This is an optimization exercise on Yosys and OpenROAD, whose aim is small area, not a production implementation. RTL that was checked went through simulation tests only; none was proved equivalent to the original. Some runs may be left out. An edit can pass the tests and still lose a function that they never use. Only the layout flow was run in runs 8 and 12; the RTL was not checked for function there. The clock port is modelled as an ideal driver; clocking choices that lean on that would not hold on a real chip.

--- config.mk ---
export PLATFORM = sky130hd
export DESIGN_NAME = fifo
export DESIGN_NICKNAME = fifo
export VERILOG_FILES = /design/flow/design.v
export SDC_FILE = /design/flow/constraint.sdc
export NUM_CORES = 4
export LEC_CHECK = 0
export CAP_MARGIN = 20
export CORE_MARGIN = 2
export CORE_UTILIZATION = 50
export PLACE_DENSITY = 0.6
export SLEW_MARGIN = 20
--- constraint.sdc ---
create_clock -name core_clock -period 7.0 [get_ports {clk_i}]
set_input_delay 1.4000 -clock core_clock [delete_from_list [all_inputs] [get_ports {clk_i}]]
set_output_delay 1.4000 -clock core_clock [all_outputs]
set_load 0.01 [all_outputs]
--- design.v ---
module fifo #(
    parameter XLEN = 32,
    parameter FIFO_SIZE = 32
) (
    input                           clk_i,
    input                           rst_ni,
    input                           flush_en_i,
    input                           push_en_i,
    input           [XLEN-1:0]      data_i,
    input                           pop_en_i,
    output  logic   [XLEN-1:0]      data_o,
    output  logic                   full_o,
    output  logic                   empty_o
);
    logic [1:0][15:0] fifo_buffer_q[FIFO_SIZE];
    logic [1:0] valid_q[FIFO_SIZE];
    logic [1:0][15:0] fifo_buffer_d[FIFO_SIZE];
    logic [1:0] valid_d[FIFO_SIZE];
    logic [XLEN-1:0] data_q;
    logic [XLEN-1:0] data_d;
    logic [$clog2(FIFO_SIZE)-1:0] write_ptr;
    logic [$clog2(FIFO_SIZE)-1:0] read_ptr;
    always_ff @(posedge clk_i or negedge rst_ni) begin
        if (~rst_ni) begin
            write_ptr <= '0;
        end else begin
            if (flush_en_i) begin
                write_ptr <= '0;
            end else begin
                case ({push_en_i, pop_en_i})
                    2'b01: begin
                        write_ptr <= write_ptr;
                    end
                    2'b10: begin
                        if (!full_o) begin
                            if (write_ptr == FIFO_SIZE - 1) begin
                                write_ptr <= '0;  
                            end else begin
                                write_ptr <= write_ptr + 1;
                            end
                        end
                    end
                    2'b11: begin
                        if (!empty_o) begin
                            if (write_ptr == FIFO_SIZE - 1) begin
                                write_ptr <= '0;  
                            end else begin
                                write_ptr <= write_ptr + 1;
                            end
                        end
                    end
                    default: begin
                        write_ptr <= write_ptr;
                    end
                endcase
            end
        end
    end
    always_ff @(posedge clk_i or negedge rst_ni) begin
        if (~rst_ni) begin
            read_ptr <= '0;
        end else begin
            if (flush_en_i) begin
                read_ptr <= '0;
            end else begin
                case ({push_en_i, pop_en_i})
                    2'b01, 2'b11: begin
                        if (!empty_o) begin
                            if (read_ptr == FIFO_SIZE - 1) begin
                                read_ptr <= '0;  
                            end else begin
                                read_ptr <= read_ptr + 1;
                            end
                        end
                    end
                    2'b10: begin
                        read_ptr <= read_ptr;
                    end
                    default: begin
                        read_ptr <= read_ptr;
                    end
                endcase
            end
        end
    end
    always_ff @(posedge clk_i or negedge rst_ni) begin
        if (~rst_ni) begin
            for (int i = 0; i < FIFO_SIZE; i++) begin
                fifo_buffer_q[i] <= '0;
                valid_q[i] <= '0;
            end
        end else begin
            if (flush_en_i) begin
                for (int i = 0; i < FIFO_SIZE; i++) begin
                    fifo_buffer_q[i] <= '0;
                    valid_q[i] <= '0;
                end
            end else begin
                for (int i = 0; i < FIFO_SIZE; i++) begin
                    fifo_buffer_q[i] <= fifo_buffer_d[i];
                    valid_q[i] <= valid_d[i];
                end
            end
        end
    end
    always @(*) begin
        data_d = '0;  
        for (int i = 0; i < FIFO_SIZE; i++) begin
            fifo_buffer_d[i] = fifo_buffer_q[i];
            valid_d[i] = valid_q[i];
        end
        if (flush_en_i) begin
            for (int i = 0; i < FIFO_SIZE; i++) begin
                fifo_buffer_d[i] = '0;
                valid_d[i] = '0;
            end
        end else begin
            case ({push_en_i, pop_en_i})
                2'b01: begin
                    if (!empty_o) begin
                        data_d = {fifo_buffer_q[read_ptr][1], fifo_buffer_q[read_ptr][0]};
                        valid_d[read_ptr][1] = '0;
                        valid_d[read_ptr][0] = '0;
                    end
                end
                2'b10: begin
                    if (!full_o) begin
                        fifo_buffer_d[write_ptr][1] = data_i[XLEN-1:16];
                        fifo_buffer_d[write_ptr][0] = data_i[15:0];
                        valid_d[write_ptr][1] = 1'b1;
                        valid_d[write_ptr][0] = 1'b1;
                    end
                end
                2'b11: begin
                    if (empty_o) begin
                        data_d = data_i;  
                    end else begin
                        data_d = {fifo_buffer_q[read_ptr][1], fifo_buffer_q[read_ptr][0]};
                        valid_d[read_ptr][1] = '0;
                        valid_d[read_ptr][0] = '0;
                        fifo_buffer_d[write_ptr][1] = data_i[XLEN-1:16];
                        fifo_buffer_d[write_ptr][0] = data_i[15:0];
                        valid_d[write_ptr][1] = 1'b1;
                        valid_d[write_ptr][0] = 1'b1;
                    end
                end
                default: begin
                    for (int i = 0; i < FIFO_SIZE; i++) begin
                        fifo_buffer_d[i] = fifo_buffer_q[i];
                        valid_d[i] = valid_q[i];
                    end
                end
            endcase
        end
    end
    always_ff @(posedge clk_i or negedge rst_ni) begin
        if (~rst_ni) begin
            data_q <= '0;
        end else begin
            data_q <= data_d;
        end
    end
    assign data_o = data_q;
    assign full_o = (valid_q[write_ptr] != 2'b00);  
    assign empty_o = (valid_q[read_ptr] == 2'b00);  
endmodule
--- run.sh ---
#!/bin/bash
# synth_recipe.tcl (not shown) runs the flow's synth.tcl, then flattens the netlist and writes it again
# the make line also repeats each setting of config.mk as NAME=value (left out here)
make -C /OpenROAD-flow-scripts/flow DESIGN_CONFIG=/design/flow/config.mk WORK_HOME=/design/flow/orfs CLKGATE_MAP_FILE= SYNTH_SCRIPT=/design/flow/synth_recipe.tcl finish
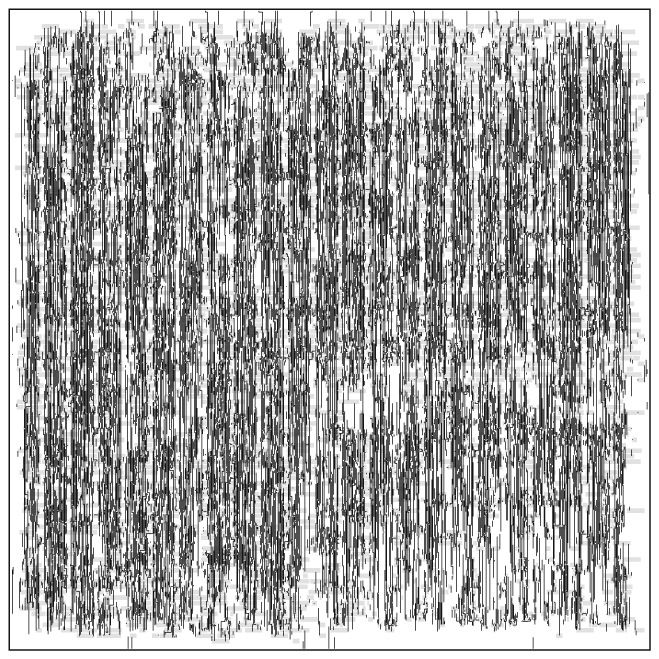
(run_1/met2.png)
Scale: 2 px per um.
The longest straight run is 101 um. The wires run mostly vertical. The layer carries 95.9 mm of wire. 3507 nets have wire on it. The layer holds 41% of the routed length.

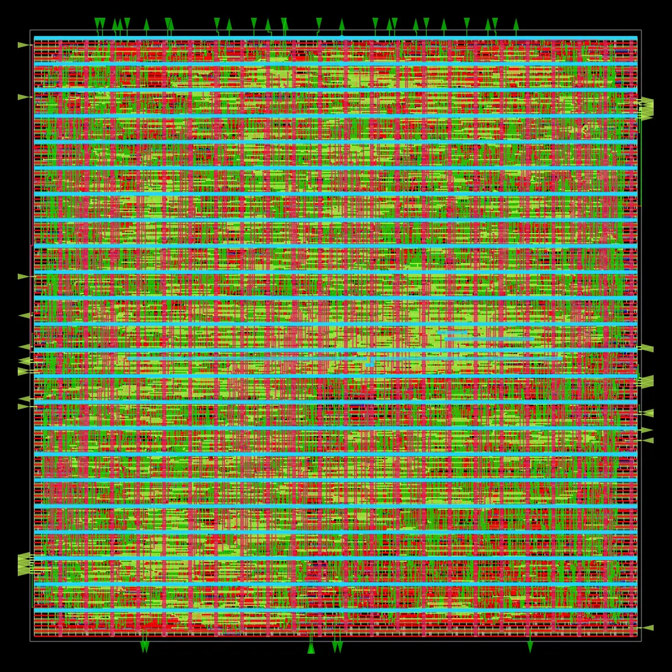
(run_1/layout.png)
Die ar.: 102000 sq um
DIE WIDTH: 320 um
Final Core Density: 57.2%
total wire length: 233000 um
Final Non-Filler Cells: 5313

==> flow_summary.ini, run 1 <==
[drt]
drtAntennaViolNets = 0
vias = 42866
wl_met2_um = 95900

[yosys]
synthCells = 4078
synthMuxAreaShare_pct = 0.337
yosysUniqueCellTypes = 89
synth_top_family_by_area = compound AO/OA/AOI/OAI gates
synth_edf_count = 0
yosys-top-cells-count = a22o_1 (1250), dfrtp_1 (1130), clkbuf_1 (296), a221oi_1 (224), buf_2 (127)
synth_area_leader_cell = dfrtp_1
synth_simple_gate_area_share_pct = 5.45

[timing]
holdWs_ns = 0.484
post-route-period-util_pct = 88.2
hold_viol = 0

[status]
status = complete, no violations

[critical_path]
crit_slowest_cell = or4_4
worstSetupPathType = reg -> out
startpoint_type = flip-flop
crit_chain = ha_1, and3_1, ha_2, o21ai_0, o211a_1, o2111ai_1, or4_4, o2bb2ai_2, clkdlybuf4s50_1
end_kind = primary output
rrSetupSlack_ns = 0.98
cp.depth = 9
r2r_end = fifo_buffer_q[30][30]$_DFFE_PN0P_
crit_family = adder cells

[cts]
numCtsBuffers = 117
h-tree-depth = 3
clock-sinks = 1130
clock_path_buffers = 3

[die]
row_count = 115
start_util_pct = 50.5
io_pins = 71

[cells_and_area]
insertedDiodeCount = 2
reg_top3 = fifo_buffer_q (1024), valid_q (64), data_q (32)
drive_gt1_share_pct = 13.3
seq_area_sq_um = 28300
final_cell_mix = a22o_1 (1250), dfrtp_1 (1127), a221oi_1 (224)
largest_register_ffs = 1024

[min_path]
holdPathEnd = valid_q[28][1]$_DFFE_PN0P_
hold_path.class = reg -> reg
hold-path-cell-count = 1

[global_routing]
grt_first_pass_wirelength_um = 328000
grt_pass1_vias = 41850
grt_util_met1_pct = 59.9

[placed_design]
hpwlAfterDp_um = 123000
postPlaceCellArea_sq_um = 52100
place_inst = 5087
place_ws_ns = 1.21

[flow_run]
drv_cap = 0
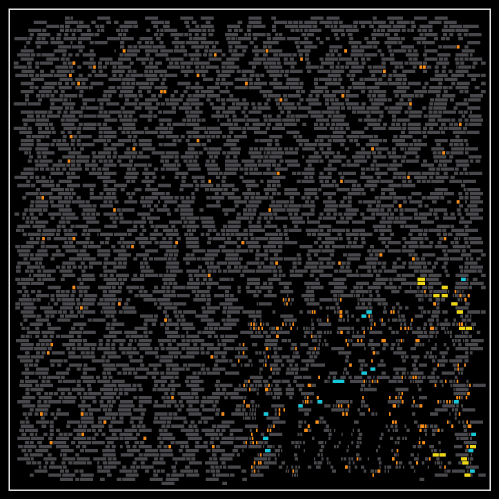
(run_1/gate_families.png)
Scale: 1.5 px per um.
Key: adder and majority cells = yellow [cells 15]; NAND gates = orange [cells 222, where widely spread]; multiplexers = cyan [cells 15]
multi-input combinational area share: 34.8%
commonest non-fill, non-tap cell in the layout: a22o_1

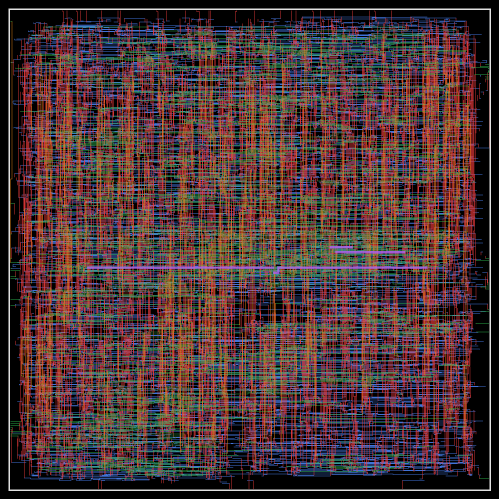
(run_1/metal_stack.png)
Scale: 1.5 px per um.
Key: met5 = purple [wire length 287 um]; met1 = blue [wire length 86.7 mm]; met3 = green [wire length 33.8 mm]; met2 = red [wire length 95.9 mm]; met4 = orange [wire length 16700 um]

==> run 2, diff against run 1 <==
==> design.v (replaced) <==
module fifo #(
    parameter XLEN = 32,
    parameter FIFO_SIZE = 32
) (
    input                           clk_i,
    input                           rst_ni,
    input                           flush_en_i,
    input                           push_en_i,
    input           [XLEN-1:0]      data_i,
    input                           pop_en_i,
    output  logic   [XLEN-1:0]      data_o,
    output  logic                   full_o,
    output  logic                   empty_o
);
    localparam AW = $clog2(FIFO_SIZE);
    logic [XLEN-1:0] mem_q [FIFO_SIZE];
    logic [AW:0] wptr_q, rptr_q;
    logic [XLEN-1:0] data_q;
    logic ptr_eq;
    assign ptr_eq  = (wptr_q[AW-1:0] == rptr_q[AW-1:0]);
    assign empty_o = ptr_eq & (wptr_q[AW] == rptr_q[AW]);
    assign full_o  = ptr_eq & (wptr_q[AW] != rptr_q[AW]);
    logic do_pop, do_push, fwd;
    assign do_pop  = ~flush_en_i & pop_en_i & ~empty_o;
    assign do_push = ~flush_en_i & push_en_i & (pop_en_i ? ~empty_o : ~full_o);
    assign fwd     = ~flush_en_i & push_en_i & pop_en_i & empty_o;
    always_ff @(posedge clk_i or negedge rst_ni) begin
        if (~rst_ni) begin
            wptr_q <= '0;
            rptr_q <= '0;
        end else if (flush_en_i) begin
            wptr_q <= '0;
            rptr_q <= '0;
        end else begin
            if (do_push) wptr_q <= wptr_q + 1'b1;
            if (do_pop)  rptr_q <= rptr_q + 1'b1;
        end
    end
    always_ff @(posedge clk_i) begin
        for (int i = 0; i < FIFO_SIZE; i++) begin
            if (do_push && (wptr_q[AW-1:0] == i)) mem_q[i] <= data_i;
        end
    end
    logic [FIFO_SIZE:0] rsel;
    always_comb begin
        for (int i = 0; i < FIFO_SIZE; i++) rsel[i] = do_pop && (rptr_q[AW-1:0] == i);
        rsel[FIFO_SIZE] = fwd;
    end
    logic [XLEN-1:0] data_d;
    for (genvar b = 0; b < XLEN; b++) begin : g_rd
        logic [FIFO_SIZE:0] col;
        logic [10:0] grp_n;
        for (genvar i = 0; i < FIFO_SIZE; i++) begin : g_col
            assign col[i] = mem_q[i][b];
        end
        assign col[FIFO_SIZE] = data_i[b];
        for (genvar k = 0; k < 11; k++) begin : g_grp
            fifo_aoi222 u_aoi (
                .a1(rsel[3*k]),   .a2(col[3*k]),
                .b1(rsel[3*k+1]), .b2(col[3*k+1]),
                .c1(rsel[3*k+2]), .c2(col[3*k+2]),
                .y(grp_n[k])
            );
        end
        logic [2:0] part;
        fifo_nand4 u_n0 (.a(grp_n[0]), .b(grp_n[1]), .c(grp_n[2]),  .d(grp_n[3]), .y(part[0]));
        fifo_nand4 u_n1 (.a(grp_n[4]), .b(grp_n[5]), .c(grp_n[6]),  .d(grp_n[7]), .y(part[1]));
        fifo_nand3 u_n2 (.a(grp_n[8]), .b(grp_n[9]), .c(grp_n[10]), .y(part[2]));
        fifo_or3   u_or (.a(part[0]), .b(part[1]), .c(part[2]), .y(data_d[b]));
    end
    always_ff @(posedge clk_i or negedge rst_ni) begin
        if (~rst_ni) data_q <= '0;
        else         data_q <= data_d;
    end
    assign data_o = data_q;
endmodule
module fifo_aoi222 (
    input  logic a1, a2, b1, b2, c1, c2,
    output logic y
);
    assign y = ~((a1 & a2) | (b1 & b2) | (c1 & c2));
endmodule
module fifo_nand4 (
    input  logic a, b, c, d,
    output logic y
);
    assign y = ~(a & b & c & d);
endmodule
module fifo_nand3 (
    input  logic a, b, c,
    output logic y
);
    assign y = ~(a & b & c);
endmodule
module fifo_or3 (
    input  logic a, b, c,
    output logic y
);
    assign y = a | b | c;
endmodule
--- a/config.mk
+++ b/config.mk
@@ -9,4 +9,6 @@
 export CORE_MARGIN = 2
-export CORE_UTILIZATION = 50
-export PLACE_DENSITY = 0.6
+export CORE_UTILIZATION = 60
+export PLACE_DENSITY = 0.7
 export SLEW_MARGIN = 20
+export SYNTH_HIERARCHICAL = 1
+export SYNTH_MINIMUM_KEEP_SIZE = 0
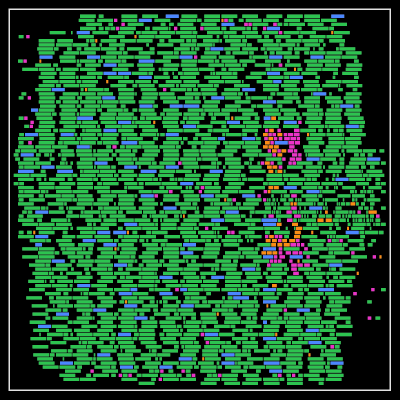
(run_2/drive_strength.png)
Scale: 1.5 px per um.
Key: drive 6 and up = blue [cells 124, most used clkbuf_16]; drive 3 to 4 = magenta [cells 125, most used buf_4]; drive 1 or less = green [cells 1746, most used edfxtp_1]; drive 2 = orange [cells 71, most used nor3_2]
Non-clk bufs: 164
final instance area: 43200 sq um

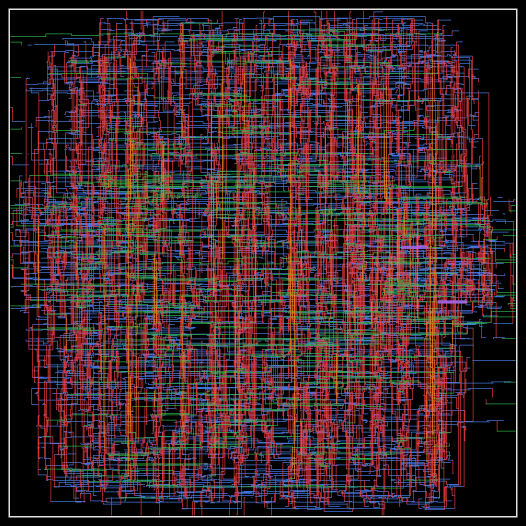
(run_2/metal_stack.png)
Scale: 2 px per um.
Key: met4 = orange [wire length 3900 um]; met5 = purple [wire length 24.8 um]; met3 = green [wire length 11200 um]; met2 = red [wire length 45.3 mm]; met1 = blue [wire length 34.5 mm]

==> flow_summary.ini, run 2 <==
[status]
status = complete, no violations

[die]
start_util_pct = 60.5
die_area_sq_um = 64000
well_tap_count = 790
fp.dieW_um = 253
row_count = 91
die_y_um = 253
io_pins = 71

[timing]
hold_viol = 0
rsz0062_at_grt = false
fin_ws_ns = 2.60
tightest_slew_ns = 1.15
slew_headroom_pct = 23.3
post-route-period-util_pct = 62.9
holdWs_ns = 0.563
setup_tns_ns = 0
setup_viol = 0

[drt]
wl_met2_um = 45300
drtAntennaViolNets = 0
met1_length_um = 34500
drt-total-wl_um = 94800
vias = 20767
top_layer = met5
wl_met3_um = 11200
drc_errors = 0
wl_per_cell_um = 33.2

[critical_path]
rrSetupSlack_ns = 2.72
end_kind = flip-flop
startpoint_type = input pin
cp.depth = 8
cp-startpoint = pop_en_i
worstSetupPathType = in -> reg
crit_family = simple AND/OR/NAND/NOR gates
cp_num_buf_inv = 2
cp.required_ns = 7.52
crit_end = data_q[25]$_DFF_PN0_
crit_slowest_cell = or2_2
crit_chain = clkdlybuf4s50_1, a21bo_1, or2_2, nor3_2, buf_4, a222oi_1, nand4_1, or3_1
r2r_end = data_q[25]$_DFF_PN0_
arrival_ns = 4.92

[min_path]
hold_path.class = reg -> reg
hold-path-cell-count = 3
holdPathEnd = data_q[13]$_DFF_PN0_

[cts]
numCtsBuffers = 100
post-cts-setup-buffers = 0
clock_latency_ns = 0.66
cts_tree = yes
cts_hold_buf = 0
clkTransAtPathRegs_ns = 0.06
cts-resized-gates = 0
clock_path_buffers = 3
h-tree-depth = 3
clock-sinks = 1068

[global_routing]
use_met2_pct = 47.2
grt-ovfl-total = 0
grt_util_met1_pct = 42.0
gr-max-usage-layer = met2
grt_pass1_vias = 20432
grt_first_pass_wirelength_um = 137000
antenna_found_initial = 2

[yosys]
synthFlopType = edfxtp_1
yosysUniqueCellTypes = 39
synth_fa_ha_area_share_pct = 0.403
synth_area_leader_cell = edfxtp_1
synth_edf_count = 1024
synth_top_family_by_area = compound AO/OA/AOI/OAI gates
synthTopCellsByArea = edfxtp_1 (83%), a222oi_1 (9.5%), dfrtp_1 (3.0%), nand4_1 (1.1%), or3_1 (0.59%)
yosys-top-cells-count = edfxtp_1 (1024), a222oi_1 (352), nand4_1 (65), dfrtp_1 (44), or3_1 (35)
syn_area_sq_um = 37200
synthCells = 1732
synth_simple_gate_area_share_pct = 3.61
synthMuxAreaShare_pct = 0.0538
synth_compound_area_share_pct = 9.70
yosysMostFrequentCell = edfxtp_1

[placed_design]
postPlaceCellArea_sq_um = 39900
hpwlAfterDp_um = 51100
place_inst = 2668
gp_congestion = 0.905
place_ws_ns = 1.95

[cells_and_area]
n_clock_buffer = 129
drive_gt1_share_pct = 15.5
stdcell_count = 2856
insertedDiodeCount = 0
final_nets = 2029
utilization_pct = 70.3
num-fill-cells = 3701
layout_commonest_cell = edfxtp_1
seq_area_sq_um = 31900
reg_top3 = mem_q (1024), data_q (32)
multi_input_area_share_pct = 13.0
seq_area_share_pct = 73.7
final_cell_mix = edfxtp_1 (1024), a222oi_1 (352), clkbuf_16 (104)
largest_register_ffs = 1024

[flow_run]
drv_cap = 0
==> run 3, diff against run 2 <==
--- a/config.mk
+++ b/config.mk
@@ -10,2 +10,4 @@
 export CORE_UTILIZATION = 60
+export CTS_CLUSTER_DIAMETER = 100
+export CTS_CLUSTER_SIZE = 25
 export PLACE_DENSITY = 0.7
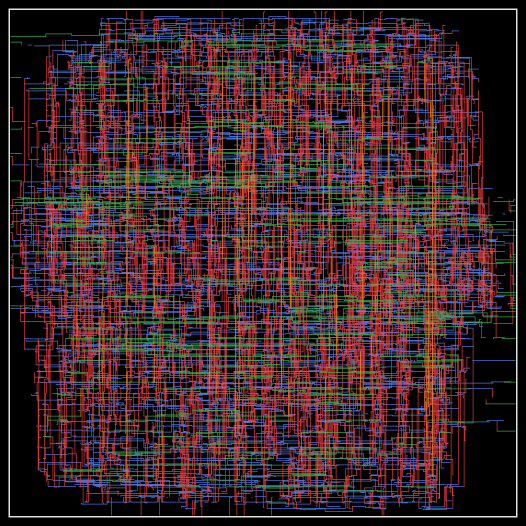
(run_3/metal_stack.png)
Scale: 2 px per um.
Key: met2 = red [wire length 44.2 mm]; met4 = orange [wire length 3390 um]; met1 = blue [wire length 33.3 mm]; met3 = green [wire length 11500 um]
Avg WL per Cell: 33.5 um
total wire length: 92400 um

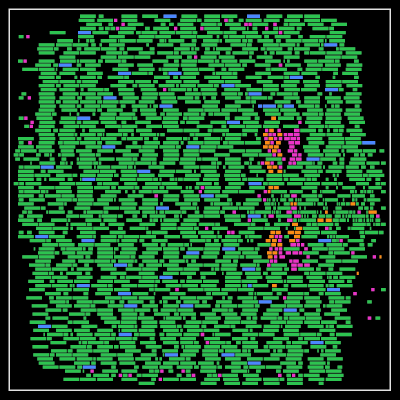
(run_3/drive_strength.png)
Scale: 1.5 px per um.
Key: drive 6 and up = blue [cells 52, most used clkbuf_16]; drive 2 = orange [cells 46, most used nor3_2]; drive 3 to 4 = magenta [cells 122, most used buf_4]; drive 1 or less = green [cells 1749, most used edfxtp_1]

==> flow_summary.ini, run 3 <==
[cts]
cts_tree = yes
clock_latency_ns = 0.63
cts-resized-gates = 0
post-cts-setup-buffers = 0
h-tree-depth = 2

[die]
well_tap_count = 790
start_util_pct = 60.5
fp.dieW_um = 253
io_pins = 71

[yosys]
synthMuxAreaShare_pct = 0.0538
yosysUniqueCellTypes = 39
yosys-top-cells-count = edfxtp_1 (1024), a222oi_1 (352), nand4_1 (65), dfrtp_1 (44), or3_1 (35)
synth_simple_gate_area_share_pct = 3.61
syn_area_sq_um = 37200
synth_fa_ha_area_share_pct = 0.403
synthFlopType = edfxtp_1

[timing]
post-route-period-util_pct = 63.8
fin_ws_ns = 2.54
setup_viol = 0

[global_routing]
grt_first_pass_wirelength_um = 134000
grt_util_met1_pct = 41.5

[placed_design]
place_inst = 2668
hpwlAfterDp_um = 51100
postPlaceCellArea_sq_um = 39900
gp_congestion = 0.905
place_ws_ns = 1.95

[drt]
drc_errors = 0
drtAntennaViolNets = 0
top_layer = met4

[critical_path]
end_kind = flip-flop
startpoint_type = input pin
arrival_ns = 4.97
crit_family = simple AND/OR/NAND/NOR gates

[status]
status = complete, no violations

[cells_and_area]
num-fill-cells = 3961
insertedDiodeCount = 1
layout_commonest_cell = edfxtp_1
n_clock_buffer = 87
final_nets = 1978
seq_area_sq_um = 31900

[min_path]
hold_path.class = reg -> reg
==> run 4, diff against run 3 <==
--- a/config.mk
+++ b/config.mk
@@ -9,6 +9,6 @@
 export CORE_MARGIN = 2
-export CORE_UTILIZATION = 60
+export CORE_UTILIZATION = 72
 export CTS_CLUSTER_DIAMETER = 100
 export CTS_CLUSTER_SIZE = 25
-export PLACE_DENSITY = 0.7
+export PLACE_DENSITY = 0.8
 export SLEW_MARGIN = 20
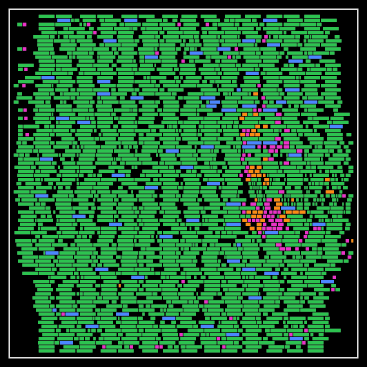
(run_4/drive_strength.png)
Scale: 1.5 px per um.
Key: drive 2 = orange [cells 47, most used nor3_2]; drive 3 to 4 = magenta [cells 108, most used buf_4]; drive 1 or less = green [cells 1746, most used edfxtp_1]; drive 6 and up = blue [cells 68, most used clkbuf_16]
worst setup margin: 2.09 ns
final instance area: 41500 sq um
area grow syn2layout: 11.4%
Non-clk bufs: 168

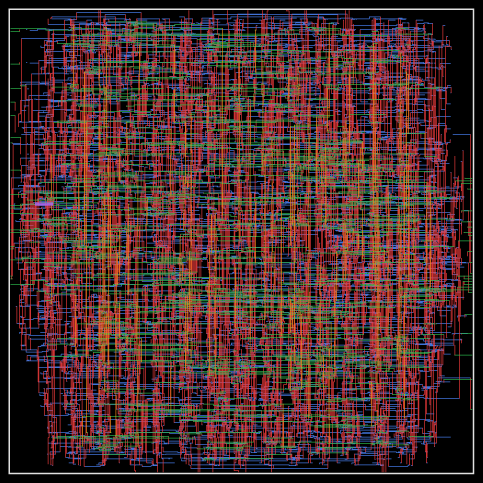
(run_4/metal_stack.png)
Scale: 2 px per um.
Key: met5 = purple [wire length 7.40 um]; met2 = red [wire length 47.3 mm]; met3 = green [wire length 13900 um]; met4 = orange [wire length 5030 um]; met1 = blue [wire length 30.1 mm]
total wire length: 96300 um
vias post-DR: 21203
GRT Util Overall: 36.3%
Avg WL per Cell: 36.4 um

==> flow_summary.ini, run 4 <==
[status]
status = complete, no violations

[cells_and_area]
insertedDiodeCount = 0
seq_area_sq_um = 31900
num-fill-cells = 2375
n_clock_buffer = 84
regMostFlops = mem_q
multi_input_area_share_pct = 13.5
largest_cell_class = sequential cells
final_nets = 1981
layout_commonest_cell = edfxtp_1

[min_path]
hold-path-cell-count = 3
hold_path.class = reg -> reg

[drt]
top_layer = met5
drtAntennaViolNets = 0
drc_errors = 0

[timing]
setup_tns_ns = 0
hold_viol = 0
maxSlewViolCount = 0
fmax_mhz = 204
slew_headroom_pct = 21.5
rsz0062_at_grt = false
setup_viol = 0
post-route-period-util_pct = 70.1

[yosys]
synthFlopType = edfxtp_1
synth_simple_gate_area_share_pct = 3.61
syn_area_sq_um = 37200
synth_area_leader_cell = edfxtp_1
synth.avg_cell_area_sq_um = 21.5
synth_fa_ha_area_share_pct = 0.403
yosys-top-cells-count = edfxtp_1 (1024), a222oi_1 (352), nand4_1 (65), dfrtp_1 (44), or3_1 (35)
synth_warnings = 8
synthMuxAreaShare_pct = 0.0538
synth_top_area_share_pct = 82.6
synthCells = 1732
synth_fp_nets = 1781
yosysUniqueCellTypes = 39

[critical_path]
startpoint_type = input pin
arrival_ns = 5.45
crit_family = simple AND/OR/NAND/NOR gates
cp_num_buf_inv = 1
end_kind = flip-flop
rr_worst_depth = 8
cp.required_ns = 7.54

[die]
fp.dieW_um = 231
io_pins = 71
die_area_sq_um = 53500
well_tap_count = 680
start_util_pct = 72.7

[cts]
post-cts-setup-buffers = 0
h-tree-depth = 2
clock_latency_ns = 0.64
cts_tree = yes
cts-resized-gates = 0
cts-root-buf = clkbuf_16

[global_routing]
grt_util_met1_pct = 49.1
use_met2_pct = 58.2
grt_first_pass_wirelength_um = 138000

[placed_design]
place_inst = 2555
place_ws_ns = 1.53
hpwlAfterDp_um = 53800
postPlaceCellArea_sq_um = 39900
gp_congestion = 0.902

[flow_run]
drv_cap = 0
==> run 5, diff against run 4 <==
==> flow/run.sh (new file) <==
#!/bin/bash
set -e
export BUFFER_PORTS_ARGS="-buffer_cell sky130_fd_sc_hd__buf_1"
export CTS_ARGS="-sink_clustering_enable -repair_clock_nets -sink_clustering_size 25 -sink_clustering_max_diameter 100 -dont_use_dummy_load"
bash standard.sh > flow.log 2>&1
==> standard.sh (new file) <==
#!/bin/bash
# synth_recipe.tcl (not shown) runs the flow's synth.tcl, then flattens the netlist and writes it again
# the make line also repeats each setting of config.mk as NAME=value (left out here)
make -C /OpenROAD-flow-scripts/flow DESIGN_CONFIG=/design/flow/config.mk WORK_HOME=/design/flow/orfs CLKGATE_MAP_FILE= SYNTH_SCRIPT=/design/flow/synth_recipe.tcl "${@:-finish}"
--- a/config.mk
+++ b/config.mk
@@ -7,9 +7,9 @@
 export LEC_CHECK = 0
-export CAP_MARGIN = 20
+export CAP_MARGIN = 5
 export CORE_MARGIN = 2
-export CORE_UTILIZATION = 72
+export CORE_UTILIZATION = 60
 export CTS_CLUSTER_DIAMETER = 100
 export CTS_CLUSTER_SIZE = 25
-export PLACE_DENSITY = 0.8
-export SLEW_MARGIN = 20
+export PLACE_DENSITY = 0.7
+export SLEW_MARGIN = 5
 export SYNTH_HIERARCHICAL = 1
removed: run.sh
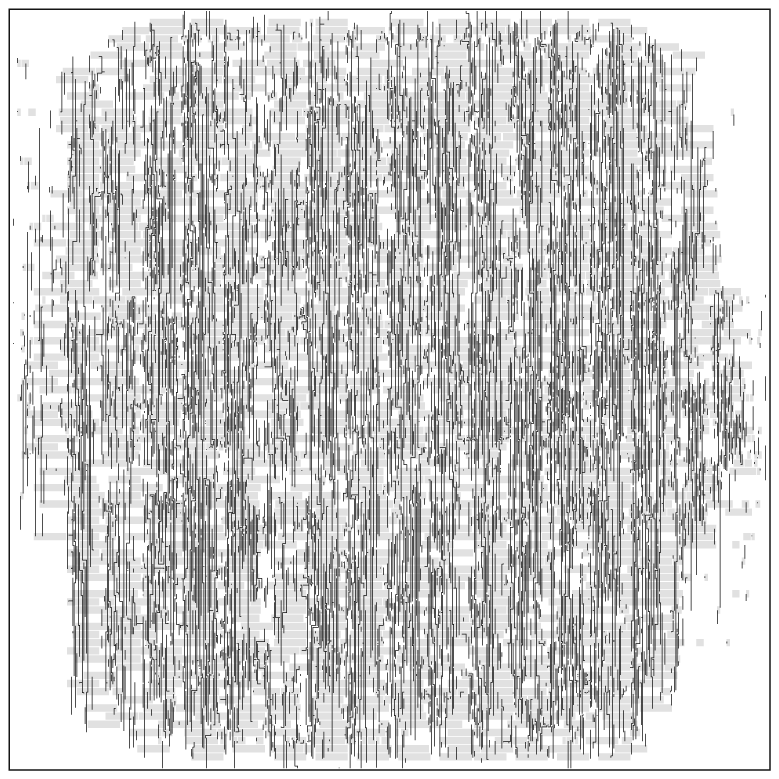
(run_5/met2.png)
Scale: 3 px per um.
The longest straight run is 97.9 um. The wires run mostly vertical. The layer holds 48% of the routed length. 1673 nets have wire on it.
vias post-DR: 20060
met2 GRT Util: 46.1%
total wire length: 91900 um

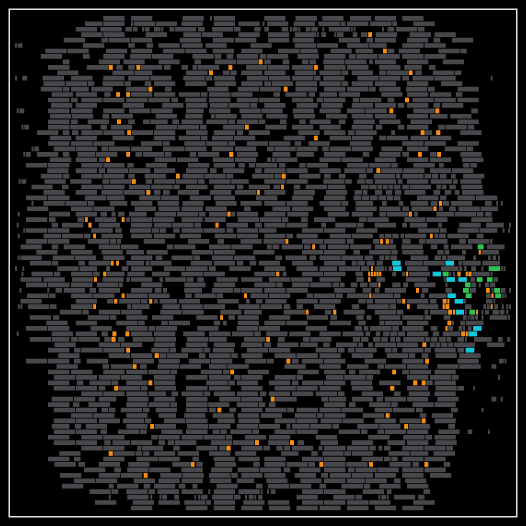
(run_5/gate_families.png)
Scale: 2 px per um.
Key: XOR/XNOR gates = green [cells 11, where east]; NAND gates = orange [cells 124, where widely spread]; adder and majority cells = cyan [cells 12, where east]
commonest non-fill, non-tap cell in the layout: edfxtp_1
multi-input combinational area share: 13.8%
Final Non-Filler Cells: 2703

==> flow_summary.ini, run 5 <==
[status]
status = complete, no violations

[flow_run]
drv_cap = 0

[cells_and_area]
stdcell_area_sq_um = 40600
multi_input_area_sq_um = 5610
regMostFlops = mem_q
insertedDiodeCount = 1
n_clock_buffer = 48
synthToLayoutAreaGrowth_pct = 8.98
reg_top3 = mem_q (1024), data_q (32)
multi_input_cells = 636
final_nets = 1963
utilization_pct = 66.0
largest_register_ffs = 1024
largest_cell_class = sequential cells
buffers = 150
num-fill-cells = 3945
seq_area_sq_um = 31900

[global_routing]
grt_pass1_vias = 18781
antenna_found_initial = 1
grt_first_pass_wirelength_um = 133000
grtUsageTotal_pct = 29.0
grt_util_met1_pct = 43.3

[drt]
drtAntennaViolNets = 0
wl_per_cell_um = 34.0
drc_errors = 0
wl_met3_um = 10400
routed_via_density = 7.42
top_layer = met4

[timing]
post-route-period-util_pct = 60.6
setup_viol = 0
setup_tns_ns = 0
rsz0062_at_grt = false
slew_headroom_pct = 15.3
maxSlewViolCount = 0
hold_viol = 0
tightest_slew_ns = 1.27
fmax_mhz = 236
clock-skew-final_ns = 0.0403
fin_ws_ns = 2.76

[placed_design]
place_ws_ns = 2.39
hpwlAfterDp_um = 51800
place_inst = 2654
postPlaceCellArea_sq_um = 39400
gp_congestion = 0.867

[critical_path]
critPathMaxStageDelay_ns = 0.81
startpoint_type = flip-flop
crit_fanout = 32
end_kind = flip-flop
cp_num_buf_inv = 1
r2r-start = rptr_q[2]$_DFFE_PN0P_
cp.required_ns = 7.49
crit_slowest_cell = or2_2
crit_family = simple AND/OR/NAND/NOR gates
rr_worst_depth = 9
arrival_ns = 4.74

[yosys]
synthCells = 1732
synth_fp_nets = 1781
synth_top_area_share_pct = 82.6
yosysUniqueCellTypes = 39
synth_fa_ha_area_share_pct = 0.403
ys_seq_area_share_pct = 85.6
synthFlopType = edfxtp_1
synth_edf_count = 1024
yosys-top-cells-count = edfxtp_1 (1024), a222oi_1 (352), nand4_1 (65), dfrtp_1 (44), or3_1 (35)
synth.avg_cell_area_sq_um = 21.5
syn_area_sq_um = 37200
synth_simple_gate_area_share_pct = 3.61
synthMuxAreaShare_pct = 0.0538
synth_warnings = 8
synth_area_leader_cell = edfxtp_1

[cts]
clock_latency_ns = 0.64
cts_tree = yes
post-cts-setup-buffers = 0
cts-resized-gates = 0
cts-root-buf = clkbuf_16
h-tree-depth = 2

[die]
io_pins = 71
fp.dieW_um = 253
core-area_sq_um = 61500
die_area_sq_um = 64000
start_util_pct = 60.5
well_tap_count = 790

[min_path]
holdPathEnd = data_q[12]$_DFF_PN0_
hold_start = mem_q[31][12]$_DFFE_PP_
hold_path.class = reg -> reg
hold-path-cell-count = 3
==> run 6, diff against run 5 <==
--- a/design.v
+++ b/design.v
@@ -38,11 +38,25 @@
     end
+    logic [3:0] wlo_n, rlo_n;
+    logic [7:0] whi_n, rhi_n;
+    always_comb begin
+        for (int j = 0; j < 4; j++) begin
+            wlo_n[j] = ~(do_push && (wptr_q[1:0] == j));
+            rlo_n[j] = ~(do_pop  && (rptr_q[1:0] == j));
+        end
+        for (int k = 0; k < 8; k++) begin
+            whi_n[k] = ~(wptr_q[AW-1:2] == k);
+            rhi_n[k] = ~(rptr_q[AW-1:2] == k);
+        end
+    end
+    logic [FIFO_SIZE-1:0] wsel;
+    logic [FIFO_SIZE:0] rsel;
+    for (genvar i = 0; i < FIFO_SIZE; i++) begin : g_dec
+        fifo_nor2 u_wdec (.a(wlo_n[i%4]), .b(whi_n[i/4]), .y(wsel[i]));
+        fifo_nor2 u_rdec (.a(rlo_n[i%4]), .b(rhi_n[i/4]), .y(rsel[i]));
+    end
+    assign rsel[FIFO_SIZE] = fwd;
     always_ff @(posedge clk_i) begin
         for (int i = 0; i < FIFO_SIZE; i++) begin
-            if (do_push && (wptr_q[AW-1:0] == i)) mem_q[i] <= data_i;
+            if (wsel[i]) mem_q[i] <= data_i;
         end
-    end
-    logic [FIFO_SIZE:0] rsel;
-    always_comb begin
-        for (int i = 0; i < FIFO_SIZE; i++) rsel[i] = do_pop && (rptr_q[AW-1:0] == i);
-        rsel[FIFO_SIZE] = fwd;
     end
@@ -100 +114,7 @@
 endmodule
+module fifo_nor2 (
+    input  logic a, b,
+    output logic y
+);
+    assign y = ~(a | b);
+endmodule
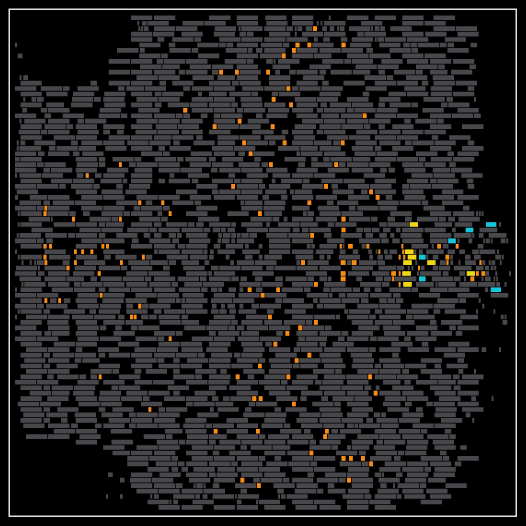
(run_6/gate_families.png)
Scale: 2 px per um.
Key: NAND gates = orange [cells 121]; multiplexers = cyan [cells 6, where east]; adder and majority cells = yellow [cells 8, where east]
multi-input combinational area share: 14.0%
Final Non-Filler Cells: 2669

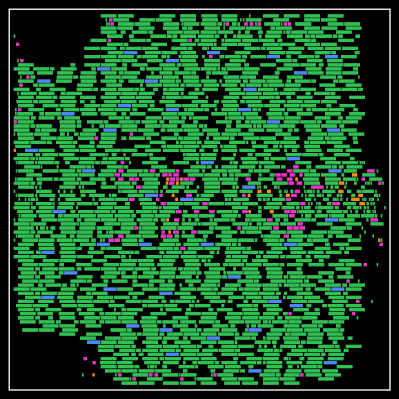
(run_6/drive_strength.png)
Scale: 1.5 px per um.
Key: drive 6 and up = blue [cells 48, most used clkbuf_16]; drive 1 or less = green [cells 1698, most used edfxtp_1]; drive 3 to 4 = magenta [cells 105, most used nor2_4]; drive 2 = orange [cells 24, most used nor2_2]

==> flow_summary.ini, run 6 <==
[yosys]
ys_seq_elements = 1068
synth_warnings = 8
synth_xor_area_share_pct = 0.364
synth_top_area_share_pct = 82.8
synth_simple_gate_area_share_pct = 3.65
synth.avg_cell_area_sq_um = 21.6
synthMuxAreaShare_pct = 0.195
synthCells = 1717
synth_fa_ha_area_share_pct = 0.270
synth_edf_count = 1024
synth_area_leader_cell = edfxtp_1
yosysUniqueCellTypes = 32
syn_area_sq_um = 37100
synth_fp_nets = 1762
yosys-top-cells-count = edfxtp_1 (1024), a222oi_1 (352), nor2_1 (79), nand4_1 (68), dfrtp_1 (44)

[timing]
hold_viol = 0
finalCriticalPeriod_ns = 4.54
setup_tns_ns = 0
slew_headroom_pct = 24.3
maxSlewViolCount = 0
post-route-period-util_pct = 64.9
fmax_mhz = 220
clock-skew-final_ns = 0.0333
setup_viol = 0
fin_ws_ns = 2.46
tightest_slew_ns = 1.13
rsz0062_at_grt = false

[cells_and_area]
reg_top3 = mem_q (1024), data_q (32)
layout_commonest_cell = edfxtp_1
n_clock_buffer = 48
multi_input_area_sq_um = 5650
multi_input_cells = 637
insertedDiodeCount = 4
largest_cell_class = sequential cells
synthToLayoutAreaGrowth_pct = 8.65
stdcell_area_sq_um = 40300
num-fill-cells = 3939
largest_register_ffs = 1024
seq_area_sq_um = 31900
final_cell_mix = edfxtp_1 (1024), a222oi_1 (352), nand4_1 (68)
regMostFlops = mem_q

[die]
core-area_sq_um = 61500
io_pins = 71
die_area_sq_um = 63900
start_util_pct = 60.4
fp.dieW_um = 253
well_tap_count = 790

[critical_path]
crit_chain = xor2_1, nor3_1, a21boi_2, nor2b_1, nand2_1, nor2_4, a222oi_1, nand4_1, or3_1
cp.required_ns = 7.51
startpoint_type = flip-flop
crit_slowest_cell = a222oi_1
crit_family = simple AND/OR/NAND/NOR gates
arrival_ns = 5.05
crit_fanout = 32
critPathMaxStageDelay_ns = 0.79
end_kind = flip-flop
rr_worst_depth = 9
cp_num_buf_inv = 0
r2r-start = rptr_q[3]$_DFFE_PN0P_

[placed_design]
hpwlAfterDp_um = 63600
place_ws_ns = 2.24
gp_congestion = 0.899
place_inst = 2617

[global_routing]
grt_util_met1_pct = 49.6
grt_first_pass_wirelength_um = 141000
antenna_found_initial = 12
grt_pass1_vias = 18813
grtUsageTotal_pct = 32.0

[drt]
wl_met3_um = 17300
vias = 20611
drtAntennaViolNets = 0
drc_errors = 0
routed_via_density = 7.72
drt-total-wl_um = 102000
top_layer = met5
wl_per_cell_um = 38.2

[min_path]
hold-path-cell-count = 3
hold_start = mem_q[16][13]$_DFFE_PP_
hold_path.class = reg -> reg

[status]
status = complete, no violations

[cts]
cts-resized-gates = 0
post-cts-setup-buffers = 0
clkTransAtPathRegs_ns = 0.09
clock_latency_ns = 0.63
h-tree-depth = 2

[flow_run]
drv_cap = 0
==> run 7, diff against run 6 <==
==> flow/run.sh (replaced) <==
#!/bin/bash
set -e
export BUFFER_PORTS_ARGS="-buffer_cell sky130_fd_sc_hd__buf_1"
export CTS_ARGS="-sink_clustering_enable -repair_clock_nets -sink_clustering_size 29 -sink_clustering_max_diameter 100 -dont_use_dummy_load"
bash standard.sh > flow.log 2>&1
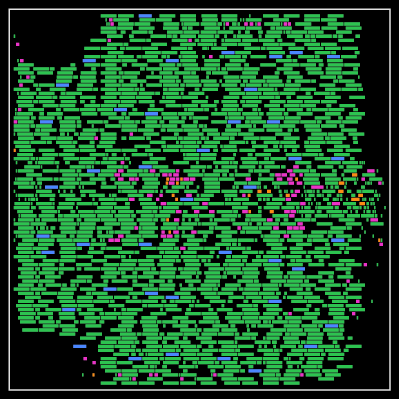
(run_7/drive_strength.png)
Scale: 1.5 px per um.
Key: drive 3 to 4 = magenta [cells 105, most used nor2_4]; drive 1 or less = green [cells 1698, most used edfxtp_1]; drive 6 and up = blue [cells 42, most used clkbuf_16]; drive 2 = orange [cells 24, most used nor2_2]

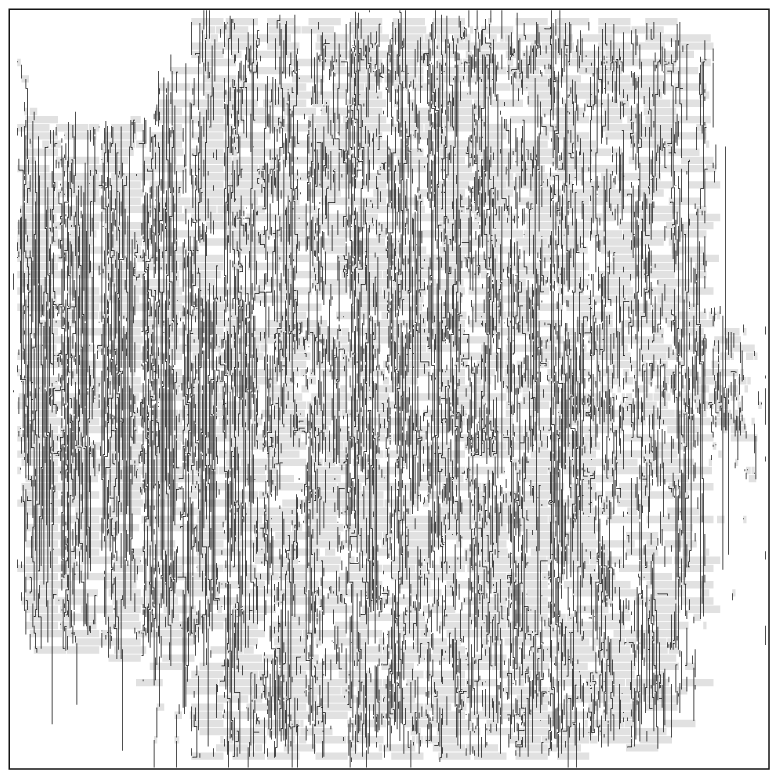
(run_7/met2.png)
Scale: 3 px per um.
1669 nets have wire on it. The longest straight run is 93.3 um. The layer holds 43% of the routed length. The layer carries 43.8 mm of wire.
vias post-DR: 20651
total wire length: 102000 um

==> flow_summary.ini, run 7 <==
[status]
status = complete, no violations

[cells_and_area]
layout_commonest_cell = edfxtp_1
multi_input_area_share_pct = 14.1
synthToLayoutAreaGrowth_pct = 8.24
multi_input_area_sq_um = 5650
n_clock_buffer = 42
regMostFlops = mem_q
num-fill-cells = 3957
largest_register_ffs = 1024
stdcell_count = 2662
seq_area_sq_um = 31900

[yosys]
synthMuxAreaShare_pct = 0.195
synth_warnings = 8
yosys-top-cells-count = edfxtp_1 (1024), a222oi_1 (352), nor2_1 (79), nand4_1 (68), dfrtp_1 (44)
synth_xor_area_share_pct = 0.364
synth.avg_cell_area_sq_um = 21.6
synthCells = 1717
synth_edf_count = 1024
yosysUniqueCellTypes = 32
synth_fa_ha_area_share_pct = 0.270

[timing]
rsz0062_at_grt = false
slew_headroom_pct = 21.9
tightest_slew_ns = 1.17
post-route-period-util_pct = 66.5
setup_tns_ns = 0
clock-skew-final_ns = 0.0208
finalCriticalPeriod_ns = 4.66

[drt]
drc_errors = 0
drtAntennaViolNets = 0
top_layer = met5
wl_met3_um = 17800

[critical_path]
cp_num_buf_inv = 0
crit_fanout = 32
crit_family = simple AND/OR/NAND/NOR gates
cp.required_ns = 7.50

[cts]
post-cts-setup-buffers = 0
clock_latency_ns = 0.62
cts-resized-gates = 0

[global_routing]
antenna_found_initial = 10

[die]
well_tap_count = 790
core-area_sq_um = 61500
io_pins = 71

[min_path]
hold_start = mem_q[16][13]$_DFFE_PP_
hold_path.class = reg -> reg

[placed_design]
place_ws_ns = 2.24
==> run 8: a larger rewrite; changed files in full <==
==> design.v <==
module fifo #(
    parameter XLEN = 32,
    parameter FIFO_SIZE = 32
) (
    input                           clk_i,
    input                           rst_ni,
    input                           flush_en_i,
    input                           push_en_i,
    input           [XLEN-1:0]      data_i,
    input                           pop_en_i,
    output  logic   [XLEN-1:0]      data_o,
    output  logic                   full_o,
    output  logic                   empty_o
);
    localparam AW = 5;
    logic [XLEN-1:0] mem_q [32];
    logic [AW:0] wptr_q, rptr_q;
    logic [AW:0] wptr_d, rptr_d;
    logic [XLEN-1:0] data_q;
    logic [AW-1:0] ptr_same;
    for (genvar i = 0; i < AW; i++) begin : g_cmp
        fifo_xnor2 u_x (.a(wptr_q[i]), .b(rptr_q[i]), .y(ptr_same[i]));
    end
    logic eq_a_n, eq_b_n, eq5, wrap_diff;
    fifo_nand3 u_eqa (.a(ptr_same[0]), .b(ptr_same[1]), .c(ptr_same[2]), .y(eq_a_n));
    fifo_nand2 u_eqb (.a(ptr_same[3]), .b(ptr_same[4]), .y(eq_b_n));
    fifo_nor2  u_eq  (.a(eq_a_n), .b(eq_b_n), .y(eq5));
    fifo_xor2  u_wd  (.a(wptr_q[AW]), .b(rptr_q[AW]), .y(wrap_diff));
    fifo_nor3  u_emp (.a(eq_a_n), .b(eq_b_n), .c(wrap_diff), .y(empty_o));
    fifo_and2  u_ful (.a(wrap_diff), .b(eq5), .y(full_o));
    logic nflush, pop_nf_n, push_nf, room_n, do_pop, do_push, fwd;
    fifo_inv   u_nf   (.a(flush_en_i), .y(nflush));
    fifo_nand2 u_pnf  (.a(pop_en_i), .b(nflush), .y(pop_nf_n));
    fifo_nor2  u_dpop (.a(empty_o), .b(pop_nf_n), .y(do_pop));         
    fifo_and2  u_unf  (.a(push_en_i), .b(nflush), .y(push_nf));        
    fifo_and3  u_fwd  (.a(push_nf), .b(pop_en_i), .c(empty_o), .y(fwd));
    fifo_mux2i u_room (.a0(full_o), .a1(empty_o), .s(pop_en_i), .y(room_n));  
    fifo_and2  u_dpsh (.a(push_nf), .b(room_n), .y(do_push));
    logic [AW:0] wcarry, rcarry, wsum, rsum;
    assign wcarry[0] = do_push;
    assign rcarry[0] = do_pop;
    for (genvar i = 0; i < AW; i++) begin : g_inc
        fifo_ha u_wha (.a(wptr_q[i]), .b(wcarry[i]), .s(wsum[i]), .c(wcarry[i+1]));
        fifo_ha u_rha (.a(rptr_q[i]), .b(rcarry[i]), .s(rsum[i]), .c(rcarry[i+1]));
    end
    fifo_xor2 u_wtop (.a(wptr_q[AW]), .b(wcarry[AW]), .y(wsum[AW]));
    fifo_xor2 u_rtop (.a(rptr_q[AW]), .b(rcarry[AW]), .y(rsum[AW]));
    for (genvar i = 0; i <= AW; i++) begin : g_clr
        fifo_and2 u_wclr (.a(wsum[i]), .b(nflush), .y(wptr_d[i]));
        fifo_and2 u_rclr (.a(rsum[i]), .b(nflush), .y(rptr_d[i]));
    end
    always_ff @(posedge clk_i or negedge rst_ni) begin
        if (~rst_ni) begin
            wptr_q <= '0;
            rptr_q <= '0;
        end else begin
            wptr_q <= wptr_d;
            rptr_q <= rptr_d;
        end
    end
    logic [AW-1:0] wptr_n, rptr_n;
    for (genvar i = 0; i < AW; i++) begin : g_inv
        fifo_inv u_wi (.a(wptr_q[i]), .y(wptr_n[i]));
        fifo_inv u_ri (.a(rptr_q[i]), .y(rptr_n[i]));
    end
    logic [3:0] wlo_n, rlo_n;
    logic [7:0] whi_n, rhi_n;
    for (genvar j = 0; j < 4; j++) begin : g_lo
        fifo_nand3 u_w (.a(do_push),
                        .b(j[0] ? wptr_q[0] : wptr_n[0]),
                        .c(j[1] ? wptr_q[1] : wptr_n[1]), .y(wlo_n[j]));
        fifo_nand3 u_r (.a(do_pop),
                        .b(j[0] ? rptr_q[0] : rptr_n[0]),
                        .c(j[1] ? rptr_q[1] : rptr_n[1]), .y(rlo_n[j]));
    end
    for (genvar k = 0; k < 8; k++) begin : g_hi
        fifo_nand3 u_w (.a(k[0] ? wptr_q[2] : wptr_n[2]),
                        .b(k[1] ? wptr_q[3] : wptr_n[3]),
                        .c(k[2] ? wptr_q[4] : wptr_n[4]), .y(whi_n[k]));
        fifo_nand3 u_r (.a(k[0] ? rptr_q[2] : rptr_n[2]),
                        .b(k[1] ? rptr_q[3] : rptr_n[3]),
                        .c(k[2] ? rptr_q[4] : rptr_n[4]), .y(rhi_n[k]));
    end
    logic [31:0] wsel;
    logic [32:0] rsel;
    for (genvar i = 0; i < 32; i++) begin : g_dec
        fifo_nor2 u_wdec (.a(wlo_n[i%4]), .b(whi_n[i/4]), .y(wsel[i]));
        fifo_nor2 u_rdec (.a(rlo_n[i%4]), .b(rhi_n[i/4]), .y(rsel[i]));
    end
    assign rsel[32] = fwd;
    always_ff @(posedge clk_i) begin
        for (int i = 0; i < 32; i++) begin
            if (wsel[i]) mem_q[i] <= data_i;
        end
    end
    logic [XLEN-1:0] data_d;
    for (genvar b = 0; b < XLEN; b++) begin : g_rd
        logic [32:0] col;
        logic [10:0] grp_n;
        for (genvar i = 0; i < 32; i++) begin : g_col
            assign col[i] = mem_q[i][b];
        end
        assign col[32] = data_i[b];
        for (genvar k = 0; k < 11; k++) begin : g_grp
            fifo_aoi222 u_aoi (
                .a1(rsel[3*k]),   .a2(col[3*k]),
                .b1(rsel[3*k+1]), .b2(col[3*k+1]),
                .c1(rsel[3*k+2]), .c2(col[3*k+2]),
                .y(grp_n[k])
            );
        end
        logic [2:0] part;
        fifo_nand4 u_n0 (.a(grp_n[0]), .b(grp_n[1]), .c(grp_n[2]),  .d(grp_n[3]), .y(part[0]));
        fifo_nand4 u_n1 (.a(grp_n[4]), .b(grp_n[5]), .c(grp_n[6]),  .d(grp_n[7]), .y(part[1]));
        fifo_nand3 u_n2 (.a(grp_n[8]), .b(grp_n[9]), .c(grp_n[10]), .y(part[2]));
        fifo_or3   u_or (.a(part[0]), .b(part[1]), .c(part[2]), .y(data_d[b]));
    end
    always_ff @(posedge clk_i or negedge rst_ni) begin
        if (~rst_ni) data_q <= '0;
        else         data_q <= data_d;
    end
    assign data_o = data_q;
endmodule
module fifo_inv (input logic a, output logic y);
    assign y = ~a;
endmodule
module fifo_and2 (input logic a, b, output logic y);
    assign y = a & b;
endmodule
module fifo_and3 (input logic a, b, c, output logic y);
    assign y = a & b & c;
endmodule
module fifo_nand2 (input logic a, b, output logic y);
    assign y = ~(a & b);
endmodule
module fifo_nand3 (input logic a, b, c, output logic y);
    assign y = ~(a & b & c);
endmodule
module fifo_nand4 (input logic a, b, c, d, output logic y);
    assign y = ~(a & b & c & d);
endmodule
module fifo_nor2 (input logic a, b, output logic y);
    assign y = ~(a | b);
endmodule
module fifo_nor3 (input logic a, b, c, output logic y);
    assign y = ~(a | b | c);
endmodule
module fifo_or3 (input logic a, b, c, output logic y);
    assign y = a | b | c;
endmodule
module fifo_xor2 (input logic a, b, output logic y);
    assign y = a ^ b;
endmodule
module fifo_xnor2 (input logic a, b, output logic y);
    assign y = ~(a ^ b);
endmodule
module fifo_mux2i (input logic a0, a1, s, output logic y);
    assign y = ~(s ? a1 : a0);
endmodule
module fifo_ha (input logic a, b, output logic s, c);
    assign s = a ^ b;
    assign c = a & b;
endmodule
module fifo_aoi222 (
    input  logic a1, a2, b1, b2, c1, c2,
    output logic y
);
    assign y = ~((a1 & a2) | (b1 & b2) | (c1 & c2));
endmodule
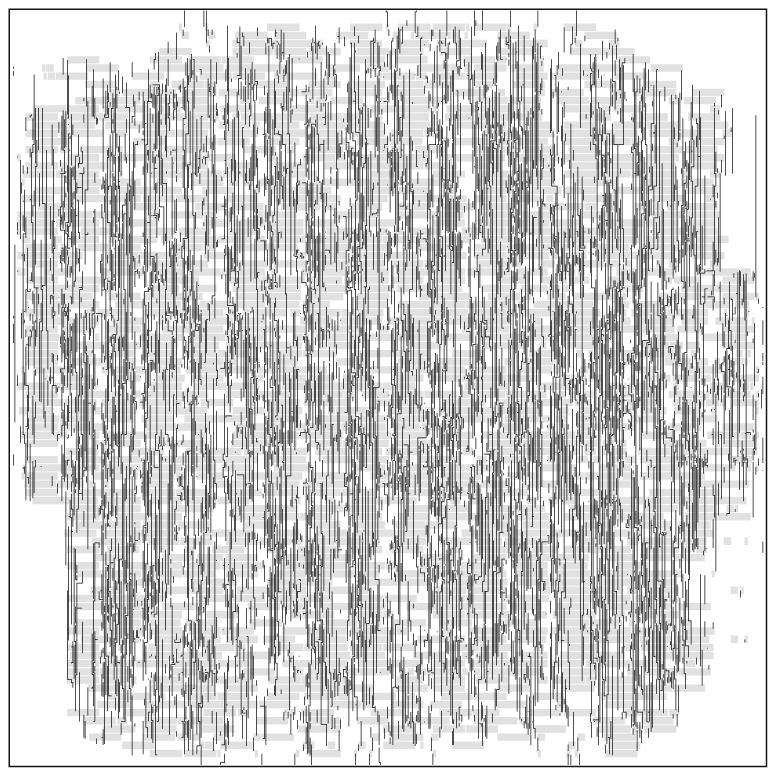
(run_8/met2.png)
Scale: 3 px per um.
The layer holds 47% of the routed length. 1661 nets have wire on it. The wires run mostly vertical. The layer carries 43.2 mm of wire.
total wire length: 91200 um
vias post-DR: 19806
met2 GRT Util: 45.4%

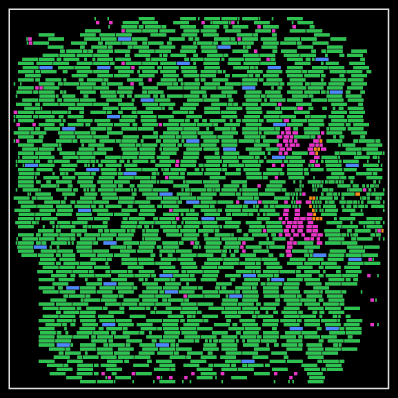
(run_8/drive_strength.png)
Scale: 1.5 px per um.
Key: drive 6 and up = blue [cells 42, most used clkbuf_16]; drive 2 = orange [cells 14, most used nor2_2]; drive 3 to 4 = magenta [cells 136, most used buf_4]; drive 1 or less = green [cells 1692, most used edfxtp_1]

==> flow_summary.ini, run 8 <==
[timing]
clock-skew-final_ns = 0.0392
setup_viol = 0
setup_tns_ns = 0
holdWs_ns = 0.566
rsz0062_at_grt = false
hold_viol = 0
fin_ws_ns = 2.74
tightest_slew_ns = 1.27
finalCriticalPeriod_ns = 4.26
slew_headroom_pct = 15.2
post-route-period-util_pct = 60.9

[drt]
drt_iter0_drc = 4104
drc_errors = 0
wl_per_cell_um = 34.2
wl_met3_um = 10900
top_layer = met4
firstDrtPassIters = 9
routed_via_density = 7.43
drtAntennaViolNets = 0
met1_length_um = 33400

[yosys]
synthCells = 1688
yosys-top-cells-count = edfxtp_1 (1024), a222oi_1 (352), nor2_1 (66), nand4_1 (64), nand3_1 (57)
yosysMostFrequentCell = edfxtp_1
synth_edf_count = 1024
synth_fa_ha_area_share_pct = 0.339
synth_xor_area_share_pct = 0.190
synth.avg_cell_area_sq_um = 21.8
synthMuxAreaShare_pct = 0.0271
syn_area_sq_um = 36900
async_reset_ff_share_pct = 4.12
synth_area_leader_cell = edfxtp_1
synth_top_family_by_area = compound AO/OA/AOI/OAI gates
synthTopCellsByArea = edfxtp_1 (83%), a222oi_1 (9.6%), dfrtp_1 (3.0%), nand4_1 (1.1%), nand3_1 (0.77%)
yosysUniqueCellTypes = 16
synth_warnings = 8

[status]
status = complete, no violations

[die]
core-area_sq_um = 60600
die_y_um = 252
start_util_pct = 60.9
well_tap_count = 782
die_area_sq_um = 63500
fp.dieW_um = 252
io_pins = 71

[critical_path]
cp_num_buf_inv = 2
startpoint_type = input pin
worstSetupPathType = in -> reg
critPathMaxStageDelay_ns = 1.17
cp-startpoint = flush_en_i
rr_worst_depth = 9
end_kind = flip-flop
crit_fanout = 32
crit_family = simple AND/OR/NAND/NOR gates
rrSetupSlack_ns = 3.12
arrival_ns = 4.80
cp.required_ns = 7.53
crit_slowest_cell = nor2_4

[min_path]
hold_path.class = reg -> reg
hold_start = mem_q[25][7]$_DFFE_PP_
holdPathEnd = data_q[7]$_DFF_PN0_

[placed_design]
postPlaceCellArea_sq_um = 39200
place_ws_ns = 2.26
hpwlAfterDp_um = 50800

[cts]
post-cts-setup-buffers = 0
clock-sinks = 1068
cts-root-buf = clkbuf_16
h-tree-depth = 2
cts-resized-gates = 0
clock_latency_ns = 0.62

[cells_and_area]
synthToLayoutAreaGrowth_pct = 9.08
insertedDiodeCount = 1
n_all_inverters = 11
multi_input_area_share_pct = 13.4
multi_input_area_sq_um = 5400
seq_area_sq_um = 31900
seq_cells = 1068
num-fill-cells = 3938
stdcell_count = 2667
regMostFlops = mem_q
drive_gt1_share_pct = 10.2
largest_register_ffs = 1024
clkCellAreaFrac_pct = 2.61
layout_commonest_cell = edfxtp_1
n_clock_buffer = 42
stdcell_area_sq_um = 40200

[global_routing]
grt_max_degree = 45
antenna_found_initial = 0
grt-ovfl-total = 0

[flow_run]
drv_cap = 0
==> run 9, diff against run 8 <==
--- a/design.v
+++ b/design.v
@@ -65,19 +65,19 @@
     end
-    logic [3:0] wlo_n, rlo_n;
-    logic [7:0] whi_n, rhi_n;
+    logic [3:0] wlo, rlo;
+    logic [7:0] whi, rhi;
     for (genvar j = 0; j < 4; j++) begin : g_lo
-        fifo_nand3 u_w (.a(do_push),
-                        .b(j[0] ? wptr_q[0] : wptr_n[0]),
-                        .c(j[1] ? wptr_q[1] : wptr_n[1]), .y(wlo_n[j]));
-        fifo_nand3 u_r (.a(do_pop),
-                        .b(j[0] ? rptr_q[0] : rptr_n[0]),
-                        .c(j[1] ? rptr_q[1] : rptr_n[1]), .y(rlo_n[j]));
+        fifo_and3 u_w (.a(do_push),
+                       .b(j[0] ? wptr_q[0] : wptr_n[0]),
+                       .c(j[1] ? wptr_q[1] : wptr_n[1]), .y(wlo[j]));
+        fifo_and3 u_r (.a(do_pop),
+                       .b(j[0] ? rptr_q[0] : rptr_n[0]),
+                       .c(j[1] ? rptr_q[1] : rptr_n[1]), .y(rlo[j]));
     end
     for (genvar k = 0; k < 8; k++) begin : g_hi
-        fifo_nand3 u_w (.a(k[0] ? wptr_q[2] : wptr_n[2]),
-                        .b(k[1] ? wptr_q[3] : wptr_n[3]),
-                        .c(k[2] ? wptr_q[4] : wptr_n[4]), .y(whi_n[k]));
-        fifo_nand3 u_r (.a(k[0] ? rptr_q[2] : rptr_n[2]),
-                        .b(k[1] ? rptr_q[3] : rptr_n[3]),
-                        .c(k[2] ? rptr_q[4] : rptr_n[4]), .y(rhi_n[k]));
+        fifo_and3 u_w (.a(k[0] ? wptr_q[2] : wptr_n[2]),
+                       .b(k[1] ? wptr_q[3] : wptr_n[3]),
+                       .c(k[2] ? wptr_q[4] : wptr_n[4]), .y(whi[k]));
+        fifo_and3 u_r (.a(k[0] ? rptr_q[2] : rptr_n[2]),
+                       .b(k[1] ? rptr_q[3] : rptr_n[3]),
+                       .c(k[2] ? rptr_q[4] : rptr_n[4]), .y(rhi[k]));
     end
@@ -86,4 +86,4 @@
     for (genvar i = 0; i < 32; i++) begin : g_dec
-        fifo_nor2 u_wdec (.a(wlo_n[i%4]), .b(whi_n[i/4]), .y(wsel[i]));
-        fifo_nor2 u_rdec (.a(rlo_n[i%4]), .b(rhi_n[i/4]), .y(rsel[i]));
+        fifo_and2 u_wdec (.a(wlo[i%4]), .b(whi[i/4]), .y(wsel[i]));
+        fifo_and2 u_rdec (.a(rlo[i%4]), .b(rhi[i/4]), .y(rsel[i]));
     end
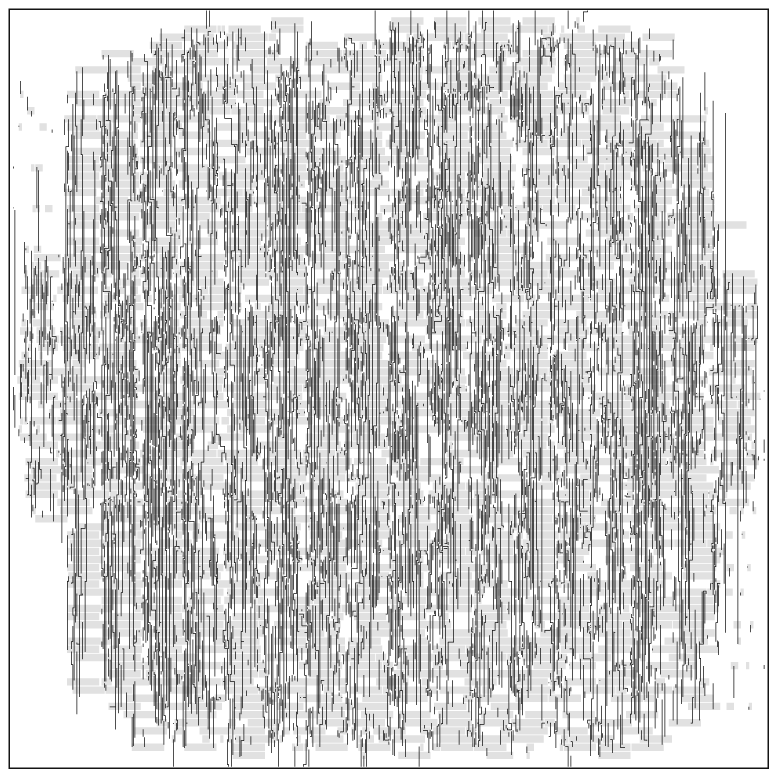
(run_9/met2.png)
Scale: 3 px per um.
The layer holds 49% of the routed length. The wires run mostly vertical. The longest straight run is 92.1 um. 1632 nets have wire on it.
met2 GRT Util: 45.6%
total wire length: 88200 um
vias post-DR: 19478

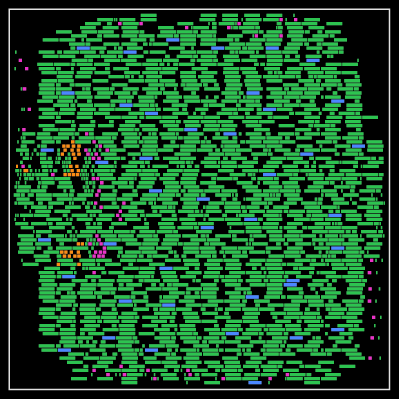
(run_9/drive_strength.png)
Scale: 1.5 px per um.
Key: drive 6 and up = blue [cells 42, most used clkbuf_16]; drive 1 or less = green [cells 1724, most used edfxtp_1]; drive 2 = orange [cells 34, most used and2_2]; drive 3 to 4 = magenta [cells 66, most used buf_4]
Non-clk bufs: 136
area grow syn2layout: 7.67%

==> flow_summary.ini, run 9 <==
[drt]
met1_length_um = 32900
wl_per_cell_um = 33.2
drt_iter0_drc = 4012
drtAntennaViolNets = 0
wl_met2_um = 43200
routed_via_density = 7.33
drc_errors = 0
top_layer = met5
firstDrtPassIters = 12

[flow_run]
drv_cap = 0

[cells_and_area]
seq_cells = 1068
seq_area_sq_um = 31900
insertedDiodeCount = 1
drive_gt1_share_pct = 7.61
n_clock_buffer = 42
stdcell_area_sq_um = 39900
stdcell_count = 2657
layout_commonest_cell = edfxtp_1
largest_register_ffs = 1024
multi_input_area_sq_um = 5210
regMostFlops = mem_q
n_all_inverters = 11
multi_input_cells = 609

[timing]
post-route-period-util_pct = 50.7
tightest_slew_ns = 1.14
fin_ws_ns = 3.45
clock-skew-final_ns = 0.0215
setup_tns_ns = 0
finalCriticalPeriod_ns = 3.55
hold_viol = 0
slew_headroom_pct = 23.9
setup_viol = 0
rsz0062_at_grt = false

[cts]
clock-sinks = 1068
post-cts-setup-buffers = 0
cts_tree = yes
cts-resized-gates = 0
h-tree-depth = 2
clock_path_buffers = 3
cts-root-buf = clkbuf_16

[min_path]
hold_start = mem_q[28][19]$_DFFE_PP_
holdPathEnd = data_q[19]$_DFF_PN0_
hold_path.class = reg -> reg

[critical_path]
cp_num_buf_inv = 1
cp-startpoint = rptr_q[2]$_DFF_PN0_
crit_slowest_cell = a222oi_1
startpoint_type = flip-flop
cp.required_ns = 7.49
critPathMaxStageDelay_ns = 0.51
crit_family = simple AND/OR/NAND/NOR gates
rrSetupSlack_ns = 3.45
arrival_ns = 4.04
cp.depth = 10
crit_fanout = 32
rr_worst_depth = 10
worstSetupPathType = reg -> reg

[yosys]
syn_area_sq_um = 37100
synth_xor_area_share_pct = 0.189
synth_warnings = 8
synthMuxAreaShare_pct = 0.0270
synth_edf_count = 1024
synthTopCellsByArea = edfxtp_1 (83%), a222oi_1 (9.5%), dfrtp_1 (3.0%), and2_1 (1.3%), nand4_1 (1.1%)
synthCells = 1688
synth.avg_cell_area_sq_um = 22.0
ys_seq_elements = 1068
yosysMostFrequentCell = edfxtp_1
yosys-top-cells-count = edfxtp_1 (1024), a222oi_1 (352), and2_1 (79), nand4_1 (64), dfrtp_1 (44)
synth_fa_ha_area_share_pct = 0.338
async_reset_ff_share_pct = 4.12
synthFlopType = edfxtp_1
synth_area_leader_cell = edfxtp_1
yosysUniqueCellTypes = 16
synth_top_family_by_area = compound AO/OA/AOI/OAI gates

[die]
row_count = 91
io_pins = 71
core-area_sq_um = 61400
start_util_pct = 60.4
well_tap_count = 790
fp.dieW_um = 253
die_area_sq_um = 63800

[global_routing]
grt-ovfl-total = 0
grt_max_degree = 45
antenna_found_initial = 2

[placed_design]
hpwlAfterDp_um = 47600
place_ws_ns = 2.93
postPlaceCellArea_sq_um = 38800

[status]
status = complete, no violations
==> run 10, diff against run 9 <==
==> flow/run.sh (replaced) <==
#!/bin/bash
set -e
here=$(pwd)
export BUFFER_PORTS_ARGS="-inputs -buffer_cell sky130_fd_sc_hd__buf_4"
export POST_GLOBAL_PLACE_TCL="$here/flow/post_global_place.tcl"
export CTS_ARGS="-sink_clustering_enable -repair_clock_nets -sink_clustering_size 17 -sink_clustering_max_diameter 100 -dont_use_dummy_load -buf_list sky130_fd_sc_hd__clkbuf_8"
bash standard.sh > flow.log 2>&1
==> flow/post_global_place.tcl (new file) <==
# Output ports get their buffers here, after global placement, with the
# smallest buffer: they only drive the pin. The input ports are buffered
# before placement (BUFFER_PORTS_ARGS in run.sh).
buffer_ports -outputs -buffer_cell sky130_fd_sc_hd__buf_1
--- a/config.mk
+++ b/config.mk
@@ -9,6 +9,6 @@
 export CORE_MARGIN = 2
-export CORE_UTILIZATION = 60
+export CORE_UTILIZATION = 70
 export CTS_CLUSTER_DIAMETER = 100
 export CTS_CLUSTER_SIZE = 25
-export PLACE_DENSITY = 0.7
+export PLACE_DENSITY = 0.8
 export SLEW_MARGIN = 5
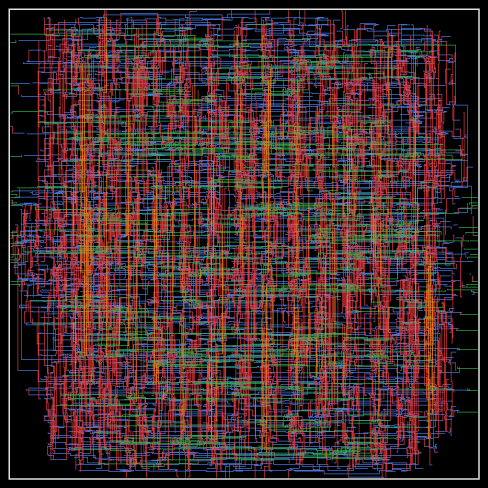
(run_10/metal_stack.png)
Scale: 2 px per um.
Key: met3 = green [wire length 12000 um]; met4 = orange [wire length 4860 um]; met1 = blue [wire length 30.1 mm]; met2 = red [wire length 41.7 mm]
Avg WL per Cell: 34.7 um
total wire length: 88600 um

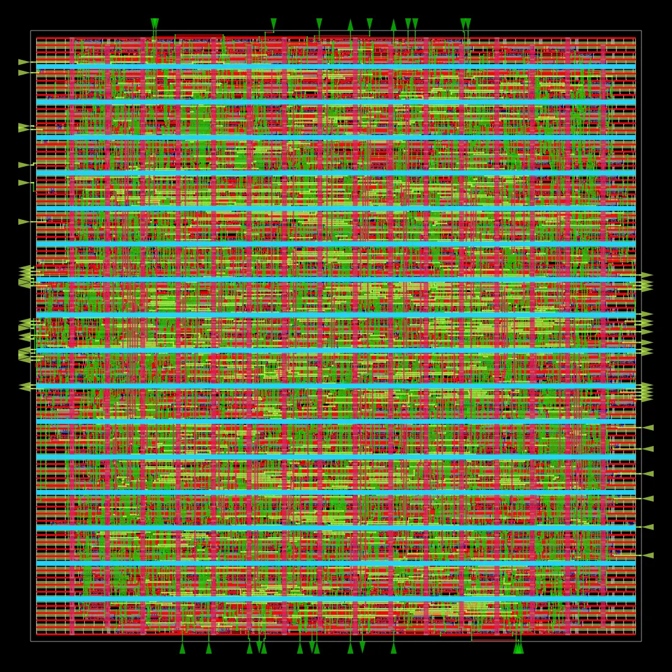
(run_10/layout.png)
Die ar.: 54800 sq um
Final Non-Filler Cells: 2555
row count: 84
die height: 234 um

==> flow_summary.ini, run 10 <==
[status]
status = complete, no violations

[die]
fp.dieW_um = 234
well_tap_count = 688
start_util_pct = 70.7
io_pins = 71
core-area_sq_um = 52400

[cts]
cts-resized-gates = 0
cts-root-buf = clkbuf_8
cts_tree = yes
clock-sinks = 1068
clock_path_buffers = 3
numCtsBuffers = 72
h-tree-depth = 3
post-cts-setup-buffers = 0

[placed_design]
hpwlAfterDp_um = 48200
postPlaceCellArea_sq_um = 38600
place_ws_ns = 2.99

[yosys]
synthFlopType = edfxtp_1
yosys-top-cells-count = edfxtp_1 (1024), a222oi_1 (352), and2_1 (79), nand4_1 (64), dfrtp_1 (44)
synthCells = 1688
ys_seq_elements = 1068
yosysUniqueCellTypes = 16
synthTopCellsByArea = edfxtp_1 (83%), a222oi_1 (9.5%), dfrtp_1 (3.0%), and2_1 (1.3%), nand4_1 (1.1%)
synth_area_leader_cell = edfxtp_1
synthMuxAreaShare_pct = 0.0270
synth.avg_cell_area_sq_um = 22.0
syn_area_sq_um = 37100
synth_top_family_by_area = compound AO/OA/AOI/OAI gates
yosysMostFrequentCell = edfxtp_1
synth_fa_ha_area_share_pct = 0.338
synth_edf_count = 1024
async_reset_ff_share_pct = 4.12
synth_warnings = 8
synth_xor_area_share_pct = 0.189

[timing]
setup_viol = 0
finalCriticalPeriod_ns = 3.55
rsz0062_at_grt = false
post-route-period-util_pct = 50.7
maxSlewViolCount = 0
tightest_slew_ns = 1.16
clock-skew-final_ns = 0.0442
fin_ws_ns = 3.45
hold_viol = 0
setup_tns_ns = 0
slew_headroom_pct = 22.4

[cells_and_area]
buffers = 105
n_clock_buffer = 72
n_all_inverters = 11
stdcell_area_sq_um = 39600
synthToLayoutAreaGrowth_pct = 6.90
seq_area_share_pct = 80.4
largest_register_ffs = 1024
seq_area_sq_um = 31900
multi_input_cells = 609
layout_commonest_cell = edfxtp_1
regMostFlops = mem_q
multi_input_area_sq_um = 5210
seq_cells = 1068
drive_gt1_share_pct = 9.44
insertedDiodeCount = 2

[critical_path]
cp.depth = 10
cp-startpoint = rptr_q[4]$_DFF_PN0_
cp_num_buf_inv = 1
rr_worst_depth = 10
startpoint_type = flip-flop
crit_slowest_cell = dfrtp_1
rrSetupSlack_ns = 3.45
worstSetupPathType = reg -> reg
cp.required_ns = 7.54
arrival_ns = 4.09
crit_fanout = 32
crit_family = simple AND/OR/NAND/NOR gates
critPathMaxStageDelay_ns = 0.50

[min_path]
hold_path.class = reg -> reg
hold_start = mem_q[28][28]$_DFFE_PP_
holdPathEnd = data_q[28]$_DFF_PN0_

[drt]
drtAntennaViolNets = 0
met1_length_um = 30100
top_layer = met4
drc_errors = 0
routed_via_density = 7.78
firstDrtPassIters = 8
vias = 19879
wl_met2_um = 41700
drt_iter0_drc = 4278

[flow_run]
drv_cap = 0

[global_routing]
antenna_found_initial = 1
grt-ovfl-total = 0
use_met2_pct = 51.1
grt_max_degree = 45
==> run 11, diff against run 10 <==
--- a/config.mk
+++ b/config.mk
@@ -9,6 +9,6 @@
 export CORE_MARGIN = 2
-export CORE_UTILIZATION = 70
+export CORE_UTILIZATION = 60
 export CTS_CLUSTER_DIAMETER = 100
 export CTS_CLUSTER_SIZE = 25
-export PLACE_DENSITY = 0.8
+export PLACE_DENSITY = 0.7
 export SLEW_MARGIN = 5
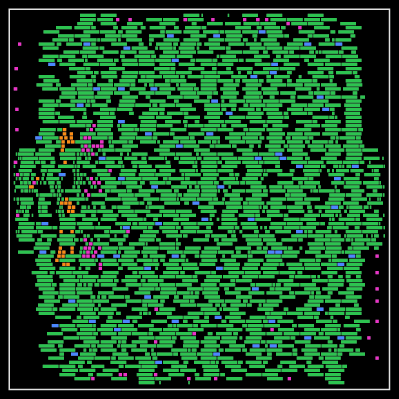
(run_11/drive_strength.png)
Scale: 1.5 px per um.
Key: drive 3 to 4 = magenta [cells 68, most used buf_4]; drive 6 and up = blue [cells 72, most used clkbuf_8]; drive 2 = orange [cells 34, most used and2_2]; drive 1 or less = green [cells 1688, most used edfxtp_1]

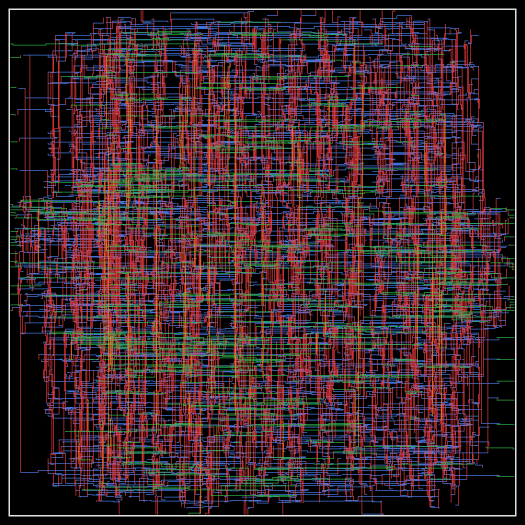
(run_11/metal_stack.png)
Scale: 2 px per um.
Key: met3 = green [wire length 10700 um]; met4 = orange [wire length 2740 um]; met1 = blue [wire length 34.0 mm]; met2 = red [wire length 43.0 mm]

==> flow_summary.ini, run 11 <==
[min_path]
hold_path.class = reg -> reg
holdPathEnd = data_q[31]$_DFF_PN0_
hold_start = mem_q[28][31]$_DFFE_PP_

[yosys]
synth_fa_ha_area_share_pct = 0.338
ys_seq_elements = 1068
synthCells = 1688
async_reset_ff_share_pct = 4.12
syn_area_sq_um = 37100
synth_edf_count = 1024
synth_area_leader_cell = edfxtp_1
synth_warnings = 8
yosysUniqueCellTypes = 16

[drt]
firstDrtPassIters = 9
routed_via_density = 7.40
drt_iter0_drc = 3846
wl_per_cell_um = 34.1
wl_met2_um = 43000
met1_length_um = 34000
drtAntennaViolNets = 0
top_layer = met4

[cells_and_area]
multi_input_area_sq_um = 5210
drive_gt1_share_pct = 9.34
stdcell_area_sq_um = 39700
seq_area_share_pct = 80.2
stdcell_count = 2654
n_clock_buffer = 72
seq_cells = 1068
insertedDiodeCount = 2
buffers = 102
n_all_inverters = 11
seq_area_sq_um = 31900

[timing]
setup_tns_ns = 0
post-route-period-util_pct = 50.3
tightest_slew_ns = 1.15
rsz0062_at_grt = false
slew_headroom_pct = 23.6
fin_ws_ns = 3.48
setup_viol = 0
clock-skew-final_ns = 0.0311
hold_viol = 0

[global_routing]
grt_max_degree = 45

[cts]
h-tree-depth = 3
post-cts-setup-buffers = 0
cts-root-buf = clkbuf_8
cts-resized-gates = 0

[die]
row_count = 91
die_area_sq_um = 63800
start_util_pct = 60.4
io_pins = 71
die_y_um = 253

[critical_path]
rrSetupSlack_ns = 3.48
cp.depth = 10
cp_num_buf_inv = 1
arrival_ns = 4.08
rr_worst_depth = 10
crit_fanout = 32
crit_slowest_cell = a222oi_1
startpoint_type = flip-flop
cp-startpoint = rptr_q[3]$_DFF_PN0_
worstSetupPathType = reg -> reg

[flow_run]
drv_cap = 0

[placed_design]
place_ws_ns = 2.95
postPlaceCellArea_sq_um = 38700

[status]
status = complete, no violations
==> run 12, diff against run 11 <==
--- a/design.v
+++ b/design.v
@@ -87,3 +87,5 @@
         fifo_and2 u_wdec (.a(wlo[i%4]), .b(whi[i/4]), .y(wsel[i]));
-        fifo_and2 u_rdec (.a(rlo[i%4]), .b(rhi[i/4]), .y(rsel[i]));
+        logic rsel_n;
+        fifo_nand2 u_rdec (.a(rlo[i%4]), .b(rhi[i/4]), .y(rsel_n));
+        fifo_inv   u_rdrv (.a(rsel_n), .y(rsel[i]));
     end
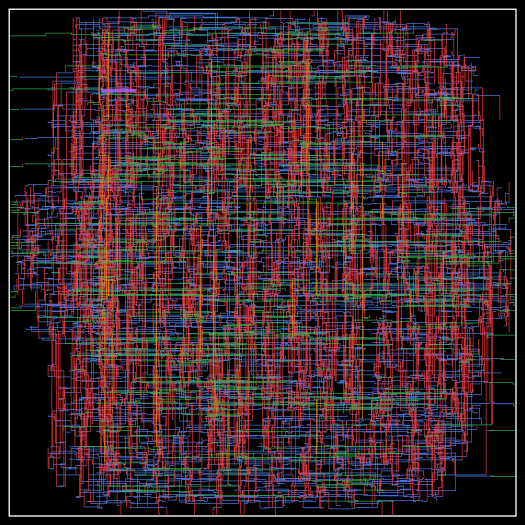
(run_12/metal_stack.png)
Scale: 2 px per um.
Key: met1 = blue [wire length 32.7 mm]; met5 = purple [wire length 15.6 um]; met3 = green [wire length 10800 um]; met4 = orange [wire length 2680 um]; met2 = red [wire length 42.6 mm]
total wire length: 88700 um
Avg WL per Cell: 33.1 um
GRT Util Overall: 27.9%
vias post-DR: 19650

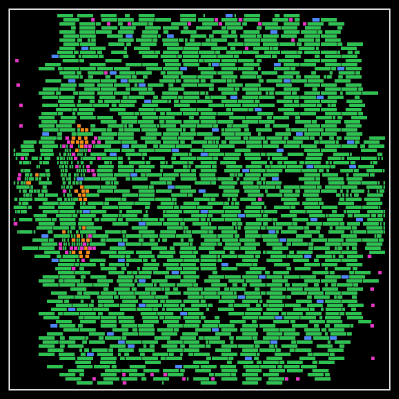
(run_12/drive_strength.png)
Scale: 1.5 px per um.
Key: drive 6 and up = blue [cells 72, most used clkbuf_8]; drive 1 or less = green [cells 1720, most used edfxtp_1]; drive 2 = orange [cells 34, most used and2_2]; drive 3 to 4 = magenta [cells 68, most used buf_4]
final instance area: 39800 sq um
Non-clk bufs: 102
worst setup margin: 3.58 ns
area grow syn2layout: 7.17%

==> flow_summary.ini, run 12 <==
[status]
status = complete, no violations

[cts]
cts-resized-gates = 0
numCtsBuffers = 72
h-tree-depth = 3
clock-sinks = 1068
clock_latency_ns = 0.69
post-cts-setup-buffers = 0
cts-root-buf = clkbuf_8

[yosys]
async_reset_ff_share_pct = 4.12
synthCells = 1720
synth_fa_ha_area_share_pct = 0.337
yosysUniqueCellTypes = 16
ys_seq_elements = 1068
synth_xor_area_share_pct = 0.189
synthTopCellsByArea = edfxtp_1 (83%), a222oi_1 (9.5%), dfrtp_1 (3.0%), nand4_1 (1.1%), and2_1 (0.79%)
synth_edf_count = 1024
synth_warnings = 8
synthMuxAreaShare_pct = 0.0270
synth_area_leader_cell = edfxtp_1
synth_fp_nets = 1767
yosys-top-cells-count = edfxtp_1 (1024), a222oi_1 (352), nand4_1 (64), and2_1 (47), dfrtp_1 (44)
syn_area_sq_um = 37100
synthFlopType = edfxtp_1

[cells_and_area]
stdcell_count = 2684
n_all_inverters = 43
n_clock_buffer = 72
multi_input_area_share_pct = 12.9
buf_share_pct = 1.60
seq_cells = 1068
reg_top3 = mem_q (1024), data_q (32)
clkCellAreaFrac_pct = 2.49
utilization_pct = 64.8
multi_input_area_sq_um = 5130
drive_gt1_share_pct = 9.19
seq_area_share_pct = 80.1
seq_area_sq_um = 31900
insertedDiodeCount = 0

[die]
die_y_um = 253
die_area_sq_um = 63800
row_count = 91
well_tap_count = 790
io_pins = 71
fp.dieW_um = 253
start_util_pct = 60.5

[critical_path]
worstSetupPathType = reg -> reg
cp.depth = 11
critPathMaxStageDelay_ns = 0.54
rrSetupSlack_ns = 3.58
crit_slowest_cell = a222oi_1
r2r_end = data_q[13]$_DFF_PN0_
cp-startpoint = rptr_q[2]$_DFF_PN0_
end_kind = flip-flop
cp_num_buf_inv = 2
crit_end = data_q[13]$_DFF_PN0_
startpoint_type = flip-flop
crit_fanout = 32
arrival_ns = 3.96
rr_worst_depth = 11

[min_path]
hold_path.class = reg -> reg
hold-path-cell-count = 3
holdPathEnd = data_q[3]$_DFF_PN0_
hold_start = mem_q[28][3]$_DFFE_PP_

[timing]
finalCriticalPeriod_ns = 3.42
tightest_slew_ns = 1.15
slew_headroom_pct = 23.2
maxSlewViolCount = 0
holdWs_ns = 0.543
setup_tns_ns = 0
fmax_mhz = 293
hold_viol = 0
setup_viol = 0
rsz0062_at_grt = false
post-route-period-util_pct = 48.8
clock-skew-final_ns = 0.0469

[flow_run]
drv_cap = 0

[drt]
firstDrtPassIters = 8
routed_via_density = 7.32
drt_iter0_drc = 3695
drc_errors = 0
drtAntennaViolNets = 0
wl_met2_um = 42600
top_layer = met5
wl_met3_um = 10800
met1_length_um = 32700

[placed_design]
place_ws_ns = 3.02
postPlaceCellArea_sq_um = 38800

[global_routing]
antenna_found_initial = 2
use_met2_pct = 44.3
grt.met3_usage_pct = 4.64
grt_max_degree = 45
grt_first_pass_wirelength_um = 127000
==> run 13, diff against run 12 <==
--- a/design.v
+++ b/design.v
@@ -87,5 +87,3 @@
         fifo_and2 u_wdec (.a(wlo[i%4]), .b(whi[i/4]), .y(wsel[i]));
-        logic rsel_n;
-        fifo_nand2 u_rdec (.a(rlo[i%4]), .b(rhi[i/4]), .y(rsel_n));
-        fifo_inv   u_rdrv (.a(rsel_n), .y(rsel[i]));
+        fifo_and2 u_rdec (.a(rlo[i%4]), .b(rhi[i/4]), .y(rsel[i]));
     end
--- a/flow/run.sh
+++ b/flow/run.sh
@@ -3,3 +3,3 @@
 here=$(pwd)
-export BUFFER_PORTS_ARGS="-inputs -buffer_cell sky130_fd_sc_hd__buf_4"
+export BUFFER_PORTS_ARGS="-inputs -buffer_cell sky130_fd_sc_hd__buf_2"
 export POST_GLOBAL_PLACE_TCL="$here/flow/post_global_place.tcl"
==> flow/post_global_place.tcl (replaced) <==
# Runs at the end of global placement (POST_GLOBAL_PLACE_TCL).
#
# 1. The timing-driven repair puts a buffer behind each read select line
#    (the u_rdec AND2 outputs, each driving 32 AOI inputs). A 4x AND2 drives
#    such a line alone well within the slew limit, for less area, so the
#    buffer is removed and the AND2 upsized.
set bufs {}
set drvs {}
foreach c [get_cells -filter "ref_name == sky130_fd_sc_hd__buf_4"] {
  set net [get_nets -of_objects [get_pins -of_objects $c -filter "direction == input"]]
  if {![string match "*u_rdec.y" [get_full_name $net]]} { continue }
  if {[llength [get_pins -of_objects $net]] != 2} { continue }
  set d [get_cells -of_objects [get_pins -of_objects $net -filter "direction == output"]]
  if {[lsearch -exact {sky130_fd_sc_hd__and2_0 sky130_fd_sc_hd__and2_1 sky130_fd_sc_hd__and2_2} [get_property $d ref_name]] < 0} { continue }
  lappend bufs $c
  lappend drvs $d
}
puts "post_global_place: unbuffering [llength $bufs] read select lines"
if {[llength $bufs] > 0} {
  remove_buffers {*}$bufs
  foreach d $drvs { replace_cell $d sky130_fd_sc_hd__and2_4 }
}

# 2. Output ports get their buffers here, with the smallest buffer: they only
#    drive the pin. The input ports are buffered before placement
#    (BUFFER_PORTS_ARGS in run.sh).
buffer_ports -outputs -buffer_cell sky130_fd_sc_hd__buf_1
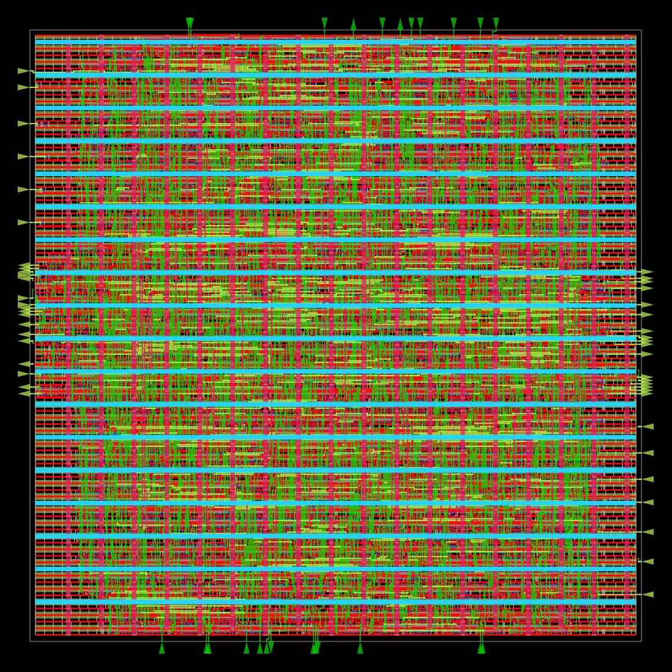
(run_13/layout.png)
Final Non-Filler Cells: 2624
row count: 91

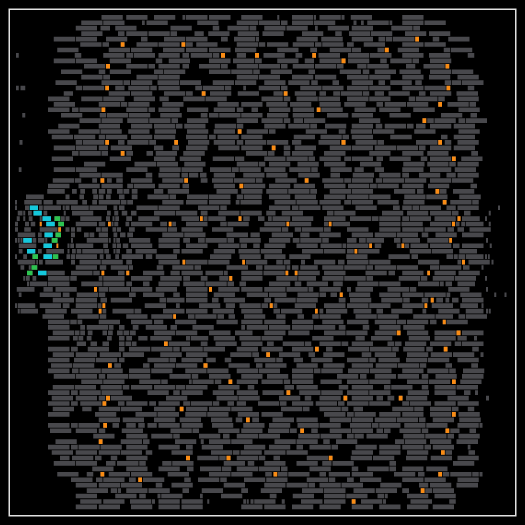
(run_13/gate_families.png)
Scale: 2 px per um.
Key: adder and majority cells = cyan [cells 10, where west]; NAND gates = orange [cells 99, where widely spread]; XOR/XNOR gates = green [cells 8, where west]
multi-input combinational area share: 13.4%

==> flow_summary.ini, run 13 <==
[cells_and_area]
seq_area_sq_um = 31900
buffers = 73
seq_cells = 1068
clkCellAreaFrac_pct = 2.51
stdcell_area_sq_um = 39500
drive_gt1_share_pct = 9.60
utilization_pct = 64.3

[yosys]
synth_fa_ha_area_share_pct = 0.338
synth_warnings = 8
synthFlopType = edfxtp_1
ys_seq_elements = 1068
synthCells = 1688
yosysUniqueCellTypes = 16
synth_area_leader_cell = edfxtp_1
syn_area_sq_um = 37100
synth_xor_area_share_pct = 0.189

[drt]
met1_length_um = 33600
drt-total-wl_um = 88000
firstDrtPassIters = 10
drtAntennaViolNets = 0
wl_met2_um = 42600
vias = 19555
routed_via_density = 7.45

[timing]
slew_headroom_pct = 24.9
holdWs_ns = 0.558
tightest_slew_ns = 1.13
maxSlewViolCount = 0
clock-skew-final_ns = 0.0291
finalCriticalPeriod_ns = 3.52
setup_tns_ns = 0
setup_viol = 0

[die]
die_area_sq_um = 63800
fp.dieW_um = 253
well_tap_count = 790

[critical_path]
arrival_ns = 4.10
cp_num_buf_inv = 0
r2r_end = data_q[24]$_DFF_PN0_
rr_worst_depth = 9
crit_slowest_cell = a222oi_1
cp-startpoint = rptr_q[2]$_DFF_PN0_
end_kind = flip-flop
startpoint_type = flip-flop
worstSetupPathType = reg -> reg

[flow_run]
drv_cap = 0

[global_routing]
use_met2_pct = 43.9
grtUsageTotal_pct = 27.6
grt_first_pass_wirelength_um = 127000
grt_max_degree = 45
grt.met3_usage_pct = 5.52
antenna_found_initial = 0

[placed_design]
postPlaceCellArea_sq_um = 38500

[cts]
cts-resized-gates = 0

[min_path]
hold_start = mem_q[28][18]$_DFFE_PP_
hold_path.class = reg -> reg
holdPathEnd = data_q[18]$_DFF_PN0_

[status]
status = complete, no violations

[separate check: timing with driven ports]
No port has a modelled driver above. Below, the same layouts with a new extraction and two added sets of constraints. Step 1 assumes that a clkbuf_16 drives the clock port and a buf_2 every other input. Step 2 also shifts input and output timing later by t, the mid clock arrival at the registers, as if the neighbouring blocks saw the same clock. Three values: no drivers, after step 1, after step 2; two values: the first two.
run | t (ns) | slack for setup (ns) | worst hold slack (ns) | worst setup path after step 2 | latest minus earliest clock arrival (ns)
run 1 | 0.809 | 0.828 / 0.755 / 0.975 | 0.484 / 0.484 / 0.484 | register to register | 0.042 / 0.041
run 2 | 0.710 | 2.599 / 2.636 / 1.926 | 0.563 / 0.563 / 0.563 | input to register | 0.030 / 0.029
run 3 | 0.682 | 2.537 / 2.573 / 1.891 | 0.566 / 0.566 / 0.566 | input to register | 0.023 / 0.023
run 4 | 0.690 | 2.090 / 2.120 / 1.430 | 0.566 / 0.566 / 0.566 | input to register | 0.031 / 0.032
run 5 | 0.678 | 2.758 / 2.758 / 2.316 | 0.573 / 0.573 / 0.573 | input to register | 0.046 / 0.046
run 6 | 0.674 | 2.456 / 2.456 / 2.157 | 0.592 / 0.592 / 0.592 | input to register | 0.035 / 0.035
run 7 | 0.667 | 2.344 / 2.344 / 2.044 | 0.598 / 0.598 / 0.598 | input to register | 0.024 / 0.025
run 8 | 0.663 | 2.735 / 2.775 / 2.112 | 0.566 / 0.566 / 0.566 | input to register | 0.048 / 0.047
run 9 | 0.672 | 3.448 / 3.448 / 2.891 | 0.556 / 0.556 / 0.556 | input to register | 0.031 / 0.031
run 10 | 0.727 | 3.451 / 3.451 / 2.879 | 0.580 / 0.580 / 0.580 | input to register | 0.046 / 0.046
run 11 | 0.736 | 3.477 / 3.477 / 2.914 | 0.560 / 0.560 / 0.560 | input to register | 0.036 / 0.036
run 12 | 0.724 | 3.584 / 3.584 / 2.952 | 0.543 / 0.543 / 0.543 | input to register | 0.048 / 0.048
run 13 | 0.726 | 3.479 / 3.479 / 2.836 | 0.558 / 0.558 / 0.558 | input to register | 0.035 / 0.035
After both steps every run listed still meets setup and hold. For run 2, which loses most, drivers alone change the setup slack by +0.037 ns; drivers and shift together by -0.673 ns.
